What follows belongs to an exercise in optimizing a design on an open flow for small area and a short achievable clock period; a production flow would make more cautious choices.
The RTL was checked by simulation tests, not by an equivalence proof against the original design.
Not every run is shown, and edits may drop behaviour that the tests do not exercise.

==> flow/design.v <==
package PARAMS_pkg;
    parameter INSTR_SIZE = 32;
    parameter ADDR_SIZE = 32;
    parameter WD_SIZE = 32;
    parameter INSTR_REG_SIZE = 5;
    parameter OPCODE_SIZE = 7;
    parameter FUNCT3_SIZE = 3;
    parameter FUNCT7_SIZE = 7;
    parameter IMM_I_SIZE = 12;
    parameter OPCODE_OP = 7'b0110011;  
    parameter OPCODE_IM = 7'b0010011;
    parameter OPCODE_LD = 7'b0000011;
    parameter OPCODE_ST = 7'b0100011;
    parameter OPCODE_BR = 7'b1100011;
    parameter OPCODE_JM = 7'b1101111;
    parameter F7_ADD = 7'b0;
    parameter F7_SUB = 7'b0100000;
    parameter F7_MULDIV = 7'b0000001;
    parameter F3_ADD = 3'b0;
    parameter F3_SUB = 3'b0;
    parameter F3_MUL = 3'b0;
    parameter F3_MULH = 3'b001;
    parameter F3_MULHSU = 3'b010;
    parameter F3_MULHU = 3'b011;
    parameter F3_DIV = 3'b100;
    parameter F3_DIVU = 3'b101;
    parameter F3_REM = 3'b110;
    parameter F3_REMU = 3'b111;
    parameter F3_LDB = 3'b0;
    parameter F3_LDW = 3'b010;
    parameter F3_STB = 3'b0;
    parameter F3_STW = 3'b010;
    parameter F3_BEQ = 3'b0;
    parameter F3_BNE = 3'b001;
    parameter F3_BLT = 3'b100;
    parameter F3_BGE = 3'b101;
    parameter F3_BLTU = 3'b110;
    parameter F3_BGEU = 3'b111;
    parameter MEM_ACCESS_BYTE = 3'b000;
    parameter MEM_ACCESS_HALF = 3'b001;
    parameter MEM_ACCESS_WORD = 3'b010;
    parameter RD = 1'b0;
    parameter WR = 1'b1;
    parameter BOOT_ADDR = 32'h00001000;
    parameter EXCEP_ADDR = 32'h00002000;
    parameter NOP_INSTR = { {{WD_SIZE-7}{1'b0}}, OPCODE_IM};  
    parameter CACHE_LINE_SIZE = 64;  
    parameter CACHE_NUM_LINES = 4;
endpackage
`timescale 1ns/1ps
import PARAMS_pkg::*;
module mult_div #(
    parameter bit FINAL_STAGE = 0
) (
    input clk,
    input reset_n,
    input logic op_i,
    output logic op_o,
    input logic [FUNCT7_SIZE-1:0] funct7_i,
    output logic [FUNCT7_SIZE-1:0] funct7_o,
    input logic [FUNCT3_SIZE-1:0] funct3_i,
    output logic [FUNCT3_SIZE-1:0] funct3_o,
    input logic [WD_SIZE-1:0] op1_data_i,
    output logic [WD_SIZE-1:0] op1_data_o,
    input logic [WD_SIZE-1:0] op2_data_i, 
    output logic [WD_SIZE-1:0] op2_data_o,
    input logic ctrl_reg_write_i,
    output logic ctrl_reg_write_o,
    input logic [INSTR_REG_SIZE-1:0] rd_i,
    output logic [INSTR_REG_SIZE-1:0] rd_o,
    output logic [WD_SIZE-1:0] bypass_ml_data_o,
    output logic bypass_ctrl_reg_write_ml_o,
    output logic valid_result_o,
    output logic [WD_SIZE-1:0] result_o
);
localparam integer DW_SIZE = 2*WD_SIZE;
logic ctrl_reg_write_q, op_q;
logic [FUNCT7_SIZE-1:0] funct7_q;
logic [FUNCT3_SIZE-1:0] funct3_q;
logic [WD_SIZE-1:0] op1_data_q, op2_data_q;
logic [INSTR_REG_SIZE-1:0] rd_q;
assign op_o = op_q;
assign ctrl_reg_write_o = ctrl_reg_write_q;
assign funct7_o = funct7_q;
assign funct3_o = funct3_q;
assign op1_data_o = op1_data_q;
assign op2_data_o = op2_data_q;
assign rd_o = rd_q;
always_ff@(posedge clk) begin
    if (!reset_n) begin
        ctrl_reg_write_q <= 1'b0;
        rd_q <= 5'b0;
    end
    else begin
        op_q <= op_i;
        funct7_q <= funct7_i;
        funct3_q <= funct3_i;
        op1_data_q <= op1_data_i;
        op2_data_q <= op2_data_i;
        rd_q <= ctrl_reg_write_i ? rd_i : 5'b0;
        ctrl_reg_write_q <= ctrl_reg_write_i;
    end
end
logic [DW_SIZE-1:0] mult_result_s, mult_result_su, mult_result_u;
logic signed [WD_SIZE-1:0] op1_s, op2_s;
logic unsigned [WD_SIZE-1:0] op1_u, op2_u;
generate 
logic valid_result_d;
logic [WD_SIZE-1:0] result_d;
    if (FINAL_STAGE == 1) begin
        assign op1_s = signed'(op1_data_i);
        assign op2_s = signed'(op2_data_i);
        assign op1_u = unsigned'(op1_data_i);
        assign op2_u = unsigned'(op2_data_i);
        assign mult_result_s = op1_s * op2_s;
        assign mult_result_u = op1_u * op2_u;
        assign mult_result_su = { {WD_SIZE{op1_data_i[WD_SIZE-1]}}, op1_data_i } * { {WD_SIZE{1'b0}}, op2_data_i };
        logic div_zero, div_ovf;
        assign div_zero = (op2_data_i == {WD_SIZE{1'b0}});
        assign div_ovf = (op1_data_i == {1'b1, {WD_SIZE-1{1'b0}}}) && (op2_data_i == {WD_SIZE{1'b1}});
        logic signed [WD_SIZE-1:0] div_s, rem_s;
        logic [WD_SIZE-1:0] div_u, rem_u;
        assign div_s = op1_s / op2_s;
        assign rem_s = op1_s % op2_s;
        assign div_u = op1_u / op2_u;
        assign rem_u = op1_u % op2_u;
        always_comb begin
            case (funct3_i) 
                F3_MUL: 
                    result_d = mult_result_s[WD_SIZE-1:0];
                F3_MULH: 
                    result_d = mult_result_s[DW_SIZE-1:WD_SIZE];
                F3_MULHSU:
                    result_d = mult_result_su[DW_SIZE-1:WD_SIZE];
                F3_MULHU:
                    result_d = mult_result_u[DW_SIZE-1:WD_SIZE];
                F3_DIV:
                    result_d = div_zero ? {WD_SIZE{1'b1}} : div_ovf ? op1_data_i : div_s;
                F3_DIVU:
                    result_d = div_zero ? {WD_SIZE{1'b1}} : div_u;
                F3_REM:
                    result_d = div_zero ? op1_data_i : div_ovf ? {WD_SIZE{1'b0}} : rem_s;
                default:  
                    result_d = div_zero ? op1_data_i : rem_u;
            endcase
        end
        assign valid_result_d = (op_i) && (funct7_i == F7_MULDIV) && (ctrl_reg_write_i);  
        assign bypass_ml_data_o = result_d;
        assign bypass_ctrl_reg_write_ml_o = ctrl_reg_write_i;
        always_ff@(posedge clk) begin
            if (!reset_n) begin
                valid_result_o <= 1'b0;
            end
            else begin
                valid_result_o <= valid_result_d;
                result_o <= result_d;
            end
        end
    end
endgenerate
endmodule
`timescale 1ns/1ps
import PARAMS_pkg::*;
module mult_div_pipe (
    input clk,
    input reset_n,
    input logic op_i,
    input logic [FUNCT7_SIZE-1:0] funct7_i,
    input logic [FUNCT3_SIZE-1:0] funct3_i,
    input logic [WD_SIZE-1:0] op1_data_i,
    input logic [WD_SIZE-1:0] op2_data_i,
    input logic [INSTR_REG_SIZE-1:0] rd_i,
    input logic ctrl_reg_write_i,
    output logic [INSTR_REG_SIZE-1:0] rd_m0_o,
    output logic [INSTR_REG_SIZE-1:0] rd_m1_o,
    output logic [INSTR_REG_SIZE-1:0] rd_m2_o,
    output logic [INSTR_REG_SIZE-1:0] rd_m3_o,
    output logic [WD_SIZE-1:0] bypass_ml_data_o,
    output logic bypass_ctrl_reg_write_ml_o,
    output logic [INSTR_REG_SIZE-1:0] rd_o,
    output logic ctrl_reg_write_o,
    output logic valid_result_o,
    output logic [WD_SIZE-1:0] result_o
);
wire op_m0_m1, op_m1_m2, op_m2_m3, op_m3_m4;
wire [FUNCT7_SIZE-1:0] funct7_m0_m1, funct7_m1_m2, funct7_m2_m3, funct7_m3_m4;
wire [FUNCT3_SIZE-1:0] funct3_m0_m1, funct3_m1_m2, funct3_m2_m3, funct3_m3_m4;
wire [WD_SIZE-1:0] op1_data_m0_m1, op1_data_m1_m2, op1_data_m2_m3, op1_data_m3_m4;
wire [WD_SIZE-1:0] op2_data_m0_m1, op2_data_m1_m2, op2_data_m2_m3, op2_data_m3_m4;
wire ctrl_reg_write_m0_m1, ctrl_reg_write_m1_m2, ctrl_reg_write_m2_m3, ctrl_reg_write_m3_m4;
wire [INSTR_REG_SIZE-1:0] rd_m0_m1, rd_m1_m2, rd_m2_m3, rd_m3_m4;
assign rd_m0_o = rd_m0_m1;
assign rd_m1_o = rd_m1_m2;
assign rd_m2_o = rd_m2_m3;
assign rd_m3_o = rd_m3_m4;
mult_div #() m0_inst (
    .clk (clk),
    .reset_n (reset_n),
    .op_i (op_i),
    .op_o (op_m0_m1),
    .funct7_i (funct7_i),
    .funct7_o (funct7_m0_m1),
    .funct3_i (funct3_i),
    .funct3_o (funct3_m0_m1),
    .op1_data_i (op1_data_i),
    .op1_data_o (op1_data_m0_m1),
    .op2_data_i (op2_data_i),
    .op2_data_o (op2_data_m0_m1),
    .rd_i (rd_i),
    .rd_o (rd_m0_m1),
    .ctrl_reg_write_i (ctrl_reg_write_i),
    .ctrl_reg_write_o (ctrl_reg_write_m0_m1),
    .bypass_ml_data_o (),
    .bypass_ctrl_reg_write_ml_o (),
    .valid_result_o (),
    .result_o ()
);
mult_div #() m1_inst (
    .clk (clk),
    .reset_n (reset_n),
    .op_i (op_m0_m1),
    .op_o (op_m1_m2),
    .funct7_i (funct7_m0_m1),
    .funct7_o (funct7_m1_m2),
    .funct3_i (funct3_m0_m1),
    .funct3_o (funct3_m1_m2),
    .op1_data_i (op1_data_m0_m1),
    .op1_data_o (op1_data_m1_m2),
    .op2_data_i (op2_data_m0_m1),
    .op2_data_o (op2_data_m1_m2),
    .rd_i (rd_m0_m1),
    .rd_o (rd_m1_m2),
    .ctrl_reg_write_i (ctrl_reg_write_m0_m1),
    .ctrl_reg_write_o (ctrl_reg_write_m1_m2),
    .bypass_ml_data_o (),
    .bypass_ctrl_reg_write_ml_o (),
    .valid_result_o (),
    .result_o ()
);
mult_div #() m2_inst (
    .clk (clk),
    .reset_n (reset_n),
    .op_i (op_m1_m2),
    .op_o (op_m2_m3),
    .funct7_i (funct7_m1_m2),
    .funct7_o (funct7_m2_m3),
    .funct3_i (funct3_m1_m2),
    .funct3_o (funct3_m2_m3),
    .op1_data_i (op1_data_m1_m2),
    .op1_data_o (op1_data_m2_m3),
    .op2_data_i (op2_data_m1_m2),
    .op2_data_o (op2_data_m2_m3),
    .rd_i (rd_m1_m2),
    .rd_o (rd_m2_m3),
    .ctrl_reg_write_i (ctrl_reg_write_m1_m2),
    .ctrl_reg_write_o (ctrl_reg_write_m2_m3),
    .bypass_ml_data_o (),
    .bypass_ctrl_reg_write_ml_o (),
    .valid_result_o (),
    .result_o ()
);
mult_div #() m3_inst (
    .clk (clk),
    .reset_n (reset_n),
    .op_i (op_m2_m3),
    .op_o (op_m3_m4),
    .funct7_i (funct7_m2_m3),
    .funct7_o (funct7_m3_m4),
    .funct3_i (funct3_m2_m3),
    .funct3_o (funct3_m3_m4),
    .op1_data_i (op1_data_m2_m3),
    .op1_data_o (op1_data_m3_m4),
    .op2_data_i (op2_data_m2_m3),
    .op2_data_o (op2_data_m3_m4),
    .rd_i (rd_m2_m3),
    .rd_o (rd_m3_m4),
    .ctrl_reg_write_i (ctrl_reg_write_m2_m3),
    .ctrl_reg_write_o (ctrl_reg_write_m3_m4),
    .bypass_ml_data_o (),
    .bypass_ctrl_reg_write_ml_o (),
    .valid_result_o (),
    .result_o ()
);
mult_div #(
    .FINAL_STAGE (1)
    ) m4_inst (
    .clk (clk),
    .reset_n (reset_n),
    .op_i (op_m3_m4),
    .op_o (),
    .funct7_i (funct7_m3_m4),
    .funct7_o (),
    .funct3_i (funct3_m3_m4),
    .funct3_o (),
    .op1_data_i (op1_data_m3_m4),
    .op1_data_o (),
    .op2_data_i (op2_data_m3_m4),
    .op2_data_o (),
    .rd_i (rd_m3_m4),
    .rd_o (rd_o),
    .ctrl_reg_write_i (ctrl_reg_write_m3_m4),
    .ctrl_reg_write_o (ctrl_reg_write_o),
    .bypass_ml_data_o (bypass_ml_data_o),
    .bypass_ctrl_reg_write_ml_o (bypass_ctrl_reg_write_ml_o),
    .valid_result_o (valid_result_o),
    .result_o (result_o)
);
endmodule
==> flow/run.sh <==
#!/bin/bash
# synth_recipe.tcl (not shown) runs the flow's synth.tcl, then flattens the netlist and writes it again
# the make line also repeats each setting of config.mk as NAME=value (left out here)
make -C /OpenROAD-flow-scripts/flow DESIGN_CONFIG=/design/flow/config.mk WORK_HOME=/design/flow/orfs CLKGATE_MAP_FILE= SYNTH_SCRIPT=/design/flow/synth_recipe.tcl finish
==> flow/config.mk <==
export PLATFORM = sky130hd
export DESIGN_NAME = mult_div_pipe
export DESIGN_NICKNAME = mult_div_pipe
export VERILOG_FILES = /design/flow/design.v
export SDC_FILE = /design/flow/constraint.sdc
export NUM_CORES = 4
export LEC_CHECK = 0
export CAP_MARGIN = 20
export CORE_MARGIN = 2
export CORE_UTILIZATION = 40
export SLEW_MARGIN = 20
==> flow/constraint.sdc <==
create_clock -name core_clock -period 115.0 [get_ports {clk}]
set_input_delay 23.0000 -clock core_clock [delete_from_list [all_inputs] [get_ports {clk}]]
set_output_delay 23.0000 -clock core_clock [all_outputs]
set_load 0.01 [all_outputs]
==> run summary, run 1 <==
status complete, no violations; Core Util, Final 0.4680; CP Buf/Inv Count 51; port bufs roughly 170; 1st-iter DRT viols ~15000; slowest stage delay, CP 760 ps; clock-pin slew on the worst setup and hold paths 60 ps; Die Width 613.0 µm; antenna fix cells 52; post-synthesis mux area share 0.01007; top-count cell post-synth inv_1; Synth area leader fa_1; I/O Pins 175; Worst EP required about 90000 ps; Die Y roughly 600 µm; number of max-cap violations 0; largest family of logic cells by synthesized area adder cells; initial antenna violation count between 70 and 80; top post-synthesis cells by area fa_1, ha_1, edfxtp_1; Slew @ Worst Pin 1350 ps; Worst-Skew Late Latency around 730 ps; Crit Path Class flop to output port; synth unique cells between 100 and 150; worst rel slew slack 0.09177; first-pass iteration count of the detailed router 9; register area 0.01059 mm²; synthesized area per cell roughly 8.4 µm²; commonest non-fill, non-tap cell in the layout inv_1
run 1: per-stage QoR:
| stage | instance area, µm² | worst slack [ps] | std cells |
|---|---|---|---|
| after global placement | 170900 | 2283 | 24240 |
| after detailed placement | 171000 | 2361 | 24240 |
| after CTS | 172100 | 1176 | 24310 |
| final | 172800 | 4289 | 24380 |
| after floorplan | 148400 | 8529 | 17560 |
| after global routing | 172600 | -78.79 | 24330 |
run 1: routing by layer:
layer / vias to the layer above / part of all wire
met1: 69910 / 0.40
met2: 7549 / 0.42
met5: - / 0.00044
met4: 44 / 0.078
met3: 1648 / 0.10
li1: 62920 / -
run 1: repair_timing:
item / CTS / global route
setup endpoints to repair: 0 / 32
resized for setup: 0 / 78
buffers inserted: 0 / 15
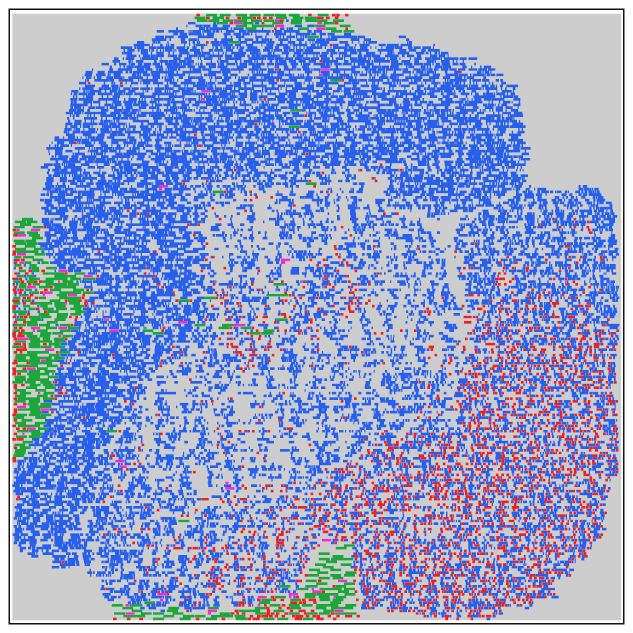
*Cells colored by class, run 1*
Scale: 1 px per µm. Fill, decap, tap and diode cells in gray.
color	class	cells
magenta	clock drivers and dummy loads	67
green	flops	363
blue	combinational and other logic	16568
red	other buffers and delay cells	2375

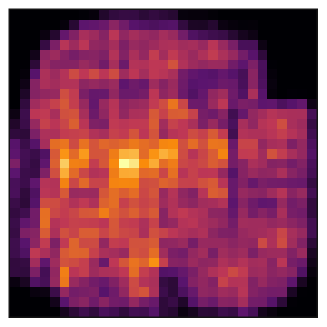
*Signal metal coverage by tile, run 1*
Scale: 0.5 px per µm. 31 x 31 tiles, from black (low) to pale yellow (high), scaled to the fullest tile. Values are wire area over tile area, all layers added.
emptiest ninth of the die	upper right
tiles over half the peak	24%
mean over tiles	0.32
nearly empty tiles	11%
fullest tile	0.91
densest ninth of the die	center
Wirelength per Cell: 28.64 µm
Tot GR Track Use: 0.3670

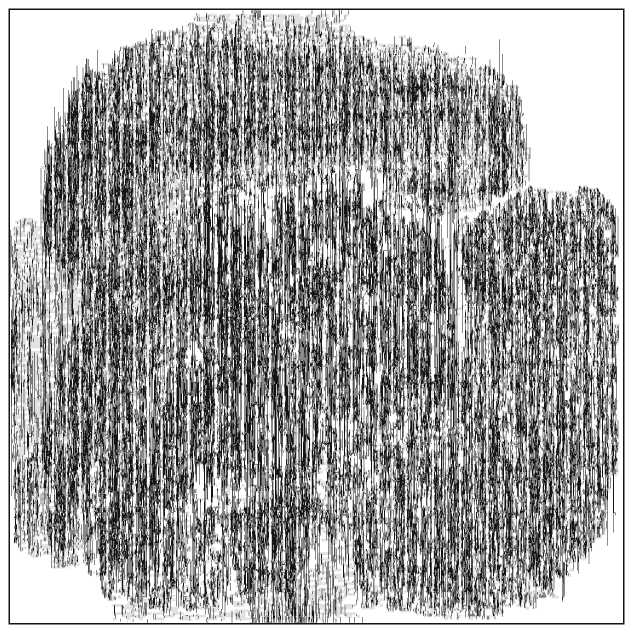
*Met2 routing, run 1*
Scale: 1 px per µm.
wire length on this layer	296 mm
longest straight run	166 µm
main direction	vertical

### Signal routing as the flow saved it, run 1

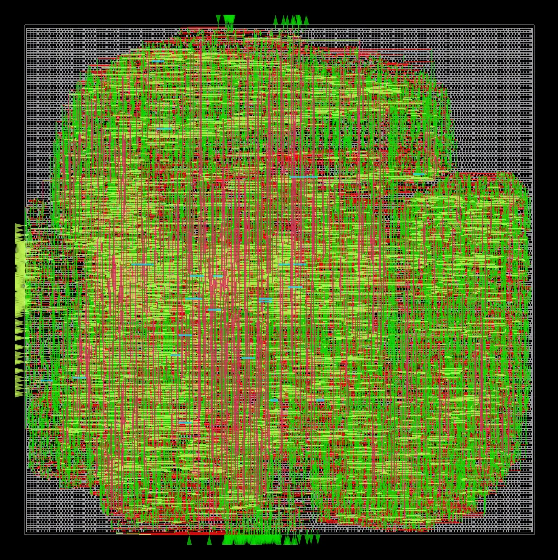

--- run 2 (changed files replaced; the others as in run 1) ---
removed: flow/run.sh
==> flow/design.v <==
package PARAMS_pkg;
    parameter INSTR_SIZE = 32;
    parameter ADDR_SIZE = 32;
    parameter WD_SIZE = 32;
    parameter INSTR_REG_SIZE = 5;
    parameter OPCODE_SIZE = 7;
    parameter FUNCT3_SIZE = 3;
    parameter FUNCT7_SIZE = 7;
    parameter IMM_I_SIZE = 12;
    parameter OPCODE_OP = 7'b0110011;  
    parameter OPCODE_IM = 7'b0010011;
    parameter OPCODE_LD = 7'b0000011;
    parameter OPCODE_ST = 7'b0100011;
    parameter OPCODE_BR = 7'b1100011;
    parameter OPCODE_JM = 7'b1101111;
    parameter F7_ADD = 7'b0;
    parameter F7_SUB = 7'b0100000;
    parameter F7_MULDIV = 7'b0000001;
    parameter F3_ADD = 3'b0;
    parameter F3_SUB = 3'b0;
    parameter F3_MUL = 3'b0;
    parameter F3_MULH = 3'b001;
    parameter F3_MULHSU = 3'b010;
    parameter F3_MULHU = 3'b011;
    parameter F3_DIV = 3'b100;
    parameter F3_DIVU = 3'b101;
    parameter F3_REM = 3'b110;
    parameter F3_REMU = 3'b111;
    parameter F3_LDB = 3'b0;
    parameter F3_LDW = 3'b010;
    parameter F3_STB = 3'b0;
    parameter F3_STW = 3'b010;
    parameter F3_BEQ = 3'b0;
    parameter F3_BNE = 3'b001;
    parameter F3_BLT = 3'b100;
    parameter F3_BGE = 3'b101;
    parameter F3_BLTU = 3'b110;
    parameter F3_BGEU = 3'b111;
    parameter MEM_ACCESS_BYTE = 3'b000;
    parameter MEM_ACCESS_HALF = 3'b001;
    parameter MEM_ACCESS_WORD = 3'b010;
    parameter RD = 1'b0;
    parameter WR = 1'b1;
    parameter BOOT_ADDR = 32'h00001000;
    parameter EXCEP_ADDR = 32'h00002000;
    parameter NOP_INSTR = { {{WD_SIZE-7}{1'b0}}, OPCODE_IM};  
    parameter CACHE_LINE_SIZE = 64;  
    parameter CACHE_NUM_LINES = 4;
endpackage
`timescale 1ns/1ps
module div_chain #(
    parameter integer K0 = 0,
    parameter integer K1 = 8
) (
    input  logic [(K0 > 0 ? K0 : 1)-1:0] r_i,
    input  logic [31:0] n_i,             
    input  logic [31:0] d_i,             
    output logic [K1-1:0] r_o,           
    output logic [K1-K0-1:0] q_o         
);
    logic [K1:K0][31:0] rr;
    if (K0 > 0) begin : g_rin
        assign rr[K0] = {{(32-K0){1'b0}}, r_i[K0-1:0]};
    end else begin : g_rzero
        assign rr[K0] = 32'b0;
    end
    for (genvar k = K0; k < K1; k++) begin : st
        localparam integer W = k + 1;
        logic [W-1:0] x;
        logic [W:0] diff;
        logic hnz, q;
        if (k == 0) begin : g_x0
            assign x = n_i[31];
        end else begin : g_xn
            assign x = {rr[k][k-1:0], n_i[31-k]};
        end
        assign diff = {1'b0, x} - {1'b0, d_i[W-1:0]};
        if (W < 32) begin : g_hi
            assign hnz = |d_i[31:W];
            assign rr[k+1][31:W] = '0;
        end else begin : g_nohi
            assign hnz = 1'b0;
        end
        assign q = ~diff[W] & ~hnz;
        assign rr[k+1][W-1:0] = q ? diff[W-1:0] : x;
        assign q_o[K1-1-k] = q;
    end
    assign r_o = rr[K1][K1-1:0];
endmodule
module booth_mul (
    input  logic [32:0] x,    
    input  logic [32:0] y,    
    output logic [63:0] p
);
    localparam integer NR = 17;
    logic [33:0] ys;
    assign ys = {y[32], y};
    logic [33:0] xs;             
    assign xs = {x[32], x};
    localparam logic [63:0] C = 64'h5555555600000000;
    logic [NR-1:0][63:0] row;
    for (genvar i = 0; i < NR; i++) begin : g_row
        logic y0, y1, y2, one, two, neg;
        assign y0 = (i == 0) ? 1'b0 : ys[2*i-1];
        assign y1 = ys[2*i];
        assign y2 = ys[2*i+1];
        assign one = y1 ^ y0;
        assign two = (y2 & ~y1 & ~y0) | (~y2 & y1 & y0);
        assign neg = y2;
        logic [33:0] sel;
        assign sel = ({34{one}} & xs) | ({34{two}} & {xs[32:0], 1'b0});
        logic [33:0] pv;
        assign pv = sel ^ {34{neg}};
        logic [63:0] r;
        assign r = ({30'b0, ~pv[33], pv[32:0]} << (2*i));
        assign row[i] = r;
    end
    logic [63:0] negs;
    for (genvar i = 0; i < 64; i++) begin : g_neg
        if (i % 2 == 0 && i / 2 < NR) begin : g_n
            assign negs[i] = g_row[i/2].neg;
        end else begin : g_z
            assign negs[i] = 1'b0;
        end
    end
    always_comb begin
        p = C + negs;
        for (int i = 0; i < NR; i++) p = p + row[i];
    end
endmodule
`timescale 1ns/1ps
import PARAMS_pkg::*;
module mult_div_pipe (
    input clk,
    input reset_n,
    input logic op_i,
    input logic [FUNCT7_SIZE-1:0] funct7_i,
    input logic [FUNCT3_SIZE-1:0] funct3_i,
    input logic [WD_SIZE-1:0] op1_data_i,
    input logic [WD_SIZE-1:0] op2_data_i,
    input logic [INSTR_REG_SIZE-1:0] rd_i,
    input logic ctrl_reg_write_i,
    output logic [INSTR_REG_SIZE-1:0] rd_m0_o,
    output logic [INSTR_REG_SIZE-1:0] rd_m1_o,
    output logic [INSTR_REG_SIZE-1:0] rd_m2_o,
    output logic [INSTR_REG_SIZE-1:0] rd_m3_o,
    output logic [WD_SIZE-1:0] bypass_ml_data_o,
    output logic bypass_ctrl_reg_write_ml_o,
    output logic [INSTR_REG_SIZE-1:0] rd_o,
    output logic ctrl_reg_write_o,
    output logic valid_result_o,
    output logic [WD_SIZE-1:0] result_o
);
localparam integer K1 = 13;    
localparam integer K2 = 22;    
logic v0, w0;
logic [4:0] rd0;
logic [2:0] f0;
logic [31:0] a0, b0;
always_ff @(posedge clk) begin
    a0 <= op1_data_i;
    b0 <= op2_data_i;
    f0 <= funct3_i;
    if (!reset_n) begin
        v0 <= 1'b0;
        w0 <= 1'b0;
        rd0 <= 5'b0;
    end else begin
        v0 <= op_i && (funct7_i == F7_MULDIV) && ctrl_reg_write_i;
        w0 <= ctrl_reg_write_i;
        rd0 <= ctrl_reg_write_i ? rd_i : 5'b0;
    end
end
logic as1, bs1;
assign as1 = a0[31] & (f0[1:0] != 2'b11);
assign bs1 = b0[31] & (f0[1:0] == 2'b01);
logic [63:0] prod;
booth_mul bm (.x ({as1, a0}), .y ({bs1, b0}), .p (prod));
logic [31:0] mulres;
assign mulres = (f0[1:0] == 2'b00) ? prod[31:0] : prod[63:32];
logic na, nb, bz;
assign na = ~f0[0] & a0[31];
assign nb = ~f0[0] & b0[31];
assign bz = (b0 == 32'b0);
logic [31:0] ua, ub;
assign ua = (a0 ^ {32{na}}) + {31'b0, na};
assign ub = (b0 ^ {32{nb}}) + {31'b0, nb};
logic [K1-1:0] r1_d, q1_d;
div_chain #(.K0(0), .K1(K1)) dc1 (
    .r_i (1'b0), .n_i (ua), .d_i (ub), .r_o (r1_d), .q_o (q1_d)
);
logic v1, w1, neg1, rem1, mul1;
logic [4:0] rd1;
logic [K1-1:0] r1, q1;
logic [31-K1:0] n1;
logic [31:0] d1;
always_ff @(posedge clk) begin
    r1 <= r1_d;
    q1 <= q1_d;
    n1 <= ua[31-K1:0];
    d1 <= f0[2] ? ub : mulres;
    neg1 <= f0[1] ? na : (na ^ nb) & ~bz;
    rem1 <= f0[1];
    mul1 <= ~f0[2];
    if (!reset_n) begin
        v1 <= 1'b0;
        w1 <= 1'b0;
        rd1 <= 5'b0;
    end else begin
        v1 <= v0;
        w1 <= w0;
        rd1 <= rd0;
    end
end
logic [K2-1:0] r2_d;
logic [K2-K1-1:0] q2_d;
div_chain #(.K0(K1), .K1(K2)) dc2 (
    .r_i (r1), .n_i ({q1, n1}), .d_i (d1), .r_o (r2_d), .q_o (q2_d)
);
logic v2, w2, neg2, rem2, mul2;
logic [4:0] rd2;
logic [K2-1:0] r2, q2;
logic [31-K2:0] n2;
logic [31:0] d2;
always_ff @(posedge clk) begin
    r2 <= r2_d;
    q2 <= {q1, q2_d};
    n2 <= n1[31-K2:0];
    d2 <= d1;
    neg2 <= neg1;
    rem2 <= rem1;
    mul2 <= mul1;
    if (!reset_n) begin
        v2 <= 1'b0;
        w2 <= 1'b0;
        rd2 <= 5'b0;
    end else begin
        v2 <= v1;
        w2 <= w1;
        rd2 <= rd1;
    end
end
logic [31:0] r3_d;
logic [31-K2:0] q3_d;
div_chain #(.K0(K2), .K1(32)) dc3 (
    .r_i (r2), .n_i ({q2, n2}), .d_i (d2), .r_o (r3_d), .q_o (q3_d)
);
logic [31:0] dres, sres, res3_d;
assign dres = rem2 ? r3_d : {q2, q3_d};
assign sres = (dres ^ {32{neg2}}) + {31'b0, neg2};
assign res3_d = mul2 ? d2 : sres;
logic v3, w3, v4, w4;
logic [4:0] rd3, rd4;
logic [31:0] res3, res4;
always_ff @(posedge clk) begin
    res3 <= res3_d;
    res4 <= res3;
    if (!reset_n) begin
        v3 <= 1'b0;
        w3 <= 1'b0;
        rd3 <= 5'b0;
        v4 <= 1'b0;
        w4 <= 1'b0;
        rd4 <= 5'b0;
    end else begin
        v3 <= v2;
        w3 <= w2;
        rd3 <= rd2;
        v4 <= v3;
        w4 <= w3;
        rd4 <= rd3;
    end
end
assign rd_m0_o = rd0;
assign rd_m1_o = rd1;
assign rd_m2_o = rd2;
assign rd_m3_o = rd3;
assign bypass_ml_data_o = res3;
assign bypass_ctrl_reg_write_ml_o = w3;
assign rd_o = rd4;
assign ctrl_reg_write_o = w4;
assign valid_result_o = v4;
assign result_o = res4;
endmodule
==> flow/flow/run.sh <==
#!/bin/bash
# The standard layout, with repair_timing asked to leave a setup margin so
# that it shortens the register-to-register paths below the clock period.
# The clock period, the I/O delays and every other constraint are unchanged.
set -euo pipefail
export SETUP_SLACK_MARGIN=90
bash standard.sh > standard_flow.log 2>&1
==> flow/standard.sh <==
#!/bin/bash
# synth_recipe.tcl (not shown) runs the flow's synth.tcl, then flattens the netlist and writes it again
# the make line also repeats each setting of config.mk as NAME=value (left out here)
make -C /OpenROAD-flow-scripts/flow DESIGN_CONFIG=/design/flow/config.mk WORK_HOME=/design/flow/orfs CLKGATE_MAP_FILE= SYNTH_SCRIPT=/design/flow/synth_recipe.tcl "${@:-finish}"
==> flow/config.mk <==
export PLATFORM = sky130hd
export DESIGN_NAME = mult_div_pipe
export DESIGN_NICKNAME = mult_div_pipe
export VERILOG_FILES = /design/flow/design.v
export SDC_FILE = /design/flow/constraint.sdc
export NUM_CORES = 4
export LEC_CHECK = 0
export ABC_AREA = 1
export CAP_MARGIN = 20
export CORE_MARGIN = 2
export CORE_UTILIZATION = 55
export SLEW_MARGIN = 20
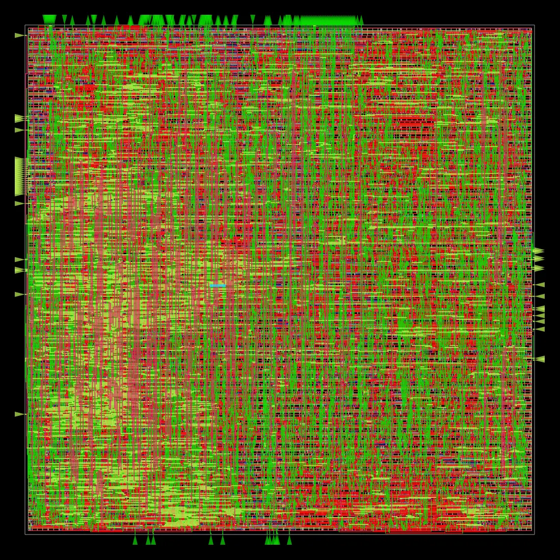
*Signal routing as the flow saved it, run 2*
Wirelength per Cell: 22.78 µm
Max Used Layer: met5
final WL: 270400 µm
Tot GR Track Use: 0.4080

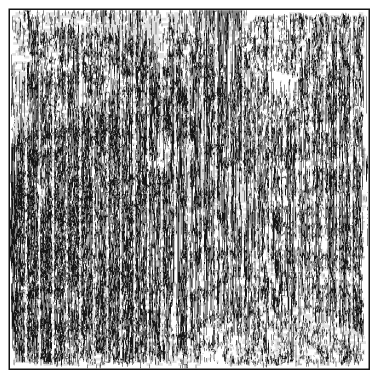
*Met2 routing, run 2*
Scale: 1 px per µm.
longest straight run	127 µm
nets with wire on the layer	9364
share of all routed wire	43%
M2 GR Usage: 0.6455
routed via count: 71200

==> run 2 against run 1 <==
Cell count is 51% lower. Die area is 66% lower. Final area is 56% lower. Fmax grew to 4.5 times the previous value. Synthesized cell count is 42% lower. Via count is 50% lower. Highest routed layer unchanged. Critical endpoint is now bypass_ml_data_o[0]. Clock-buffer cell count is 5 higher. First-iteration DRC count is 52% lower. Global-route usage is 4.1 points higher.
==> run summary, run 2 <==
Worst-Skew Late Latency roughly 650 ps; Max FO, Critical Path 2; number of max-cap violations 0; I/O Pins approximately 180; Resize count post-CTS between 60 and 70; Critical Path Sink Type output port; RSZ-0062 raised after global routing no; clock-pin slew on the worst setup and hold paths around 60 ps; Hold Slack around 320 ps; Die Width ~360 µm; 1st-iter DRT viols 7242; post-CTS setup buffer count 14; slowest stage delay, CP 590 ps; Yosys top cell area share 0.1393; Post-Syn Instances 10140; Area Overhead vs Synth 9.452%; number of global-route vias before repair roughly 69000; fin cells between 10000 and 15000; synthesized area per cell around 6.8 µm²; first-pass iteration count of the detailed router 7; top post-synthesis cells by area fa_1, ha_1, nand2_1; core area between 0.1 and 0.15 mm²; placed cells 11700; Slew @ Worst Pin 1123 ps; CP endpoint bypass_ml_data_o[0]; CP Buf/Inv Count 1; register area 0.006741 mm²; syn nets about 11000; Synth area leader fa_1; sequential share of the synthesized area 0.09700; Worst EP required slightly above 90000 ps; Sinks on Clock Net around 340; status complete, no violations; initial antenna violation count 9; Post-DP Area slightly above 0.07 mm²; worst rel slew slack 0.2507; final instance area roughly 0.076 mm²; fin worst setup slack 90310 ps; port bufs around 170; synth unique cells 74; hold crit path type flop to flop; CTS buffer count 43; Die Y around 360 µm; Core Util, Final 0.6042; commonest non-fill, non-tap cell in the layout nand2_1; top-count cell post-synth nand2_1; most frequent cells in the layout nand2_1, inv_1, xor2_1, ha_1, a21oi_1; pre-CTS setup slack about 87000 ps; Crit Path Class flop to output port
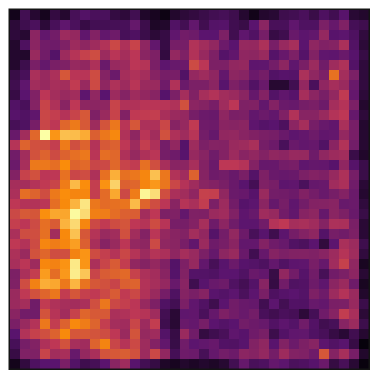
*Signal metal coverage by tile, run 2*
Scale: 1 px per µm. 36 x 36 tiles, from black (low) to pale yellow (high), scaled to the fullest tile. Values are wire area over tile area, all layers added.
mean over tiles	0.37
tiles over half the peak	21%
densest ninth of the die	middle left
nearly empty tiles	0.10%
fullest tile	0.97

==> run 2: per-layer routing <==
layer	up-vias	wire length, µm	track usage
met1	33060	105100	0.4967
met4	2	22460	0.2815
li1	33340	-	-
met2	3707	117600	0.6455
met5	-	9	0
met3	1099	25180	0.08665
==> run 2: kinds of logic (layout without fill, tap and decap cells) <==
logic type               after synthesis  in the layout  share of synthesized area
AO/OA/AOI/OAI                       1946           1946                     0.1630
XOR/XNOR                            1052           1052                     0.1349
adder cells (fa/ha/maj)             1230           1230                     0.2748
buffers and inverters               1788           1853                    0.09863
flip-flops                           335            335                    0.09700
multiplexers                           1              1                  0.0001448
other                                  0              4                          0
AND/OR/NAND/NOR                     3788           3795                     0.2315
==> run 2: layout make-up <==
class | count | area share
multi-input combinational | 8024 | 0.7465
sequential | 335 | 0.08909
inverter | 1398 | 0.07106
timing repair buffer | 372 | 0.04532
tap | 1650 | 0.02728
clock buffer | 52 | 0.01493
clock inverter | 28 | 0.005456
timing repair inverter | 3 | 0.0002645
antenna | 4 | 0.0001323
### M4 wires, run 2

Scale: 1.5 px per µm.
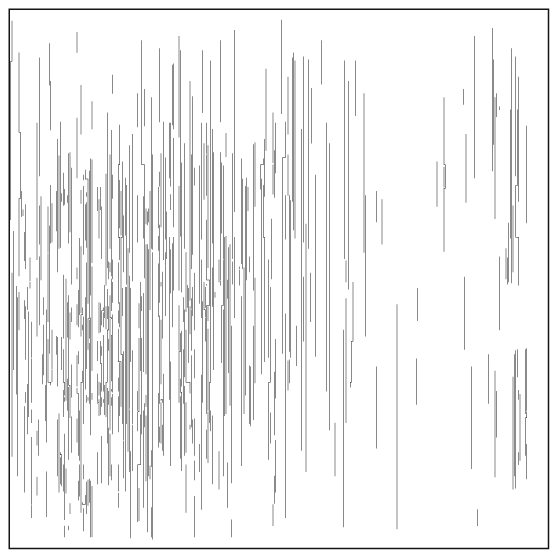

==> run 2 -> run 3 <==
==> flow/run.sh (new file) <==
#!/bin/bash
# synth_recipe.tcl (not shown) runs the flow's synth.tcl, then flattens the netlist and writes it again
# the make line also repeats each setting of config.mk as NAME=value (left out here)
make -C /OpenROAD-flow-scripts/flow DESIGN_CONFIG=/design/flow/config.mk WORK_HOME=/design/flow/orfs CLKGATE_MAP_FILE= SYNTH_SCRIPT=/design/flow/synth_recipe.tcl finish
--- a/flow/config.mk
+++ b/flow/config.mk
@@ -8,5 +8,5 @@
 export ABC_AREA = 1
 export CAP_MARGIN = 20
 export CORE_MARGIN = 2
-export CORE_UTILIZATION = 55
+export CORE_UTILIZATION = 40
 export SLEW_MARGIN = 20
removed: flow/flow/run.sh
removed: flow/standard.sh
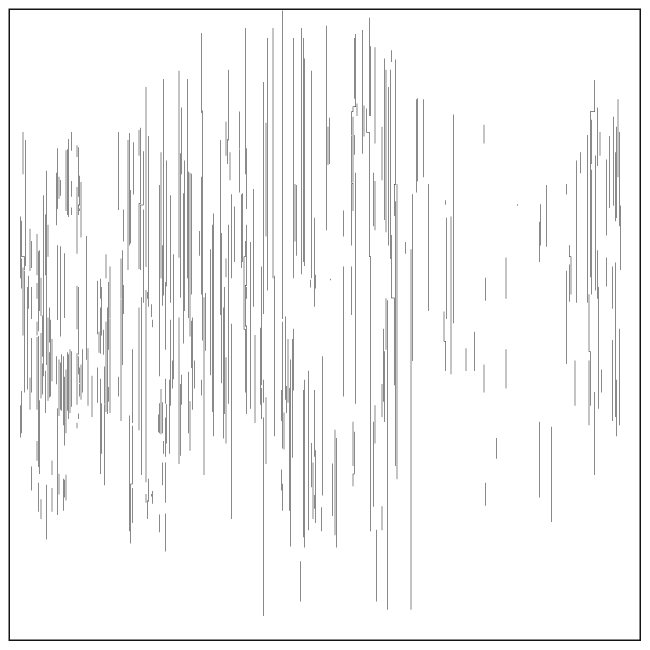
*M4 wires, run 3*
Scale: 1.5 px per µm.
longest straight run	240 µm
wire length on this layer	19800 µm
share of all routed wire	7.4%

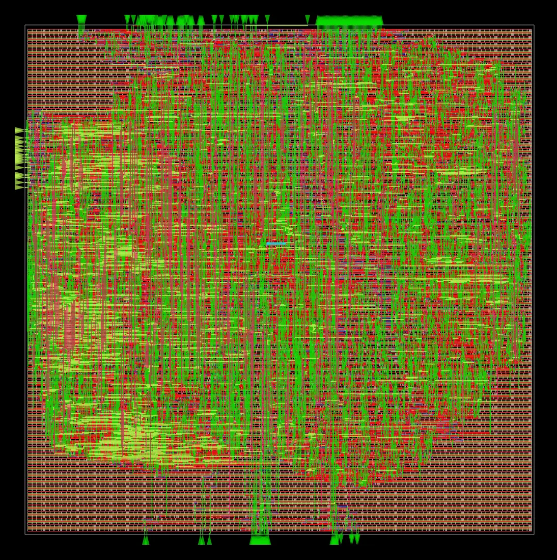
*Signal routing as the flow saved it, run 3*
Tot GR Track Use: 0.2972
Metal-1 WL: 105200 µm

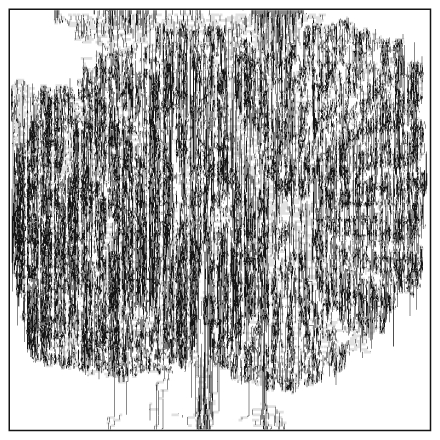
*Met2 routing, run 3*
Scale: 1 px per µm.
main direction	vertical
wire length on this layer	123 mm
nets with wire on the layer	9193
longest straight run	162 µm

==> run 3 against run 2 <==
Still clean on timing, DRC and antenna. Non-clock buffer count decreased by 62. Routed wire length decreased by 0.80%. Worst setup slack got worse by 5000 ps. Fmax decreased by 17%. Worst hold slack improved by 7.5 ps. Largest cell class unchanged. Highest routed layer unchanged.
==> run summary, run 3 <==
adder-cell share of the synthesized area 0.2748; initial antenna violation count 10; final WL between 200000 and 300000 µm; clock-pin slew on the worst setup and hold paths 70 ps; Crit Path Class flop to flop; syn nets between 10000 and 15000; CP endpoint r1[8]$_DFF_P_; Yosys top cell area share 0.1393; slowest stage delay, CP roughly 580 ps; Critical Path Sink Type flop; worst rel slew slack 0.2557; Slew @ Worst Pin 1115 ps; Worst EP required ~120000 ps; register area roughly 0.0067 mm²; multi-input logic portion of the cell area 0.7449; Resize count post-CTS 0; port bufs between 150 and 200; clkbuf count between 50 and 60; area share of and/or/nand/nor cells after synthesis 0.2315; post-synthesis mux area share 0.0001448; top cell category multi-input combinational cells; status complete, no violations; hold crit path type flop to flop; commonest non-fill, non-tap cell in the layout nand2_1; Tap Cells ~2300; number of global-route vias before repair just under 70000; CP Buf/Inv Count 19; post-CTS setup buffer count 0; number of sequential cells around 340; synth unique cells between 70 and 80; RSZ-0062 raised after global routing no; Die Width about 420 µm; top-count cell post-synth nand2_1; largest family of logic cells by synthesized area adder cells; Inverters approximately 1400; Max FO, Critical Path 32; sequential share of the synthesized area 0.09700; Synth Area in XOR/XNOR 0.1349; first-pass iteration count of the detailed router 8; Die Y between 400 and 500 µm; Post-Syn Instances just over 10000; core area 0.1717 mm²; Non-clk bufs 310
[run 3: cell types whose count changed in the layout (fill, tap and decap cells not counted), moves of 18 or more]
cell        before   now
buf_4          168   135
o21ai_0        365   404
nand2_1       2229  2247
o21ai_1         47    23
inv_1         1332  1357
clkinvlp_4      27     3
[run 3: stage by stage]
stage | setup slack, ps | area, µm² | hold slack, ps | util
floorplan | 91300 | 69140 | 309.6 | -
global placement | 85490 | 73350 | 310.2 | 0.4271
detailed placement | 85570 | 73360 | 312.1 | 0.4272
CTS | 85450 | 74800 | 324.3 | 0.4356
global route | 82350 | 74830 | 328.3 | 0.4357
finish | 85270 | 74830 | 326.1 | 0.4357
[run 3: layer usage]
metal	global-route usage	part of all wire
met2	0.4989	0.46
met3	0.04486	0.073
met4	0.1888	0.074
met5	0	0.000048
met1	0.3545	0.39
### Cells colored by class, run 3

Scale: 2 px per µm. Fill, decap, tap and diode cells in gray.
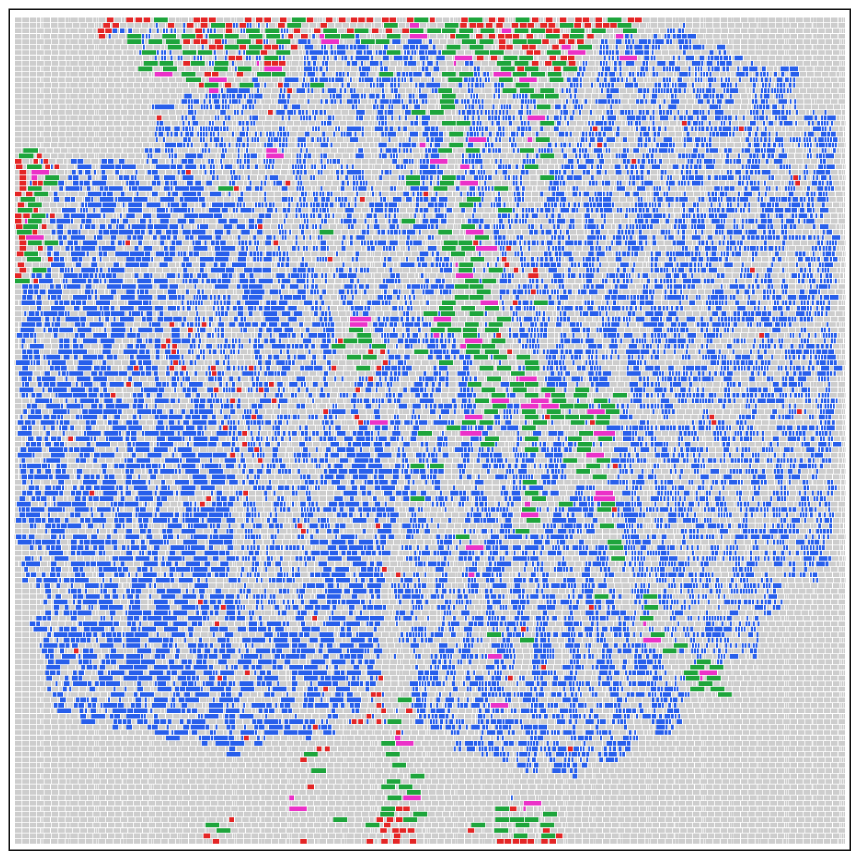

## Run 4: files that changed since run 3, shown whole
removed: flow/run.sh
==> flow/design.v <==
package PARAMS_pkg;
    parameter INSTR_SIZE = 32;
    parameter ADDR_SIZE = 32;
    parameter WD_SIZE = 32;
    parameter INSTR_REG_SIZE = 5;
    parameter OPCODE_SIZE = 7;
    parameter FUNCT3_SIZE = 3;
    parameter FUNCT7_SIZE = 7;
    parameter IMM_I_SIZE = 12;
    parameter OPCODE_OP = 7'b0110011;  
    parameter OPCODE_IM = 7'b0010011;
    parameter OPCODE_LD = 7'b0000011;
    parameter OPCODE_ST = 7'b0100011;
    parameter OPCODE_BR = 7'b1100011;
    parameter OPCODE_JM = 7'b1101111;
    parameter F7_ADD = 7'b0;
    parameter F7_SUB = 7'b0100000;
    parameter F7_MULDIV = 7'b0000001;
    parameter F3_ADD = 3'b0;
    parameter F3_SUB = 3'b0;
    parameter F3_MUL = 3'b0;
    parameter F3_MULH = 3'b001;
    parameter F3_MULHSU = 3'b010;
    parameter F3_MULHU = 3'b011;
    parameter F3_DIV = 3'b100;
    parameter F3_DIVU = 3'b101;
    parameter F3_REM = 3'b110;
    parameter F3_REMU = 3'b111;
    parameter F3_LDB = 3'b0;
    parameter F3_LDW = 3'b010;
    parameter F3_STB = 3'b0;
    parameter F3_STW = 3'b010;
    parameter F3_BEQ = 3'b0;
    parameter F3_BNE = 3'b001;
    parameter F3_BLT = 3'b100;
    parameter F3_BGE = 3'b101;
    parameter F3_BLTU = 3'b110;
    parameter F3_BGEU = 3'b111;
    parameter MEM_ACCESS_BYTE = 3'b000;
    parameter MEM_ACCESS_HALF = 3'b001;
    parameter MEM_ACCESS_WORD = 3'b010;
    parameter RD = 1'b0;
    parameter WR = 1'b1;
    parameter BOOT_ADDR = 32'h00001000;
    parameter EXCEP_ADDR = 32'h00002000;
    parameter NOP_INSTR = { {{WD_SIZE-7}{1'b0}}, OPCODE_IM};  
    parameter CACHE_LINE_SIZE = 64;  
    parameter CACHE_NUM_LINES = 4;
endpackage
`timescale 1ns/1ps
module div_chain #(
    parameter integer K0 = 0,
    parameter integer K1 = 8
) (
    input  logic [(K0 > 0 ? K0 : 1)-1:0] r_i,
    input  logic [31:0] n_i,             
    input  logic [31:0] d_i,             
    output logic [K1-1:0] r_o,           
    output logic [K1-K0-1:0] q_o         
);
    logic [K1:K0][31:0] rr;
    if (K0 > 0) begin : g_rin
        assign rr[K0] = {{(32-K0){1'b0}}, r_i[K0-1:0]};
    end else begin : g_rzero
        assign rr[K0] = 32'b0;
    end
    for (genvar k = K0; k < K1; k++) begin : st
        localparam integer W = k + 1;
        logic [W-1:0] x;
        logic [W:0] diff;
        logic hnz, q;
        if (k == 0) begin : g_x0
            assign x = n_i[31];
        end else begin : g_xn
            assign x = {rr[k][k-1:0], n_i[31-k]};
        end
        assign diff = {1'b0, x} - {1'b0, d_i[W-1:0]};
        if (W < 32) begin : g_hi
            assign hnz = |d_i[31:W];
            assign rr[k+1][31:W] = '0;
        end else begin : g_nohi
            assign hnz = 1'b0;
        end
        assign q = ~diff[W] & ~hnz;
        assign rr[k+1][W-1:0] = q ? diff[W-1:0] : x;
        assign q_o[K1-1-k] = q;
    end
    assign r_o = rr[K1][K1-1:0];
endmodule
module md_rows #(
    parameter integer K0 = 12,
    parameter integer K1 = 22
) (
    input  logic div,                    
    input  logic [31:0] f_i,             
    input  logic [31:0] b_i,             
    input  logic [31:0] d_i,             
    input  logic [31:0] e_i,             
    input  logic k_i,                    
    output logic [31:0] f_o,             
    output logic [K1-K0-1:0] qs_o,       
    output logic [K1-K0-1:0] uc_o,       
    output logic [31:0] e_o,             
    output logic k_o
);
    logic [K1:K0][31:0] ff, ee;
    logic [K1:K0] kk;
    assign ff[K0] = f_i;
    assign ee[K0] = e_i;
    assign kk[K0] = k_i;
    for (genvar k = K0; k < K1; k++) begin : st
        localparam integer W = k + 1;
        logic [W-1:0] x, s, o;
        logic c, nhz, y, sel;
        assign y = b_i[31-k];
        if (k == 0) begin : g_x0
            assign x = y & div;
        end else begin : g_xn
            assign x = {ff[k][k-1:0], y & div};
        end
        assign o = ~d_i[W-1:0];
        logic [W+1:0] sum;
        assign sum = {1'b0, x, div} + {1'b0, o, div};
        assign s = sum[W:1];
        assign c = sum[W+1];
        if (W < 32) begin : g_hi
            assign nhz = div & ~|d_i[31:W];
        end else begin : g_nohi
            assign nhz = div;
        end
        assign sel = (c & nhz) | (~div & y);
        assign ff[k+1][W-1:0] = sel ? s : x;
        if (W < 32) begin : g_ff
            assign ff[k+1][31:W] = '0;
        end
        assign qs_o[K1-1-k] = div ? sel : ee[k][31];
        logic [32:W] kc;
        assign kc[W] = kk[k];
        for (genvar i = W; i < 32; i++) begin : ext
            assign {kc[i+1], ee[k+1][i]} = {1'b0, ee[k][i-1]} + {1'b0, ~d_i[i] & y} + {1'b0, kc[i]};
        end
        assign ee[k+1][W-1:0] = '0;
        assign uc_o[K1-1-k] = kc[32];
        assign kk[k+1] = c & y;
    end
    assign f_o = ff[K1];
    assign e_o = ee[K1];
    assign k_o = kk[K1];
endmodule
module cond_neg (
    input  logic [31:0] x,
    input  logic n,
    input  logic c,
    output logic [31:0] y
);
    logic [6*32-1:0] a;        
    assign a[31:0] = {~x[30:0], 1'b1};
    for (genvar l = 0; l < 5; l++) begin : lv
        for (genvar j = 0; j < 32; j++) begin : b
            if (j >= (1 << l)) begin : c2
                assign a[(l+1)*32+j] = a[l*32+j] & a[l*32+j-(1<<l)];
            end else begin : c1
                assign a[(l+1)*32+j] = a[l*32+j];
            end
        end
    end
    assign y = n ? (~x ^ ({32{c}} & a[5*32 +: 32])) : x;
endmodule
module booth_small (
    input  logic [32:0] x,
    input  logic [13:0] y,
    output logic [44:0] p
);
    logic [14:0] ys;
    assign ys = {{1{y[13]}}, y};
    logic [33:0] xs, x2;
    assign xs = {x[32], x};
    assign x2 = {x, 1'b0};
    logic one0, two0, neg0;
    assign one0 = ys[0] ^ 1'b0;
    assign two0 = (ys[1] & ~ys[0] & ~1'b0) | (~ys[1] & ys[0] & 1'b0);
    assign neg0 = ys[1];
    logic [33:0] pp0;
    assign pp0 = (({34{one0}} & xs) | ({34{two0}} & x2)) ^ {34{neg0}};
    logic one1, two1, neg1;
    assign one1 = ys[2] ^ ys[1];
    assign two1 = (ys[3] & ~ys[2] & ~ys[1]) | (~ys[3] & ys[2] & ys[1]);
    assign neg1 = ys[3];
    logic [33:0] pp1;
    assign pp1 = (({34{one1}} & xs) | ({34{two1}} & x2)) ^ {34{neg1}};
    logic one2, two2, neg2;
    assign one2 = ys[4] ^ ys[3];
    assign two2 = (ys[5] & ~ys[4] & ~ys[3]) | (~ys[5] & ys[4] & ys[3]);
    assign neg2 = ys[5];
    logic [33:0] pp2;
    assign pp2 = (({34{one2}} & xs) | ({34{two2}} & x2)) ^ {34{neg2}};
    logic one3, two3, neg3;
    assign one3 = ys[6] ^ ys[5];
    assign two3 = (ys[7] & ~ys[6] & ~ys[5]) | (~ys[7] & ys[6] & ys[5]);
    assign neg3 = ys[7];
    logic [33:0] pp3;
    assign pp3 = (({34{one3}} & xs) | ({34{two3}} & x2)) ^ {34{neg3}};
    logic one4, two4, neg4;
    assign one4 = ys[8] ^ ys[7];
    assign two4 = (ys[9] & ~ys[8] & ~ys[7]) | (~ys[9] & ys[8] & ys[7]);
    assign neg4 = ys[9];
    logic [33:0] pp4;
    assign pp4 = (({34{one4}} & xs) | ({34{two4}} & x2)) ^ {34{neg4}};
    logic one5, two5, neg5;
    assign one5 = ys[10] ^ ys[9];
    assign two5 = (ys[11] & ~ys[10] & ~ys[9]) | (~ys[11] & ys[10] & ys[9]);
    assign neg5 = ys[11];
    logic [33:0] pp5;
    assign pp5 = (({34{one5}} & xs) | ({34{two5}} & x2)) ^ {34{neg5}};
    logic one6, two6, neg6;
    assign one6 = ys[12] ^ ys[11];
    assign two6 = (ys[13] & ~ys[12] & ~ys[11]) | (~ys[13] & ys[12] & ys[11]);
    assign neg6 = ys[13];
    logic [33:0] pp6;
    assign pp6 = (({34{one6}} & xs) | ({34{two6}} & x2)) ^ {34{neg6}};
    logic t1, t2, t3, t4, t5, t6, t7, t8, t9, t10, t11, t12, t13, t14, t15, t16;
    logic t17, t18, t19, t20, t21, t22, t23, t24, t25, t26, t27, t28, t29, t30, t31, t32;
    logic t33, t34, t35, t36, t37, t38, t39, t40, t41, t42, t43, t44, t45, t46, t47, t48;
    logic t49, t50, t51, t52, t53, t54, t55, t56, t57, t58, t59, t60, t61, t62, t63, t64;
    logic t65, t66, t67, t68, t69, t70, t71, t72, t73, t74, t75, t76, t77, t78, t79, t80;
    logic t81, t82, t83, t84, t85, t86, t87, t88, t89, t90, t91, t92, t93, t94, t95, t96;
    logic t97, t98, t99, t100, t101, t102, t103, t104, t105, t106, t107, t108, t109, t110, t111, t112;
    logic t113, t114, t115, t116, t117, t118, t119, t120, t121, t122, t123, t124, t125, t126, t127, t128;
    logic t129, t130, t131, t132, t133, t134, t135, t136, t137, t138, t139, t140, t141, t142, t143, t144;
    logic t145, t146, t147, t148, t149, t150, t151, t152, t153, t154, t155, t156, t157, t158, t159, t160;
    logic t161, t162, t163, t164, t165, t166, t167, t168, t169, t170, t171, t172, t173, t174, t175, t176;
    logic t177, t178, t179, t180, t181, t182, t183, t184, t185, t186, t187, t188, t189, t190, t191, t192;
    logic t193, t194, t195, t196, t197, t198, t199, t200, t201, t202, t203, t204, t205, t206, t207, t208;
    logic t209, t210, t211, t212, t213, t214, t215, t216, t217, t218, t219, t220, t221, t222, t223, t224;
    logic t225, t226, t227, t228, t229, t230, t231, t232, t233, t234, t235, t236, t237, t238, t239, t240;
    logic t241, t242, t243, t244, t245, t246, t247, t248, t249, t250, t251, t252, t253, t254, t255, t256;
    logic t257, t258, t259, t260, t261, t262, t263, t264, t265, t266, t267, t268, t269, t270, t271, t272;
    logic t273, t274, t275, t276, t277, t278, t279, t280, t281, t282, t283, t284, t285, t286, t287, t288;
    logic t289, t290, t291, t292, t293, t294, t295, t296, t297, t298, t299, t300, t301, t302, t303, t304;
    logic t305, t306, t307, t308, t309, t310, t311, t312, t313, t314, t315, t316, t317, t318, t319, t320;
    logic t321, t322, t323, t324, t325, t326, t327, t328, t329, t330, t331, t332, t333, t334, t335, t336;
    logic t337, t338, t339, t340, t341, t342, t343, t344, t345, t346, t347, t348, t349, t350, t351, t352;
    logic t353, t354, t355, t356, t357, t358, t359, t360, t361, t362, t363, t364, t365, t366, t367, t368;
    logic t369, t370, t371, t372, t373, t374, t375, t376, t377, t378, t379, t380, t381, t382, t383, t384;
    logic t385, t386, t387, t388, t389, t390, t391, t392, t393, t394, t395, t396;
    assign {t2, t1} = {1'b0, pp0[10]} + {1'b0, pp1[8]};
    assign {t4, t3} = {1'b0, pp0[11]} + {1'b0, pp1[9]};
    assign {t6, t5} = {1'b0, pp0[12]} + {1'b0, pp1[10]} + {1'b0, pp2[8]};
    assign {t8, t7} = {1'b0, pp3[6]} + {1'b0, pp4[4]};
    assign {t10, t9} = {1'b0, pp0[13]} + {1'b0, pp1[11]} + {1'b0, pp2[9]};
    assign {t12, t11} = {1'b0, pp3[7]} + {1'b0, pp4[5]};
    assign {t14, t13} = {1'b0, pp0[14]} + {1'b0, pp1[12]} + {1'b0, pp2[10]};
    assign {t16, t15} = {1'b0, pp3[8]} + {1'b0, pp4[6]};
    assign {t18, t17} = {1'b0, pp0[15]} + {1'b0, pp1[13]} + {1'b0, pp2[11]};
    assign {t20, t19} = {1'b0, pp3[9]} + {1'b0, pp4[7]};
    assign {t22, t21} = {1'b0, pp0[16]} + {1'b0, pp1[14]} + {1'b0, pp2[12]};
    assign {t24, t23} = {1'b0, pp3[10]} + {1'b0, pp4[8]};
    assign {t26, t25} = {1'b0, pp0[17]} + {1'b0, pp1[15]} + {1'b0, pp2[13]};
    assign {t28, t27} = {1'b0, pp3[11]} + {1'b0, pp4[9]};
    assign {t30, t29} = {1'b0, pp0[18]} + {1'b0, pp1[16]} + {1'b0, pp2[14]};
    assign {t32, t31} = {1'b0, pp3[12]} + {1'b0, pp4[10]};
    assign {t34, t33} = {1'b0, pp0[19]} + {1'b0, pp1[17]} + {1'b0, pp2[15]};
    assign {t36, t35} = {1'b0, pp3[13]} + {1'b0, pp4[11]};
    assign {t38, t37} = {1'b0, pp0[20]} + {1'b0, pp1[18]} + {1'b0, pp2[16]};
    assign {t40, t39} = {1'b0, pp3[14]} + {1'b0, pp4[12]};
    assign {t42, t41} = {1'b0, pp0[21]} + {1'b0, pp1[19]} + {1'b0, pp2[17]};
    assign {t44, t43} = {1'b0, pp3[15]} + {1'b0, pp4[13]};
    assign {t46, t45} = {1'b0, pp0[22]} + {1'b0, pp1[20]} + {1'b0, pp2[18]};
    assign {t48, t47} = {1'b0, pp3[16]} + {1'b0, pp4[14]};
    assign {t50, t49} = {1'b0, pp0[23]} + {1'b0, pp1[21]} + {1'b0, pp2[19]};
    assign {t52, t51} = {1'b0, pp3[17]} + {1'b0, pp4[15]};
    assign {t54, t53} = {1'b0, pp0[24]} + {1'b0, pp1[22]} + {1'b0, pp2[20]};
    assign {t56, t55} = {1'b0, pp3[18]} + {1'b0, pp4[16]};
    assign {t58, t57} = {1'b0, pp0[25]} + {1'b0, pp1[23]} + {1'b0, pp2[21]};
    assign {t60, t59} = {1'b0, pp3[19]} + {1'b0, pp4[17]};
    assign {t62, t61} = {1'b0, pp0[26]} + {1'b0, pp1[24]} + {1'b0, pp2[22]};
    assign {t64, t63} = {1'b0, pp3[20]} + {1'b0, pp4[18]};
    assign {t66, t65} = {1'b0, pp0[27]} + {1'b0, pp1[25]} + {1'b0, pp2[23]};
    assign {t68, t67} = {1'b0, pp3[21]} + {1'b0, pp4[19]};
    assign {t70, t69} = {1'b0, pp0[28]} + {1'b0, pp1[26]} + {1'b0, pp2[24]};
    assign {t72, t71} = {1'b0, pp3[22]} + {1'b0, pp4[20]};
    assign {t74, t73} = {1'b0, pp0[29]} + {1'b0, pp1[27]} + {1'b0, pp2[25]};
    assign {t76, t75} = {1'b0, pp3[23]} + {1'b0, pp4[21]};
    assign {t78, t77} = {1'b0, pp0[30]} + {1'b0, pp1[28]} + {1'b0, pp2[26]};
    assign {t80, t79} = {1'b0, pp3[24]} + {1'b0, pp4[22]};
    assign {t82, t81} = {1'b0, pp0[31]} + {1'b0, pp1[29]} + {1'b0, pp2[27]};
    assign {t84, t83} = {1'b0, pp3[25]} + {1'b0, pp4[23]};
    assign {t86, t85} = {1'b0, pp0[32]} + {1'b0, pp1[30]} + {1'b0, pp2[28]};
    assign {t88, t87} = {1'b0, pp3[26]} + {1'b0, pp4[24]};
    assign {t90, t89} = {1'b0, ~pp0[33]} + {1'b0, pp1[31]} + {1'b0, pp2[29]};
    assign {t92, t91} = {1'b0, pp3[27]} + {1'b0, pp4[25]} + {1'b0, pp5[23]};
    assign {t94, t93} = {1'b0, pp1[32]} + {1'b0, pp2[30]} + {1'b0, pp3[28]};
    assign {t96, t95} = {1'b0, pp4[26]} + {1'b0, pp5[24]};
    assign {t98, t97} = {1'b0, ~pp1[33]} + {1'b0, pp2[31]} + {1'b0, pp3[29]};
    assign {t100, t99} = {1'b0, pp2[32]} + {1'b0, pp3[30]};
    assign {t102, t101} = {1'b0, pp0[6]} + {1'b0, pp1[4]};
    assign {t104, t103} = {1'b0, pp0[7]} + {1'b0, pp1[5]};
    assign {t106, t105} = {1'b0, pp0[8]} + {1'b0, pp1[6]} + {1'b0, pp2[4]};
    assign {t108, t107} = {1'b0, pp3[2]} + {1'b0, pp4[0]};
    assign {t110, t109} = {1'b0, pp0[9]} + {1'b0, pp1[7]} + {1'b0, pp2[5]};
    assign {t112, t111} = {1'b0, pp3[3]} + {1'b0, pp4[1]};
    assign {t114, t113} = {1'b0, t1} + {1'b0, pp2[6]} + {1'b0, pp3[4]};
    assign {t116, t115} = {1'b0, pp4[2]} + {1'b0, pp5[0]} + {1'b0, neg5};
    assign {t118, t117} = {1'b0, t3} + {1'b0, pp2[7]} + {1'b0, pp3[5]};
    assign {t120, t119} = {1'b0, pp4[3]} + {1'b0, pp5[1]} + {1'b0, t2};
    assign {t122, t121} = {1'b0, t5} + {1'b0, t7} + {1'b0, pp5[2]};
    assign {t124, t123} = {1'b0, pp6[0]} + {1'b0, neg6} + {1'b0, t4};
    assign {t126, t125} = {1'b0, t9} + {1'b0, t11} + {1'b0, pp5[3]};
    assign {t128, t127} = {1'b0, pp6[1]} + {1'b0, t6} + {1'b0, t8};
    assign {t130, t129} = {1'b0, t13} + {1'b0, t15} + {1'b0, pp5[4]};
    assign {t132, t131} = {1'b0, pp6[2]} + {1'b0, t10} + {1'b0, t12};
    assign {t134, t133} = {1'b0, t17} + {1'b0, t19} + {1'b0, pp5[5]};
    assign {t136, t135} = {1'b0, pp6[3]} + {1'b0, t14} + {1'b0, t16};
    assign {t138, t137} = {1'b0, t21} + {1'b0, t23} + {1'b0, pp5[6]};
    assign {t140, t139} = {1'b0, pp6[4]} + {1'b0, t18} + {1'b0, t20};
    assign {t142, t141} = {1'b0, t25} + {1'b0, t27} + {1'b0, pp5[7]};
    assign {t144, t143} = {1'b0, pp6[5]} + {1'b0, t22} + {1'b0, t24};
    assign {t146, t145} = {1'b0, t29} + {1'b0, t31} + {1'b0, pp5[8]};
    assign {t148, t147} = {1'b0, pp6[6]} + {1'b0, t26} + {1'b0, t28};
    assign {t150, t149} = {1'b0, t33} + {1'b0, t35} + {1'b0, pp5[9]};
    assign {t152, t151} = {1'b0, pp6[7]} + {1'b0, t30} + {1'b0, t32};
    assign {t154, t153} = {1'b0, t37} + {1'b0, t39} + {1'b0, pp5[10]};
    assign {t156, t155} = {1'b0, pp6[8]} + {1'b0, t34} + {1'b0, t36};
    assign {t158, t157} = {1'b0, t41} + {1'b0, t43} + {1'b0, pp5[11]};
    assign {t160, t159} = {1'b0, pp6[9]} + {1'b0, t38} + {1'b0, t40};
    assign {t162, t161} = {1'b0, t45} + {1'b0, t47} + {1'b0, pp5[12]};
    assign {t164, t163} = {1'b0, pp6[10]} + {1'b0, t42} + {1'b0, t44};
    assign {t166, t165} = {1'b0, t49} + {1'b0, t51} + {1'b0, pp5[13]};
    assign {t168, t167} = {1'b0, pp6[11]} + {1'b0, t46} + {1'b0, t48};
    assign {t170, t169} = {1'b0, t53} + {1'b0, t55} + {1'b0, pp5[14]};
    assign {t172, t171} = {1'b0, pp6[12]} + {1'b0, t50} + {1'b0, t52};
    assign {t174, t173} = {1'b0, t57} + {1'b0, t59} + {1'b0, pp5[15]};
    assign {t176, t175} = {1'b0, pp6[13]} + {1'b0, t54} + {1'b0, t56};
    assign {t178, t177} = {1'b0, t61} + {1'b0, t63} + {1'b0, pp5[16]};
    assign {t180, t179} = {1'b0, pp6[14]} + {1'b0, t58} + {1'b0, t60};
    assign {t182, t181} = {1'b0, t65} + {1'b0, t67} + {1'b0, pp5[17]};
    assign {t184, t183} = {1'b0, pp6[15]} + {1'b0, t62} + {1'b0, t64};
    assign {t186, t185} = {1'b0, t69} + {1'b0, t71} + {1'b0, pp5[18]};
    assign {t188, t187} = {1'b0, pp6[16]} + {1'b0, t66} + {1'b0, t68};
    assign {t190, t189} = {1'b0, t73} + {1'b0, t75} + {1'b0, pp5[19]};
    assign {t192, t191} = {1'b0, pp6[17]} + {1'b0, t70} + {1'b0, t72};
    assign {t194, t193} = {1'b0, t77} + {1'b0, t79} + {1'b0, pp5[20]};
    assign {t196, t195} = {1'b0, pp6[18]} + {1'b0, t74} + {1'b0, t76};
    assign {t198, t197} = {1'b0, t81} + {1'b0, t83} + {1'b0, pp5[21]};
    assign {t200, t199} = {1'b0, pp6[19]} + {1'b0, t78} + {1'b0, t80};
    assign {t202, t201} = {1'b0, t85} + {1'b0, t87} + {1'b0, pp5[22]};
    assign {t204, t203} = {1'b0, pp6[20]} + {1'b0, t82} + {1'b0, t84};
    assign {t206, t205} = {1'b0, t89} + {1'b0, t91} + {1'b0, pp6[21]};
    assign {t208, t207} = {1'b0, 1'b1} + {1'b0, t86} + {1'b0, t88};
    assign {t210, t209} = {1'b0, t93} + {1'b0, t95} + {1'b0, pp6[22]};
    assign {t212, t211} = {1'b0, 1'b1} + {1'b0, t90} + {1'b0, t92};
    assign {t214, t213} = {1'b0, t97} + {1'b0, pp4[27]} + {1'b0, pp5[25]};
    assign {t216, t215} = {1'b0, pp6[23]} + {1'b0, t94} + {1'b0, t96};
    assign {t218, t217} = {1'b0, t99} + {1'b0, pp4[28]} + {1'b0, pp5[26]};
    assign {t220, t219} = {1'b0, pp6[24]} + {1'b0, 1'b1} + {1'b0, t98};
    assign {t222, t221} = {1'b0, ~pp2[33]} + {1'b0, pp3[31]} + {1'b0, pp4[29]};
    assign {t224, t223} = {1'b0, pp5[27]} + {1'b0, pp6[25]} + {1'b0, t100};
    assign {t226, t225} = {1'b0, pp3[32]} + {1'b0, pp4[30]} + {1'b0, pp5[28]};
    assign {t228, t227} = {1'b0, pp6[26]} + {1'b0, 1'b1};
    assign {t230, t229} = {1'b0, ~pp3[33]} + {1'b0, pp4[31]} + {1'b0, pp5[29]};
    assign {t232, t231} = {1'b0, pp4[32]} + {1'b0, pp5[30]};
    assign {t234, t233} = {1'b0, pp0[4]} + {1'b0, pp1[2]};
    assign {t236, t235} = {1'b0, pp0[5]} + {1'b0, pp1[3]};
    assign {t238, t237} = {1'b0, t101} + {1'b0, pp2[2]} + {1'b0, pp3[0]};
    assign {t240, t239} = {1'b0, t103} + {1'b0, pp2[3]} + {1'b0, pp3[1]};
    assign {t242, t241} = {1'b0, t105} + {1'b0, t107} + {1'b0, neg4};
    assign {t244, t243} = {1'b0, t109} + {1'b0, t111} + {1'b0, t106};
    assign {t246, t245} = {1'b0, t113} + {1'b0, t115} + {1'b0, t110};
    assign {t248, t247} = {1'b0, t117} + {1'b0, t119} + {1'b0, t114};
    assign {t250, t249} = {1'b0, t121} + {1'b0, t123} + {1'b0, t118};
    assign {t252, t251} = {1'b0, t125} + {1'b0, t127} + {1'b0, t122};
    assign {t254, t253} = {1'b0, t129} + {1'b0, t131} + {1'b0, t126};
    assign {t256, t255} = {1'b0, t133} + {1'b0, t135} + {1'b0, t130};
    assign {t258, t257} = {1'b0, t137} + {1'b0, t139} + {1'b0, t134};
    assign {t260, t259} = {1'b0, t141} + {1'b0, t143} + {1'b0, t138};
    assign {t262, t261} = {1'b0, t145} + {1'b0, t147} + {1'b0, t142};
    assign {t264, t263} = {1'b0, t149} + {1'b0, t151} + {1'b0, t146};
    assign {t266, t265} = {1'b0, t153} + {1'b0, t155} + {1'b0, t150};
    assign {t268, t267} = {1'b0, t157} + {1'b0, t159} + {1'b0, t154};
    assign {t270, t269} = {1'b0, t161} + {1'b0, t163} + {1'b0, t158};
    assign {t272, t271} = {1'b0, t165} + {1'b0, t167} + {1'b0, t162};
    assign {t274, t273} = {1'b0, t169} + {1'b0, t171} + {1'b0, t166};
    assign {t276, t275} = {1'b0, t173} + {1'b0, t175} + {1'b0, t170};
    assign {t278, t277} = {1'b0, t177} + {1'b0, t179} + {1'b0, t174};
    assign {t280, t279} = {1'b0, t181} + {1'b0, t183} + {1'b0, t178};
    assign {t282, t281} = {1'b0, t185} + {1'b0, t187} + {1'b0, t182};
    assign {t284, t283} = {1'b0, t189} + {1'b0, t191} + {1'b0, t186};
    assign {t286, t285} = {1'b0, t193} + {1'b0, t195} + {1'b0, t190};
    assign {t288, t287} = {1'b0, t197} + {1'b0, t199} + {1'b0, t194};
    assign {t290, t289} = {1'b0, t201} + {1'b0, t203} + {1'b0, t198};
    assign {t292, t291} = {1'b0, t205} + {1'b0, t207} + {1'b0, t202};
    assign {t294, t293} = {1'b0, t209} + {1'b0, t211} + {1'b0, t206};
    assign {t296, t295} = {1'b0, t213} + {1'b0, t215} + {1'b0, t210};
    assign {t298, t297} = {1'b0, t217} + {1'b0, t219} + {1'b0, t214};
    assign {t300, t299} = {1'b0, t221} + {1'b0, t223} + {1'b0, t218};
    assign {t302, t301} = {1'b0, t225} + {1'b0, t227} + {1'b0, t222};
    assign {t304, t303} = {1'b0, t229} + {1'b0, pp6[27]} + {1'b0, t226};
    assign {t306, t305} = {1'b0, t231} + {1'b0, pp6[28]} + {1'b0, 1'b1};
    assign {t308, t307} = {1'b0, ~pp4[33]} + {1'b0, pp5[31]} + {1'b0, pp6[29]};
    assign {t310, t309} = {1'b0, pp5[32]} + {1'b0, pp6[30]};
    assign {t312, t311} = {1'b0, pp0[2]} + {1'b0, pp1[0]};
    assign {t314, t313} = {1'b0, pp0[3]} + {1'b0, pp1[1]};
    assign {t316, t315} = {1'b0, t233} + {1'b0, pp2[0]} + {1'b0, neg2};
    assign {t318, t317} = {1'b0, t235} + {1'b0, pp2[1]} + {1'b0, t234};
    assign {t320, t319} = {1'b0, t237} + {1'b0, neg3} + {1'b0, t236};
    assign {t322, t321} = {1'b0, t239} + {1'b0, t102} + {1'b0, t238};
    assign {t324, t323} = {1'b0, t241} + {1'b0, t104} + {1'b0, t240};
    assign {t326, t325} = {1'b0, t243} + {1'b0, t108} + {1'b0, t242};
    assign {t328, t327} = {1'b0, t245} + {1'b0, t112} + {1'b0, t244};
    assign {t330, t329} = {1'b0, t247} + {1'b0, t116} + {1'b0, t246};
    assign {t332, t331} = {1'b0, t249} + {1'b0, t120} + {1'b0, t248};
    assign {t334, t333} = {1'b0, t251} + {1'b0, t124} + {1'b0, t250};
    assign {t336, t335} = {1'b0, t253} + {1'b0, t128} + {1'b0, t252};
    assign {t338, t337} = {1'b0, t255} + {1'b0, t132} + {1'b0, t254};
    assign {t340, t339} = {1'b0, t257} + {1'b0, t136} + {1'b0, t256};
    assign {t342, t341} = {1'b0, t259} + {1'b0, t140} + {1'b0, t258};
    assign {t344, t343} = {1'b0, t261} + {1'b0, t144} + {1'b0, t260};
    assign {t346, t345} = {1'b0, t263} + {1'b0, t148} + {1'b0, t262};
    assign {t348, t347} = {1'b0, t265} + {1'b0, t152} + {1'b0, t264};
    assign {t350, t349} = {1'b0, t267} + {1'b0, t156} + {1'b0, t266};
    assign {t352, t351} = {1'b0, t269} + {1'b0, t160} + {1'b0, t268};
    assign {t354, t353} = {1'b0, t271} + {1'b0, t164} + {1'b0, t270};
    assign {t356, t355} = {1'b0, t273} + {1'b0, t168} + {1'b0, t272};
    assign {t358, t357} = {1'b0, t275} + {1'b0, t172} + {1'b0, t274};
    assign {t360, t359} = {1'b0, t277} + {1'b0, t176} + {1'b0, t276};
    assign {t362, t361} = {1'b0, t279} + {1'b0, t180} + {1'b0, t278};
    assign {t364, t363} = {1'b0, t281} + {1'b0, t184} + {1'b0, t280};
    assign {t366, t365} = {1'b0, t283} + {1'b0, t188} + {1'b0, t282};
    assign {t368, t367} = {1'b0, t285} + {1'b0, t192} + {1'b0, t284};
    assign {t370, t369} = {1'b0, t287} + {1'b0, t196} + {1'b0, t286};
    assign {t372, t371} = {1'b0, t289} + {1'b0, t200} + {1'b0, t288};
    assign {t374, t373} = {1'b0, t291} + {1'b0, t204} + {1'b0, t290};
    assign {t376, t375} = {1'b0, t293} + {1'b0, t208} + {1'b0, t292};
    assign {t378, t377} = {1'b0, t295} + {1'b0, t212} + {1'b0, t294};
    assign {t380, t379} = {1'b0, t297} + {1'b0, t216} + {1'b0, t296};
    assign {t382, t381} = {1'b0, t299} + {1'b0, t220} + {1'b0, t298};
    assign {t384, t383} = {1'b0, t301} + {1'b0, t224} + {1'b0, t300};
    assign {t386, t385} = {1'b0, t303} + {1'b0, t228} + {1'b0, t302};
    assign {t388, t387} = {1'b0, t305} + {1'b0, t230} + {1'b0, t304};
    assign {t390, t389} = {1'b0, t307} + {1'b0, t232} + {1'b0, t306};
    assign {t392, t391} = {1'b0, t309} + {1'b0, 1'b1} + {1'b0, t308};
    assign {t394, t393} = {1'b0, ~pp5[33]} + {1'b0, pp6[31]} + {1'b0, t310};
    assign {t396, t395} = {1'b0, pp6[32]} + {1'b0, 1'b1};
    logic [44:0] sa, sb;
    assign sa[0] = pp0[0];
    assign sb[0] = neg0;
    assign sa[1] = pp0[1];
    assign sb[1] = 1'b0;
    assign sa[2] = t311;
    assign sb[2] = neg1;
    assign sa[3] = t313;
    assign sb[3] = t312;
    assign sa[4] = t315;
    assign sb[4] = t314;
    assign sa[5] = t317;
    assign sb[5] = t316;
    assign sa[6] = t319;
    assign sb[6] = t318;
    assign sa[7] = t321;
    assign sb[7] = t320;
    assign sa[8] = t323;
    assign sb[8] = t322;
    assign sa[9] = t325;
    assign sb[9] = t324;
    assign sa[10] = t327;
    assign sb[10] = t326;
    assign sa[11] = t329;
    assign sb[11] = t328;
    assign sa[12] = t331;
    assign sb[12] = t330;
    assign sa[13] = t333;
    assign sb[13] = t332;
    assign sa[14] = t335;
    assign sb[14] = t334;
    assign sa[15] = t337;
    assign sb[15] = t336;
    assign sa[16] = t339;
    assign sb[16] = t338;
    assign sa[17] = t341;
    assign sb[17] = t340;
    assign sa[18] = t343;
    assign sb[18] = t342;
    assign sa[19] = t345;
    assign sb[19] = t344;
    assign sa[20] = t347;
    assign sb[20] = t346;
    assign sa[21] = t349;
    assign sb[21] = t348;
    assign sa[22] = t351;
    assign sb[22] = t350;
    assign sa[23] = t353;
    assign sb[23] = t352;
    assign sa[24] = t355;
    assign sb[24] = t354;
    assign sa[25] = t357;
    assign sb[25] = t356;
    assign sa[26] = t359;
    assign sb[26] = t358;
    assign sa[27] = t361;
    assign sb[27] = t360;
    assign sa[28] = t363;
    assign sb[28] = t362;
    assign sa[29] = t365;
    assign sb[29] = t364;
    assign sa[30] = t367;
    assign sb[30] = t366;
    assign sa[31] = t369;
    assign sb[31] = t368;
    assign sa[32] = t371;
    assign sb[32] = t370;
    assign sa[33] = t373;
    assign sb[33] = t372;
    assign sa[34] = t375;
    assign sb[34] = t374;
    assign sa[35] = t377;
    assign sb[35] = t376;
    assign sa[36] = t379;
    assign sb[36] = t378;
    assign sa[37] = t381;
    assign sb[37] = t380;
    assign sa[38] = t383;
    assign sb[38] = t382;
    assign sa[39] = t385;
    assign sb[39] = t384;
    assign sa[40] = t387;
    assign sb[40] = t386;
    assign sa[41] = t389;
    assign sb[41] = t388;
    assign sa[42] = t391;
    assign sb[42] = t390;
    assign sa[43] = t393;
    assign sb[43] = t392;
    assign sa[44] = t395;
    assign sb[44] = t394;
    assign p = sa + sb;
endmodule
`timescale 1ns/1ps
import PARAMS_pkg::*;
module mult_div_pipe (
    input clk,
    input reset_n,
    input logic op_i,
    input logic [FUNCT7_SIZE-1:0] funct7_i,
    input logic [FUNCT3_SIZE-1:0] funct3_i,
    input logic [WD_SIZE-1:0] op1_data_i,
    input logic [WD_SIZE-1:0] op2_data_i,
    input logic [INSTR_REG_SIZE-1:0] rd_i,
    input logic ctrl_reg_write_i,
    output logic [INSTR_REG_SIZE-1:0] rd_m0_o,
    output logic [INSTR_REG_SIZE-1:0] rd_m1_o,
    output logic [INSTR_REG_SIZE-1:0] rd_m2_o,
    output logic [INSTR_REG_SIZE-1:0] rd_m3_o,
    output logic [WD_SIZE-1:0] bypass_ml_data_o,
    output logic bypass_ctrl_reg_write_ml_o,
    output logic [INSTR_REG_SIZE-1:0] rd_o,
    output logic ctrl_reg_write_o,
    output logic valid_result_o,
    output logic [WD_SIZE-1:0] result_o
);
localparam integer K1 = 13;    
localparam integer K2 = 22;    
logic v0, w0;
logic [4:0] rd0;
logic [2:0] f0;
logic [31:0] a0, b0;
always_ff @(posedge clk) begin
    a0 <= op1_data_i;
    b0 <= op2_data_i;
    f0 <= funct3_i;
    if (!reset_n) begin
        v0 <= 1'b0;
        w0 <= 1'b0;
        rd0 <= 5'b0;
    end else begin
        v0 <= op_i && (funct7_i == F7_MULDIV) && ctrl_reg_write_i;
        w0 <= ctrl_reg_write_i;
        rd0 <= ctrl_reg_write_i ? rd_i : 5'b0;
    end
end
logic sa0, sb0, na0, nb0;
assign sa0 = f0[2] ? ~f0[0] : (f0[1] ^ f0[0]);
assign sb0 = f0[2] ? ~f0[0] : (f0[1:0] == 2'b01);
assign na0 = sa0 & a0[31];
assign nb0 = sb0 & b0[31];
logic [31:0] ua0, ub0;
cond_neg nga (.x (a0), .n (na0), .c (1'b1), .y (ua0));
cond_neg ngb (.x (b0), .n (nb0), .c (1'b1), .y (ub0));
logic [31+K1:0] ph;
booth_small bm (.x ({1'b0, ua0}), .y ({1'b0, ub0[31:32-K1]}), .p (ph));
logic [K1-1:0] r1_d, q1_d;
div_chain #(.K0(0), .K1(K1)) dc1 (
    .r_i (1'b0), .n_i (ua0), .d_i (ub0), .r_o (r1_d), .q_o (q1_d)
);
logic bz, neg;
assign bz = (ub0 == 32'b0);
assign neg = ~f0[2] ? (na0 ^ nb0) : f0[1] ? na0 : (na0 ^ nb0) & ~bz;
logic v1, w1, div1, neg1, low1;
logic [4:0] rd1;
logic [K1-1:0] r1, q1;
logic [31:K1] e1;
logic [31-K1:0] n1;
logic [31:0] d1;
always_ff @(posedge clk) begin
    r1 <= f0[2] ? r1_d : ph[K1-1:0];
    q1 <= f0[2] ? q1_d : ph[31+K1:32];
    e1 <= ph[31:K1];
    n1 <= f0[2] ? ua0[31-K1:0] : ub0[31-K1:0];
    d1 <= f0[2] ? ub0 : ~ua0;
    div1 <= f0[2];
    neg1 <= neg;
    low1 <= f0[2] ? f0[1] : (f0[1:0] == 2'b00);
    if (!reset_n) begin
        v1 <= 1'b0;
        w1 <= 1'b0;
        rd1 <= 5'b0;
    end else begin
        v1 <= v0;
        w1 <= w0;
        rd1 <= rd0;
    end
end
logic [31:0] f2_d, e2_d;
logic [K2-K1-1:0] qs2_d, uc2_d;
logic k2_d;
md_rows #(.K0(K1), .K1(K2)) mr2 (
    .div (div1), .f_i ({{(32-K1){1'b0}}, r1}), .b_i ({{K1{1'b0}}, n1}), .d_i (d1),
    .e_i ({e1, {K1{1'b0}}}), .k_i (1'b0),
    .f_o (f2_d), .qs_o (qs2_d), .uc_o (uc2_d), .e_o (e2_d), .k_o (k2_d)
);
logic v2, w2, div2, neg2, low2, k2;
logic [4:0] rd2;
logic [K2-1:0] f2, qs2;
logic [K2-K1-1:0] uc2;
logic [31:K2] e2;
logic [31-K2:0] n2;
logic [31:0] d2;
always_ff @(posedge clk) begin
    f2 <= f2_d[K2-1:0];
    qs2 <= {q1, qs2_d};
    uc2 <= uc2_d;
    e2 <= e2_d[31:K2];
    k2 <= k2_d;
    n2 <= n1[31-K2:0];
    d2 <= d1;
    div2 <= div1;
    neg2 <= neg1;
    low2 <= low1;
    if (!reset_n) begin
        v2 <= 1'b0;
        w2 <= 1'b0;
        rd2 <= 5'b0;
    end else begin
        v2 <= v1;
        w2 <= w1;
        rd2 <= rd1;
    end
end
logic [31:0] f3_d, e3_d;
logic [31-K2:0] qs3_d, uc3_d;
logic k3_d;
md_rows #(.K0(K2), .K1(32)) mr3 (
    .div (div2), .f_i ({{(32-K2){1'b0}}, f2}), .b_i ({{K2{1'b0}}, n2}), .d_i (d2),
    .e_i ({e2, {K2{1'b0}}}), .k_i (k2),
    .f_o (f3_d), .qs_o (qs3_d), .uc_o (uc3_d), .e_o (e3_d), .k_o (k3_d)
);
logic [31:0] qs3, hi3, ures, res3_d;
assign qs3 = {qs2, qs3_d};
assign hi3 = qs3 + {{K1{1'b0}}, uc2, uc3_d} + {31'b0, k3_d};
assign ures = low2 ? f3_d : div2 ? qs3 : hi3;
logic cin;
assign cin = neg2 & (div2 | (f3_d == 32'b0));
cond_neg ngr (.x (ures), .n (neg2), .c (cin), .y (res3_d));
logic v3, w3, v4, w4;
logic [4:0] rd3, rd4;
logic [31:0] res3, res4;
always_ff @(posedge clk) begin
    res3 <= res3_d;
    res4 <= res3;
    if (!reset_n) begin
        v3 <= 1'b0;
        w3 <= 1'b0;
        rd3 <= 5'b0;
        v4 <= 1'b0;
        w4 <= 1'b0;
        rd4 <= 5'b0;
    end else begin
        v3 <= v2;
        w3 <= w2;
        rd3 <= rd2;
        v4 <= v3;
        w4 <= w3;
        rd4 <= rd3;
    end
end
assign rd_m0_o = rd0;
assign rd_m1_o = rd1;
assign rd_m2_o = rd2;
assign rd_m3_o = rd3;
assign bypass_ml_data_o = res3;
assign bypass_ctrl_reg_write_ml_o = w3;
assign rd_o = rd4;
assign ctrl_reg_write_o = w4;
assign valid_result_o = v4;
assign result_o = res4;
endmodule
==> flow/flow/run.sh <==
#!/bin/bash
# The standard layout, with repair_timing asked to leave a setup margin so
# that it shortens the register-to-register paths below the clock period.
# The clock period, the I/O delays and every other constraint are unchanged.
set -euo pipefail
export SETUP_SLACK_MARGIN=91
bash standard.sh > standard_flow.log 2>&1
==> flow/standard.sh <==
#!/bin/bash
# synth_recipe.tcl (not shown) runs the flow's synth.tcl, then flattens the netlist and writes it again
# the make line also repeats each setting of config.mk as NAME=value (left out here)
make -C /OpenROAD-flow-scripts/flow DESIGN_CONFIG=/design/flow/config.mk WORK_HOME=/design/flow/orfs CLKGATE_MAP_FILE= SYNTH_SCRIPT=/design/flow/synth_recipe.tcl "${@:-finish}"
==> flow/config.mk <==
export PLATFORM = sky130hd
export DESIGN_NAME = mult_div_pipe
export DESIGN_NICKNAME = mult_div_pipe
export VERILOG_FILES = /design/flow/design.v
export SDC_FILE = /design/flow/constraint.sdc
export NUM_CORES = 4
export LEC_CHECK = 0
export ABC_AREA = 1
export CAP_MARGIN = 20
export CORE_MARGIN = 2
export CORE_UTILIZATION = 55
export SLEW_MARGIN = 20
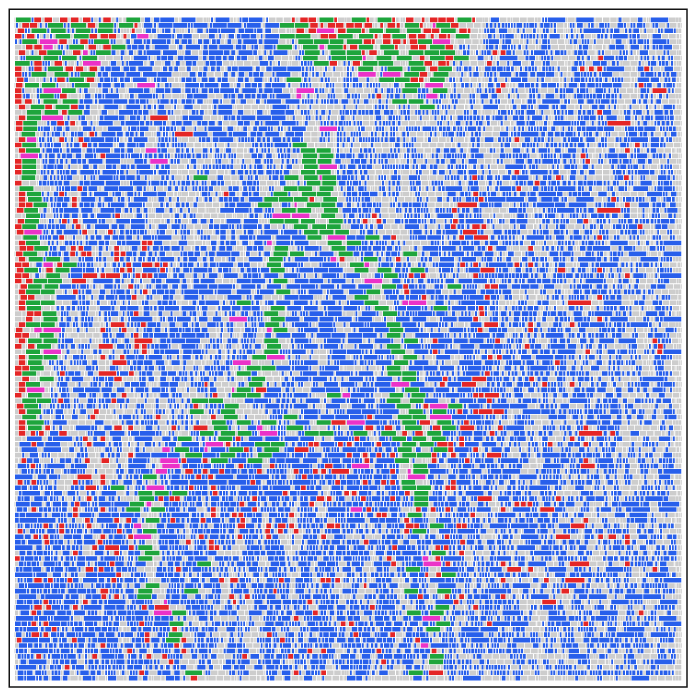
*Cells colored by class, run 4*
Scale: 2 px per µm. Fill, decap, tap and diode cells in gray.
color	class	cells
green	flops	374
blue	combinational and other logic	8763
magenta	clock drivers and dummy loads	74
red	other buffers and delay cells	666
core area: 0.1107 mm²
final instance area: 0.07533 mm²

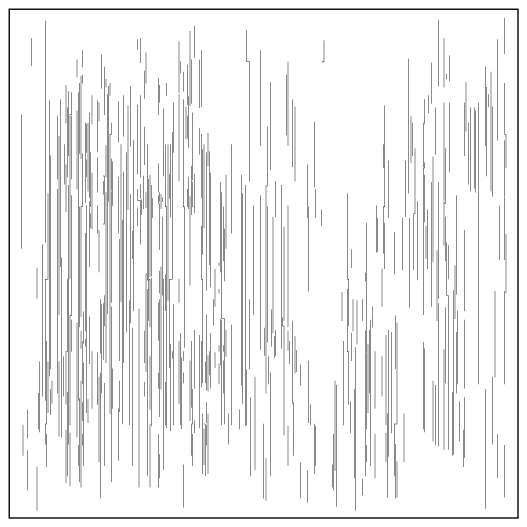
*M4 wires, run 4*
Scale: 1.5 px per µm.
longest straight run	205 µm
share of all routed wire	8.9%
wire length on this layer	20.7 mm
routed via count: 66420
final WL: 234000 µm

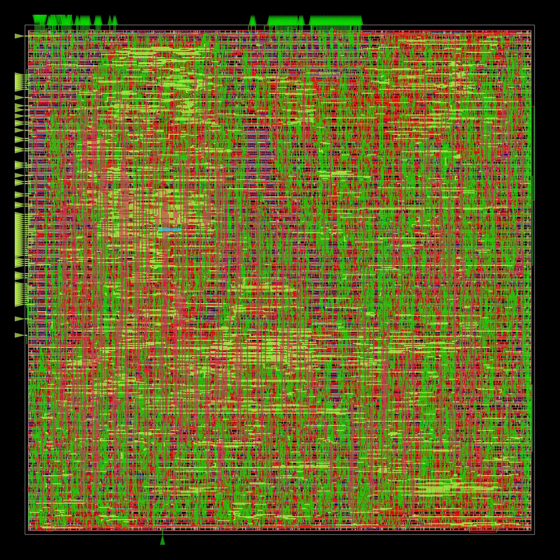
*Signal routing as the flow saved it, run 4*
Metal-1 WL: 87150 µm
DR WL met3: 16890 µm

==> run 4 against run 3 <==
Critical path depth shrank 169. Utilization rose by 24 points. Non-clock buffer count grew 356. Critical endpoint is now rd_m1_o[3]. Area after synthesis is 11% lower. Fmax grew 24%. Worst hold slack better by 1.0 ps. Largest cell class unchanged. Clock skew decreased by 13 ps. Routed wire length down 13%. Via count is 4.4% lower. Clock-buffer cell count decreased by 8.
==> run summary, run 4 <==
Critical Path Sink Type output port; I/O Pins ~180; CP Buf/Inv Count 1; 1st-iter DRT viols 5622; status complete, no violations; Core Util, Final 0.6807; syn nets 10450; top-count cell post-synth nand2_1; met1 Resource Use GR 0.4355; CP endpoint rd_m1_o[3]; Synth area leader nand2_1; area share of and/or/nand/nor cells after synthesis 0.2817; Sinks on Clock Net 374; commonest non-fill, non-tap cell in the layout nand2_1; Post-Syn Instances 9368; placed cells around 11000; largest family of logic cells by synthesized area simple AND/OR/NAND/NOR gates; port bufs between 150 and 200; Worst-Skew Late Latency around 610 ps; Slew @ Worst Pin approximately 1300 ps; fin cells about 11000; CTS buffer count 40; adder-cell share of the synthesized area 0.2472; Wirelength per Cell 20.59 µm; Synth Area in XOR/XNOR 0.09828; clock-pin slew on the worst setup and hold paths 70 ps; pre-CTS setup slack around 83000 ps; sequential share of the synthesized area 0.1219; slowest stage delay, CP around 330 ps; Resize count post-CTS ~910
-- run 4: cell count changes in the layout (fill, tap and decap cells not counted), moves of 93 or more --
| cell | delta |
|---|---|
| a21oi_1 | -134 |
| ha_1 | -284 |
| o22ai_1 | -301 |
| buf_6 | +94 |
| clkdlybuf4s50_1 | -93 |
| inv_1 | -104 |
| a21oi_2 | +96 |
| nand2_2 | +139 |
| xor2_1 | -355 |
| o21ai_0 | -102 |
| ha_4 | +149 |
| buf_4 | +277 |
| fa_1 | -143 |
-- run 4: layout make-up --
cell class / instances / area (µm²) / area share
timing repair buffer: 666 / 6167 / 0.08186
inverter: 1360 / 5403 / 0.07172
tap: 1488 / 1862 / 0.02471
timing repair inverter: 12 / 97.59 / 0.001295
clock buffer: 46 / 1054 / 0.01398
multi-input combinational: 7391 / 52830 / 0.7012
sequential: 374 / 7612 / 0.1010
clock inverter: 28 / 310.3 / 0.004119
antenna: 1 / 2.502 / 0.00003322
### Signal metal coverage by tile, run 4

Scale: 1 px per µm. 34 x 34 tiles, from black (low) to pale yellow (high), scaled to the fullest tile. Values are wire area over tile area, all layers added.
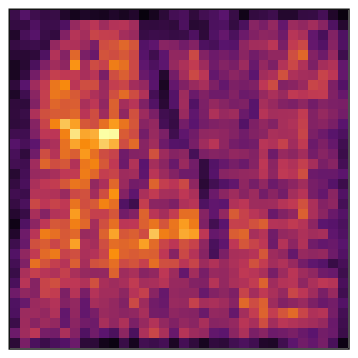

==> run 4 -> run 5 <==
==> flow/flow/run.sh (replaced) <==
#!/bin/bash
# The standard layout, with repair_timing asked to leave a setup margin so
# that it shortens the register-to-register paths below the clock period.
# The clock period, the I/O delays and every other constraint are unchanged.
set -euo pipefail
export SETUP_SLACK_MARGIN=90
bash standard.sh > standard_flow.log 2>&1
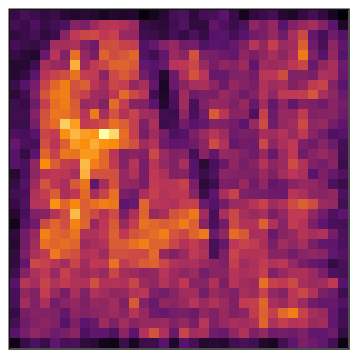
*Signal metal coverage by tile, run 5*
Scale: 1 px per µm. 34 x 34 tiles, from black (low) to pale yellow (high), scaled to the fullest tile. Values are wire area over tile area, all layers added.
mean over tiles	0.34
fullest tile	0.88
densest ninth of the die	middle left
tiles over half the peak	23%
nearly empty tiles	0.10%

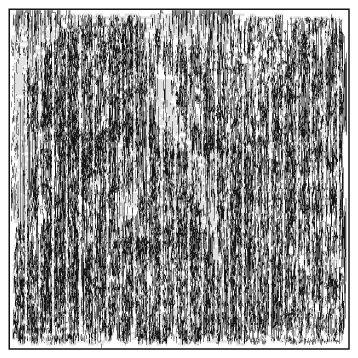
*Met2 routing, run 5*
Scale: 1 px per µm.
longest straight run	144 µm
share of all routed wire	47%
wire length on this layer	106 mm
main direction	vertical
final WL: 228000 µm
M2 GR Usage: 0.6468
routed via count: 65170

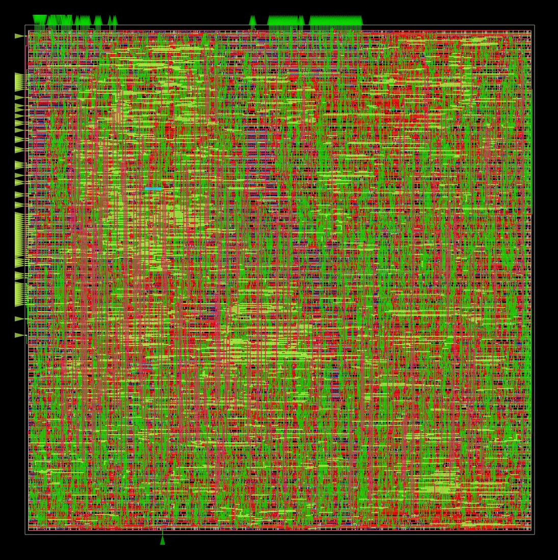
*Signal routing as the flow saved it, run 5*
Metal-1 WL: 86150 µm
DR WL met3: 16580 µm

==> run 5 against run 4 <==
Still clean. Utilization down 3.3 points. Global-route usage down 0.49 points. Clock-buffer cell count unchanged. Sequential share of layout area increased by 0.36 points. Worst hold slack barely moved. Flip-flop and latch count is the same. First-iteration DRC count shrank 8.5%. Non-clock buffer count is 135 lower. Final area shrank 4.8%. Cell count down 1.2%. Critical path type unchanged. Highest routed layer unchanged.
==> run summary, run 5 <==
Hold Slack 326.9 ps; Post-DP Area ~0.065 mm²; status complete, no violations; hold crit path type flop to flop; CP endpoint bypass_ml_data_o[13]; area share of and/or/nand/nor cells after synthesis 0.2817; commonest non-fill, non-tap cell in the layout nand2_1; Die Width 338.2 µm; adder-cell share of the synthesized area 0.2472; met3 Use GR 0.05464; synth unique cells 77; syn nets around 10000; port bufs 174; met1 Resource Use GR 0.4308; top-count cell post-synth nand2_1; Post-Syn Instances 9368; slowest stage delay, CP between 500 and 600 ps; Sinks on Clock Net 374; final instance area a little over 0.07 mm²; Yosys top cell area share 0.1470; post-synthesis compound-gate area fraction 0.1494; core area between 0.1 and 0.15 mm²; CTS buffer count 40; antenna fix cells 0; post-CTS setup buffer count 88; Wirelength per Cell between 20 and 25 µm
[run 5: cell counts after synthesis]
Identical to the previous run, type by type.
[run 5: layout make-up]
class / instances / area, µm²
Clock buffer: 46 / 1054
Clock inverter: 28 / 310.3
Fill cell: 10320 / 38930
Inverter: 1360 / 5368
Multi-Input combinational cell: 7389 / 50600
Sequential cell: 374 / 7510
Tap cell: 1488 / 1862
Timing Repair Buffer: 531 / 4962
Timing Repair inverter: 10 / 70.07
[run 5: routing by layer]
metal  routed length (µm)  vias up  share of wire
li1                     -    31160              -
met1                86150    30280           0.38
met2               106400     2874           0.47
met3                16580      858          0.073
met4                18880        2          0.083
met5                    9        -       0.000039
[run 5: per-stage QoR]
stage               utilization  setup WS [ps]  std cells
CTS                      0.6142          90010      11050
detailed placement       0.5844          83060      10870
global placement         0.5843          82710      10870
floorplan                     -          91300       9368
finish                   0.6482          90490      11230
global route             0.6482          89580      11230
### M4 wires, run 5

Scale: 1.5 px per µm.
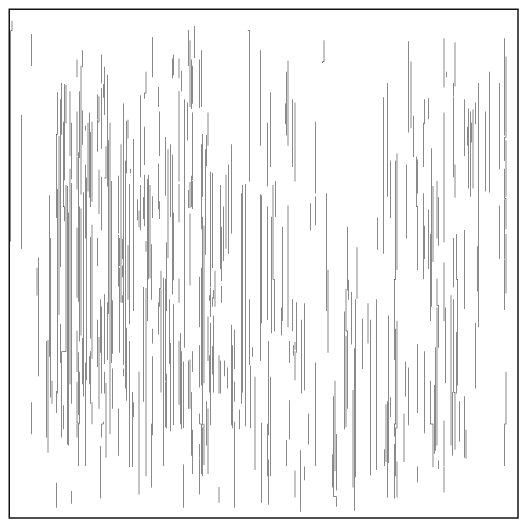

==> run 5 -> run 6 <==
==> flow/flow/run.sh (replaced) <==
#!/bin/bash
# The standard layout, with repair_timing asked to leave a setup margin so
# that it shortens the register-to-register paths below the clock period.
# The clock period, the I/O delays and every other constraint are unchanged.
set -euo pipefail
export SETUP_SLACK_MARGIN=89
bash standard.sh > standard_flow.log 2>&1
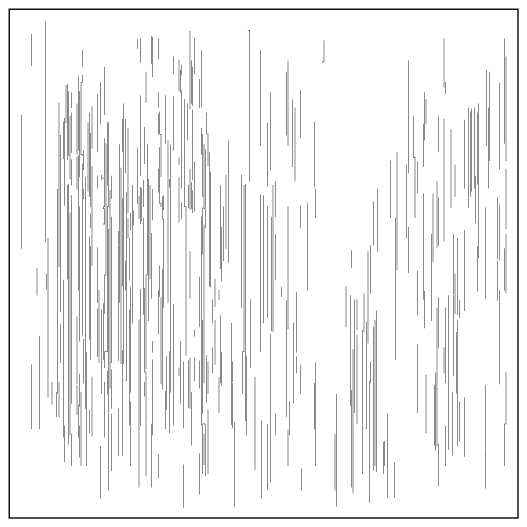
*M4 wires, run 6*
Scale: 1.5 px per µm.
share of all routed wire	7.9%
wire length on this layer	17600 µm
nets with wire on the layer	271
main direction	vertical

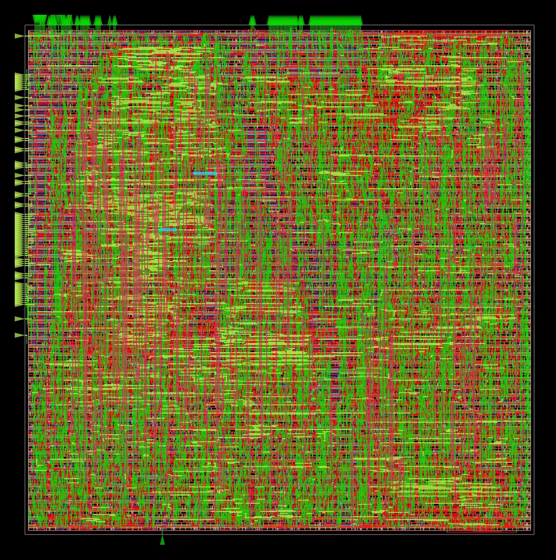
*Signal routing as the flow saved it, run 6*
final WL: 223000 µm
DR WL met3: 16140 µm

==> run 6 against run 5 <==
Clock-buffer cell count unchanged. Critical path depth up 156. Register-to-register slack worse by 550 ps. Sequential share of layout area up 0.33 points.
==> run summary, run 6 <==
status complete, no violations; commonest non-fill, non-tap cell in the layout nand2_1; Synth area leader nand2_1; number of max-cap violations 0; core area around 0.11 mm²; Core Util, Final 0.6282; #MultiIn Comb roughly 7400; number of global-route vias before repair slightly above 60000; Worst-Skew Late Latency between 600 and 700 ps; Max FO, Critical Path 31; most frequent cells in the layout nand2_1, inv_1, nand3_1, nor2_1, ha_1; Multi-input gate area 0.04947 mm²; port bufs ~170; Area Overhead vs Synth 13.20%; syn nets between 10000 and 15000; final instance area between 0.06 and 0.07 mm²; slowest stage delay, CP 450 ps; first-pass iteration count of the detailed router 9; largest family of logic cells by synthesized area simple AND/OR/NAND/NOR gates; fin cells 11120; initial antenna violation count 3; synthesized area per cell between 6 and 7 µm²; synth unique cells 77; Inverters roughly 1400; Post-DP Area approximately 0.065 mm²; clock-pin slew on the worst setup and hold paths ~70 ps; top-count cell post-synth nand2_1; Fillers between 10000 and 15000; register area approximately 0.0075 mm²; worst rel slew slack 0.1761; fin worst setup slack roughly 90000 ps; post-synthesis mux area share 0.0003463; pre-CTS setup slack a little over 80000 ps; NonClk Buf Share 0.05666; Critical Path Sink Type flop
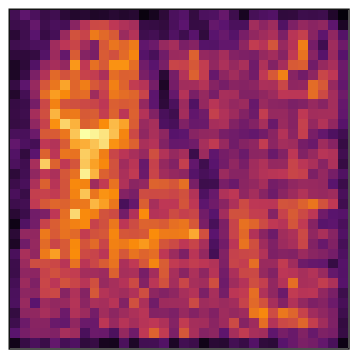
*Signal metal coverage by tile, run 6*
Scale: 1 px per µm. 34 x 34 tiles, from black (low) to pale yellow (high), scaled to the fullest tile. Values are wire area over tile area, all layers added.
nearly empty tiles	0.10%
tiles over half the peak	32%
mean over tiles	0.33
densest ninth of the die	middle left
fullest tile	0.79
routed via count: 64350
Wirelength per Cell: 20.06 µm

[run 6: cell counts after synthesis]
No cell type changed its count.
[run 6: critical path: cells and delay by family, from the launching register on]
kind / cells / cell delay, ps
AO/OA/AOI/OAI: 36 / 6020
adder cells (fa/ha/maj): 12 / 4180
flip-flops: 1 / 380
buffers and inverters: 29 / 3490
XOR/XNOR: 1 / 150
AND/OR/NAND/NOR: 79 / 10130
[run 6: routing by layer]
metal	up-vias	part of all wire	GRT usage
met5	-	0.00010	0
met4	4	0.079	0.2435
met3	825	0.072	0.05290
met2	2681	0.47	0.6409
met1	29900	0.38	0.4286
li1	30940	-	-
[run 6: cells by family (layout without fill, tap and decap cells)]
family	count (synthesis)	in the layout
simple gates	4095	4098
buf+inv	1610	1868
compound gates	1600	1601
fa+ha+maj	1000	1000
xor+xnor	687	687
flops	374	374
mux	2	2
other cells	0	3
### Met2 routing, run 6

Scale: 1 px per µm.
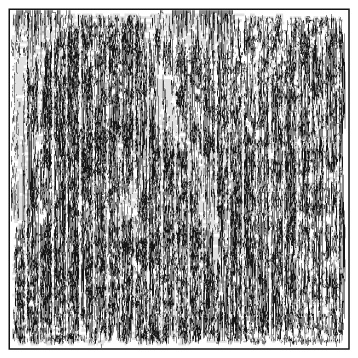

==> run 6 -> run 7 <==
==> flow/flow/run.sh (replaced) <==
#!/bin/bash
# The standard layout, with two changes to how it is made:
# - repair_timing is asked to leave a setup margin, so that it shortens the
#   register-to-register paths well below the clock period;
# - the port buffers are buf_4 cells instead of the delay buffers that
#   buffer_ports picks by default.
# The clock period, the I/O delays and every other constraint are unchanged;
# every port still gets its own buffer.
set -euo pipefail
export SETUP_SLACK_MARGIN=90
export BUFFER_PORTS_ARGS="-buffer_cell sky130_fd_sc_hd__buf_4"
bash standard.sh > standard_flow.log 2>&1
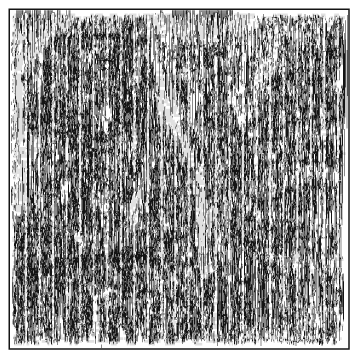
*Met2 routing, run 7*
Scale: 1 px per µm.
main direction	vertical
nets with wire on the layer	9079
wire length on this layer	108 mm
longest straight run	124 µm
share of all routed wire	47%
M2 GR Usage: 0.6592
routed via count: 65750
final WL: 232700 µm

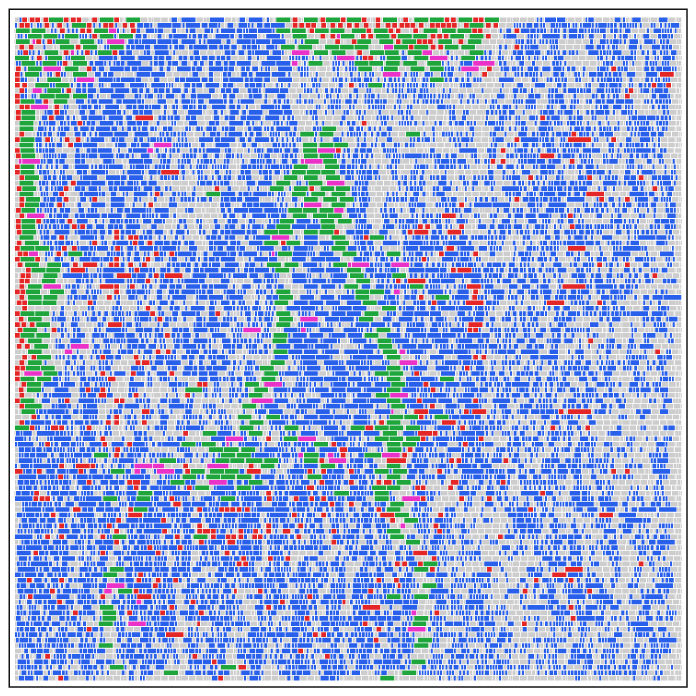
*Cells colored by class, run 7*
Scale: 2 px per µm. Fill, decap, tap and diode cells in gray.
color	class	cells
red	other buffers and delay cells	558
blue	combinational and other logic	8756
magenta	clock drivers and dummy loads	70
green	flops	374

==> run 7 against run 6 <==
Global-route usage is 1.1 points higher. Final area is 3.3% higher. Critical path depth is 10 higher. Synthesized cell count stayed put. Clock skew is 3.1 ps higher. Area after synthesis stayed put. Die area stayed put. Flip-flop and latch count stayed put. Sequential share of layout area is 0.33 points lower.
==> run summary, run 7 <==
fraction of area in registers 0.1046; 1st-iter DRT viols around 5600; Worst EP required ~120000 ps; Post-DP Area around 0.064 mm²; Worst-Skew Late Latency ~600 ps; Inverters around 1400; Clock-cell share 0.01799; slowest stage delay, CP about 450 ps; Tap Cells approximately 1500; commonest non-fill, non-tap cell in the layout nand2_1; pre-CTS setup slack 82580 ps; core area around 0.11 mm²; Yosys top cell area share 0.1470; Fillers about 10000; Max FO, Critical Path 16; Non-clk bufs 558; antenna fix cells 4; syn nets 10450; initial antenna violation count 7; fin worst setup slack about 90000 ps; top cell category multi-input combinational cells; NonClk Buf Share 0.06753; status complete, no violations; first-pass iteration count of the detailed router 6; number of sequential cells 374; kind of cell adding the most delay to the critical path simple AND/OR/NAND/NOR gates; I/O Pins ~180; Hold Slack around 330 ps; Crit Path Class flop to flop; clkbuf count 45; Slew @ Worst Pin about 1200 ps; top-count cell post-synth nand2_1; Sinks on Clock Net 374; worst rel slew slack 0.1998; Core Util, Final 0.6491; Multi-input gate area about 0.051 mm²; most frequent cells in the layout nand2_1, inv_1, nand3_1, nor2_1, ha_1; CP Buf/Inv Count 23; placed cells around 11000; #MultiIn Comb about 7400; Die Width roughly 340 µm; Wirelength per Cell ~21 µm; multi-input logic portion of the cell area 0.7081; synthesized area per cell about 6.6 µm²; sequential share of the synthesized area 0.1219; synth unique cells 77; fin cells 11250; final instance area between 0.07 and 0.08 mm²; hold crit path type flop to flop; Critical Path Sink Type flop
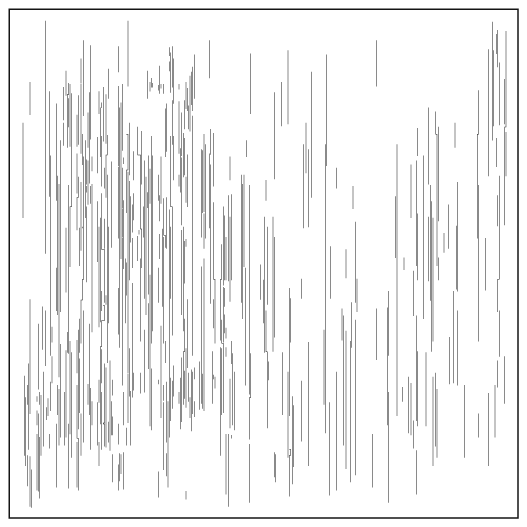
*M4 wires, run 7*
Scale: 1.5 px per µm.
wire length on this layer	17800 µm
share of all routed wire	7.7%
nets with wire on the layer	317

==> run 7: path summary, 6_finish.rpt <==
kind	startpoint	to	slack, ps	cells past startpoint
max reg2reg	b0[0]$_DFF_P_	r1[10]$_DFF_P_	90800	167
max	b0[0]$_DFF_P_	r1[10]$_DFF_P_	90800	167
min reg2reg	n1[5]$_DFF_P_	n2[5]$_DFF_P_	330	0
min	n1[5]$_DFF_P_	n2[5]$_DFF_P_	330	0
==> run 7: routing by layer <==
metal	vias to the layer above	routed length (µm)	GRT usage
met5	-	36	0
met4	6	17840	0.2307
met3	922	18560	0.05801
met2	3152	108300	0.6592
met1	30480	87980	0.4470
li1	31190	-	-
==> run 7: timing repair <==
action / 4_1_cts / 5_1_grt
gates cloned: 14 / 16
resized for setup: 331 / 495
pin swaps: 65 / 188
hold endpoints to repair: 0 / 0
endpoints found under the setup margin: 83 / 77
setup buffers: 103 / 174
==> run 7: kinds of logic after synthesis <==
| family | synth area share |
|---|---|
| fa+ha+maj | 0.2472 |
| flops | 0.1219 |
| buf+inv | 0.1010 |
| compound gates | 0.1494 |
| simple gates | 0.2817 |
| xor+xnor | 0.09828 |
| mux | 0.0003463 |
### Signal metal coverage by tile, run 7

Scale: 1 px per µm. 34 x 34 tiles, from black (low) to pale yellow (high), scaled to the fullest tile. Values are wire area over tile area, all layers added.
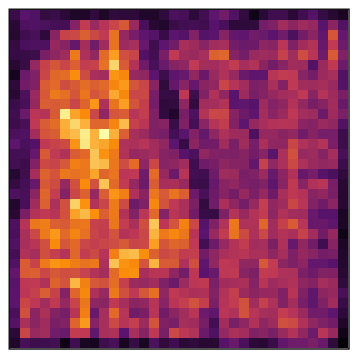

==> run 7 -> run 8 <==
--- a/flow/design.v
+++ b/flow/design.v
@@ -559,7 +559,10 @@
 );
 localparam integer K1 = 13;    
 localparam integer K2 = 22;    
-logic v0, w0;
+logic sa_i, sb_i;
+assign sa_i = funct3_i[2] ? ~funct3_i[0] : (funct3_i[1] ^ funct3_i[0]);
+assign sb_i = funct3_i[2] ? ~funct3_i[0] : (funct3_i[1:0] == 2'b01);
+logic v0, w0, na0, nb0;
 logic [4:0] rd0;
 logic [2:0] f0;
 logic [31:0] a0, b0;
@@ -567,6 +570,8 @@
     a0 <= op1_data_i;
     b0 <= op2_data_i;
     f0 <= funct3_i;
+    na0 <= sa_i & op1_data_i[31];
+    nb0 <= sb_i & op2_data_i[31];
     if (!reset_n) begin
         v0 <= 1'b0;
         w0 <= 1'b0;
@@ -577,11 +582,6 @@
         rd0 <= ctrl_reg_write_i ? rd_i : 5'b0;
     end
 end
-logic sa0, sb0, na0, nb0;
-assign sa0 = f0[2] ? ~f0[0] : (f0[1] ^ f0[0]);
-assign sb0 = f0[2] ? ~f0[0] : (f0[1:0] == 2'b01);
-assign na0 = sa0 & a0[31];
-assign nb0 = sb0 & b0[31];
 logic [31:0] ua0, ub0;
 cond_neg nga (.x (a0), .n (na0), .c (1'b1), .y (ua0));
 cond_neg ngb (.x (b0), .n (nb0), .c (1'b1), .y (ub0));
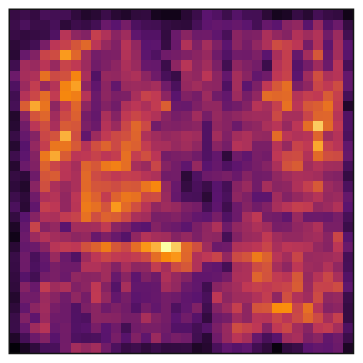
*Signal metal coverage by tile, run 8*
Scale: 1 px per µm. 34 x 34 tiles, from black (low) to pale yellow (high), scaled to the fullest tile. Values are wire area over tile area, all layers added.
fullest tile	0.91
nearly empty tiles	0.10%
mean over tiles	0.35

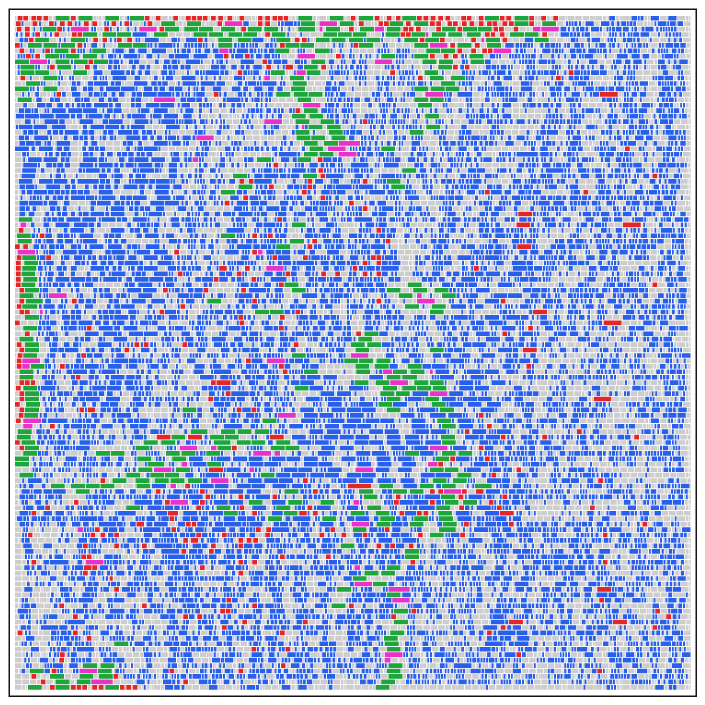
*Cells colored by class, run 8*
Scale: 2 px per µm. Fill, decap, tap and diode cells in gray.
color	class	cells
magenta	clock drivers and dummy loads	73
red	other buffers and delay cells	446
green	flops	376
blue	combinational and other logic	8886

==> run 8 against run 7 <==
Still clean. Clock skew is 6.4 ps higher. Via count about the same. Critical path depth decreased by 166. Utilization is 2.4 points lower. Area after synthesis rose by 2.8%. Clock-buffer cell count up 4. Non-clock buffer count is 112 lower. Register-to-register slack improved by 430 ps. Final area is 0.72% lower. Critical endpoint is now bypass_ml_data_o[3]. Highest routed layer unchanged.
==> run summary, run 8 <==
status complete, no violations; largest family of logic cells by synthesized area simple AND/OR/NAND/NOR gates; Die Y around 340 µm; Post-Syn Instances ~9500; number of global-route vias before repair between 60000 and 70000; M2 GR Usage 0.6157; adder-cell share of the synthesized area 0.2402; slowest stage delay, CP between 400 and 500 ps; DR WL met3 approximately 20000 µm; syn nets around 11000; Max FO, Critical Path 2; most used routing layer met2; post-synthesis compound-gate area fraction 0.1486; hold crit path type flop to flop; pre-CTS setup slack ~83000 ps; Post-DP Area 0.06563 mm²; post-synthesis mux area share 0.0001784; Area Overhead vs Synth 13.00%; Crit Path Class flop to output port; Worst EP required ~92000 ps; CP Buf/Inv Count 1; top post-synthesis cells by area nand2_1, ha_1, dfxtp_1; Core Util, Final 0.6254; Slew @ Worst Pin 1129 ps; Wirelength per Cell 20.91 µm; post-CTS setup buffer count 77; met1 Resource Use GR 0.4871; met3 Use GR 0.07087; Resize count post-CTS 194; initial antenna violation count 5; final WL 236200 µm; Tot GR Track Use 0.3836; Worst-Skew Late Latency around 620 ps; placed cells around 11000; fin worst setup slack a little over 90000 ps; top-count cell post-synth nand2_1; Sinks on Clock Net 376; fin cells roughly 11000; Metal-1 WL approximately 96000 µm; port bufs ~170
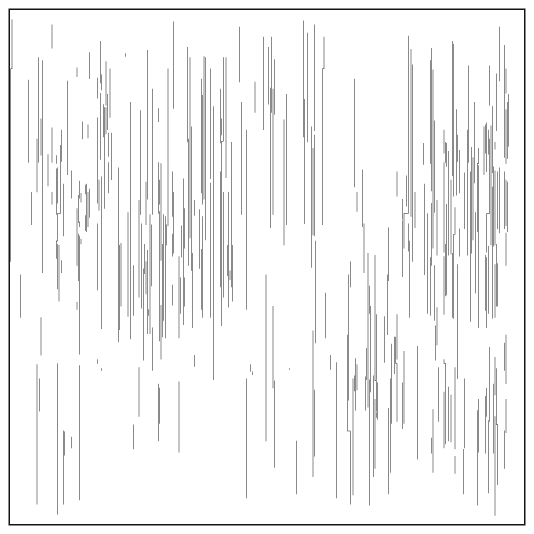
*M4 wires, run 8*
Scale: 1.5 px per µm.
nets with wire on the layer	238
longest straight run	182 µm
wire length on this layer	15300 µm
main direction	vertical

==> run 8: layout make-up <==
cell class / instances / area [µm²]
diodes: 4 / 10.01
well taps: 1512 / 1892
repair inverters: 9 / 66.31
repair buffers: 446 / 3654
fillers: 10920 / 42720
clock inverters: 24 / 281.5
clock buffers: 49 / 1116
inverters: 1363 / 5415
multi-input cells: 7514 / 51320
flip-flops and latches: 376 / 7559
==> run 8: worst paths after layout <==
check | start | cells after the start | to | slack [ps]
hold / removal | q1[0]$_DFF_P_ | 0 | qs2[9]$_DFF_P_ | 320
setup reg to reg | b0[0]$_DFF_P_ | 164 | r1[5]$_DFF_P_ | 91230
setup / recovery | res3[3]$_DFF_P_ | 1 | bypass_ml_data_o[3] | 90840
hold reg to reg | q1[0]$_DFF_P_ | 0 | qs2[9]$_DFF_P_ | 320

==> notes/layouts.md <==
Pictures saved along the way, in no particular order.

Cells colored by class.
Scale: 2 px per µm. Fill, decap, tap and diode cells in gray.
(a)
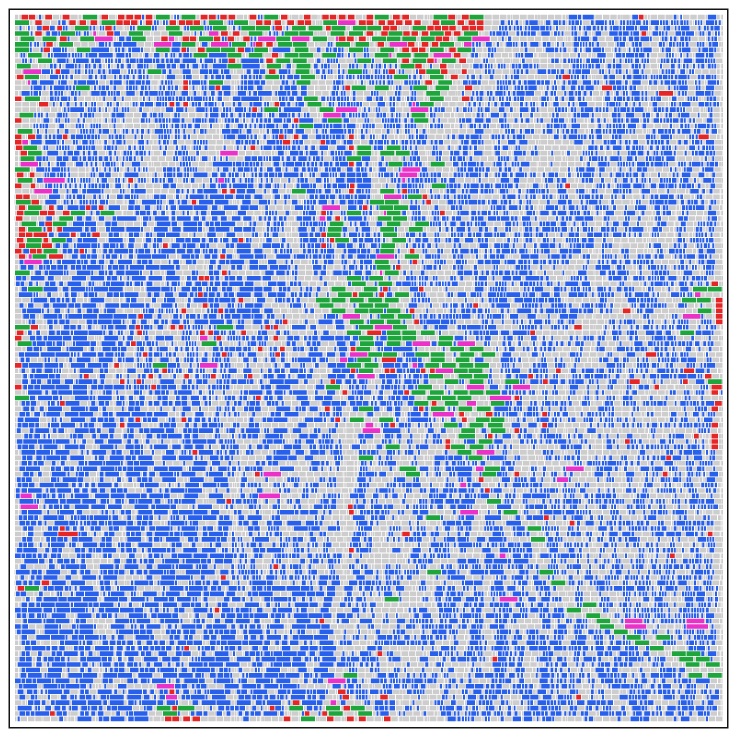
(b)
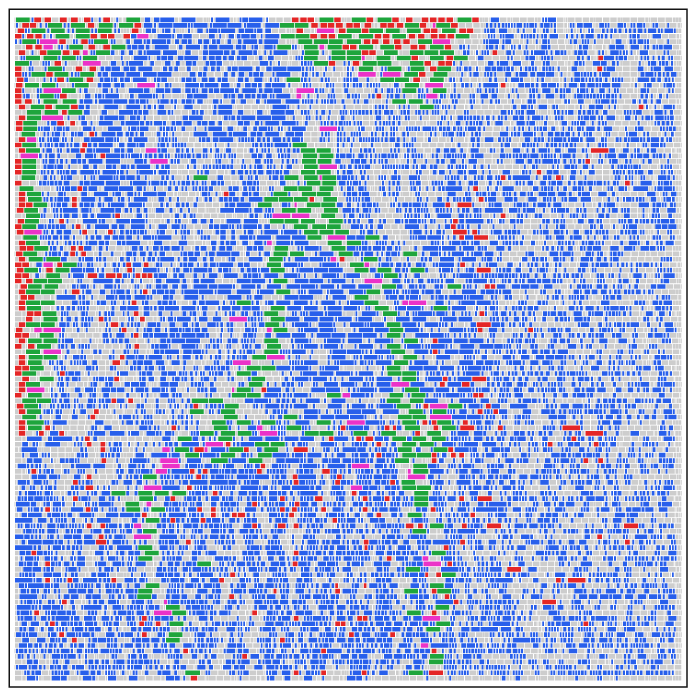
run 2 -> (a)
run 6 -> (b)

Key to (b):
color	class	cells
magenta	clock drivers and dummy loads	74
red	other buffers and delay cells	427
green	flops	374
blue	combinational and other logic	8755

static timing again, ports no longer ideal:
How much do the figures lean on ideal ports? The routed layouts below were timed once more, with nothing changed but the port constraints.
Step 1, drivers: a clkbuf_16 drives clk and a buf_2 each remaining input, both assumed.
Step 2, shift: input delay + t, output delay - t, t = (earliest + latest rising clock arrival at the registers) / 2. This alone moves slack from input paths to output paths.
Slacks: ideal ports / drivers / drivers and shift; pairs: ideal ports / drivers.
run | t, ns | setup slack, ns | worst hold slack (ns) | worst setup path at the end | pins driven straight from the clock port
run 1 | 0.735 | 4.289 / 4.227 / 4.962 | 0.350 / 0.350 / 0.350 | register to output | 1
run 2 | 0.712 | 90.307 / 90.223 / 89.898 | 0.319 / 0.319 / 0.319 | input to register | 1
run 3 | 0.685 | 85.268 / 85.268 / 85.268 | 0.326 / 0.326 / 0.326 | register to register | 1
run 4 | 0.669 | 90.945 / 90.873 / 90.726 | 0.327 / 0.327 / 0.327 | input to register | 1
run 5 | 0.657 | 90.491 / 90.428 / 90.078 | 0.327 / 0.327 / 0.327 | input to register | 1
run 6 | 0.669 | 90.324 / 90.324 / 90.088 | 0.327 / 0.327 / 0.327 | input to register | 1
run 7 | 0.657 | 90.804 / 90.804 / 90.804 | 0.331 / 0.331 / 0.331 | register to register | 1
run 8 | 0.667 | 90.838 / 90.769 / 90.987 | 0.323 / 0.323 / 0.323 | input to register | 1
After both steps setup and hold are still met in every run listed. The setup slack of run 5, which loses most, moves by -0.063 ns with the drivers and by -0.413 ns with both steps.
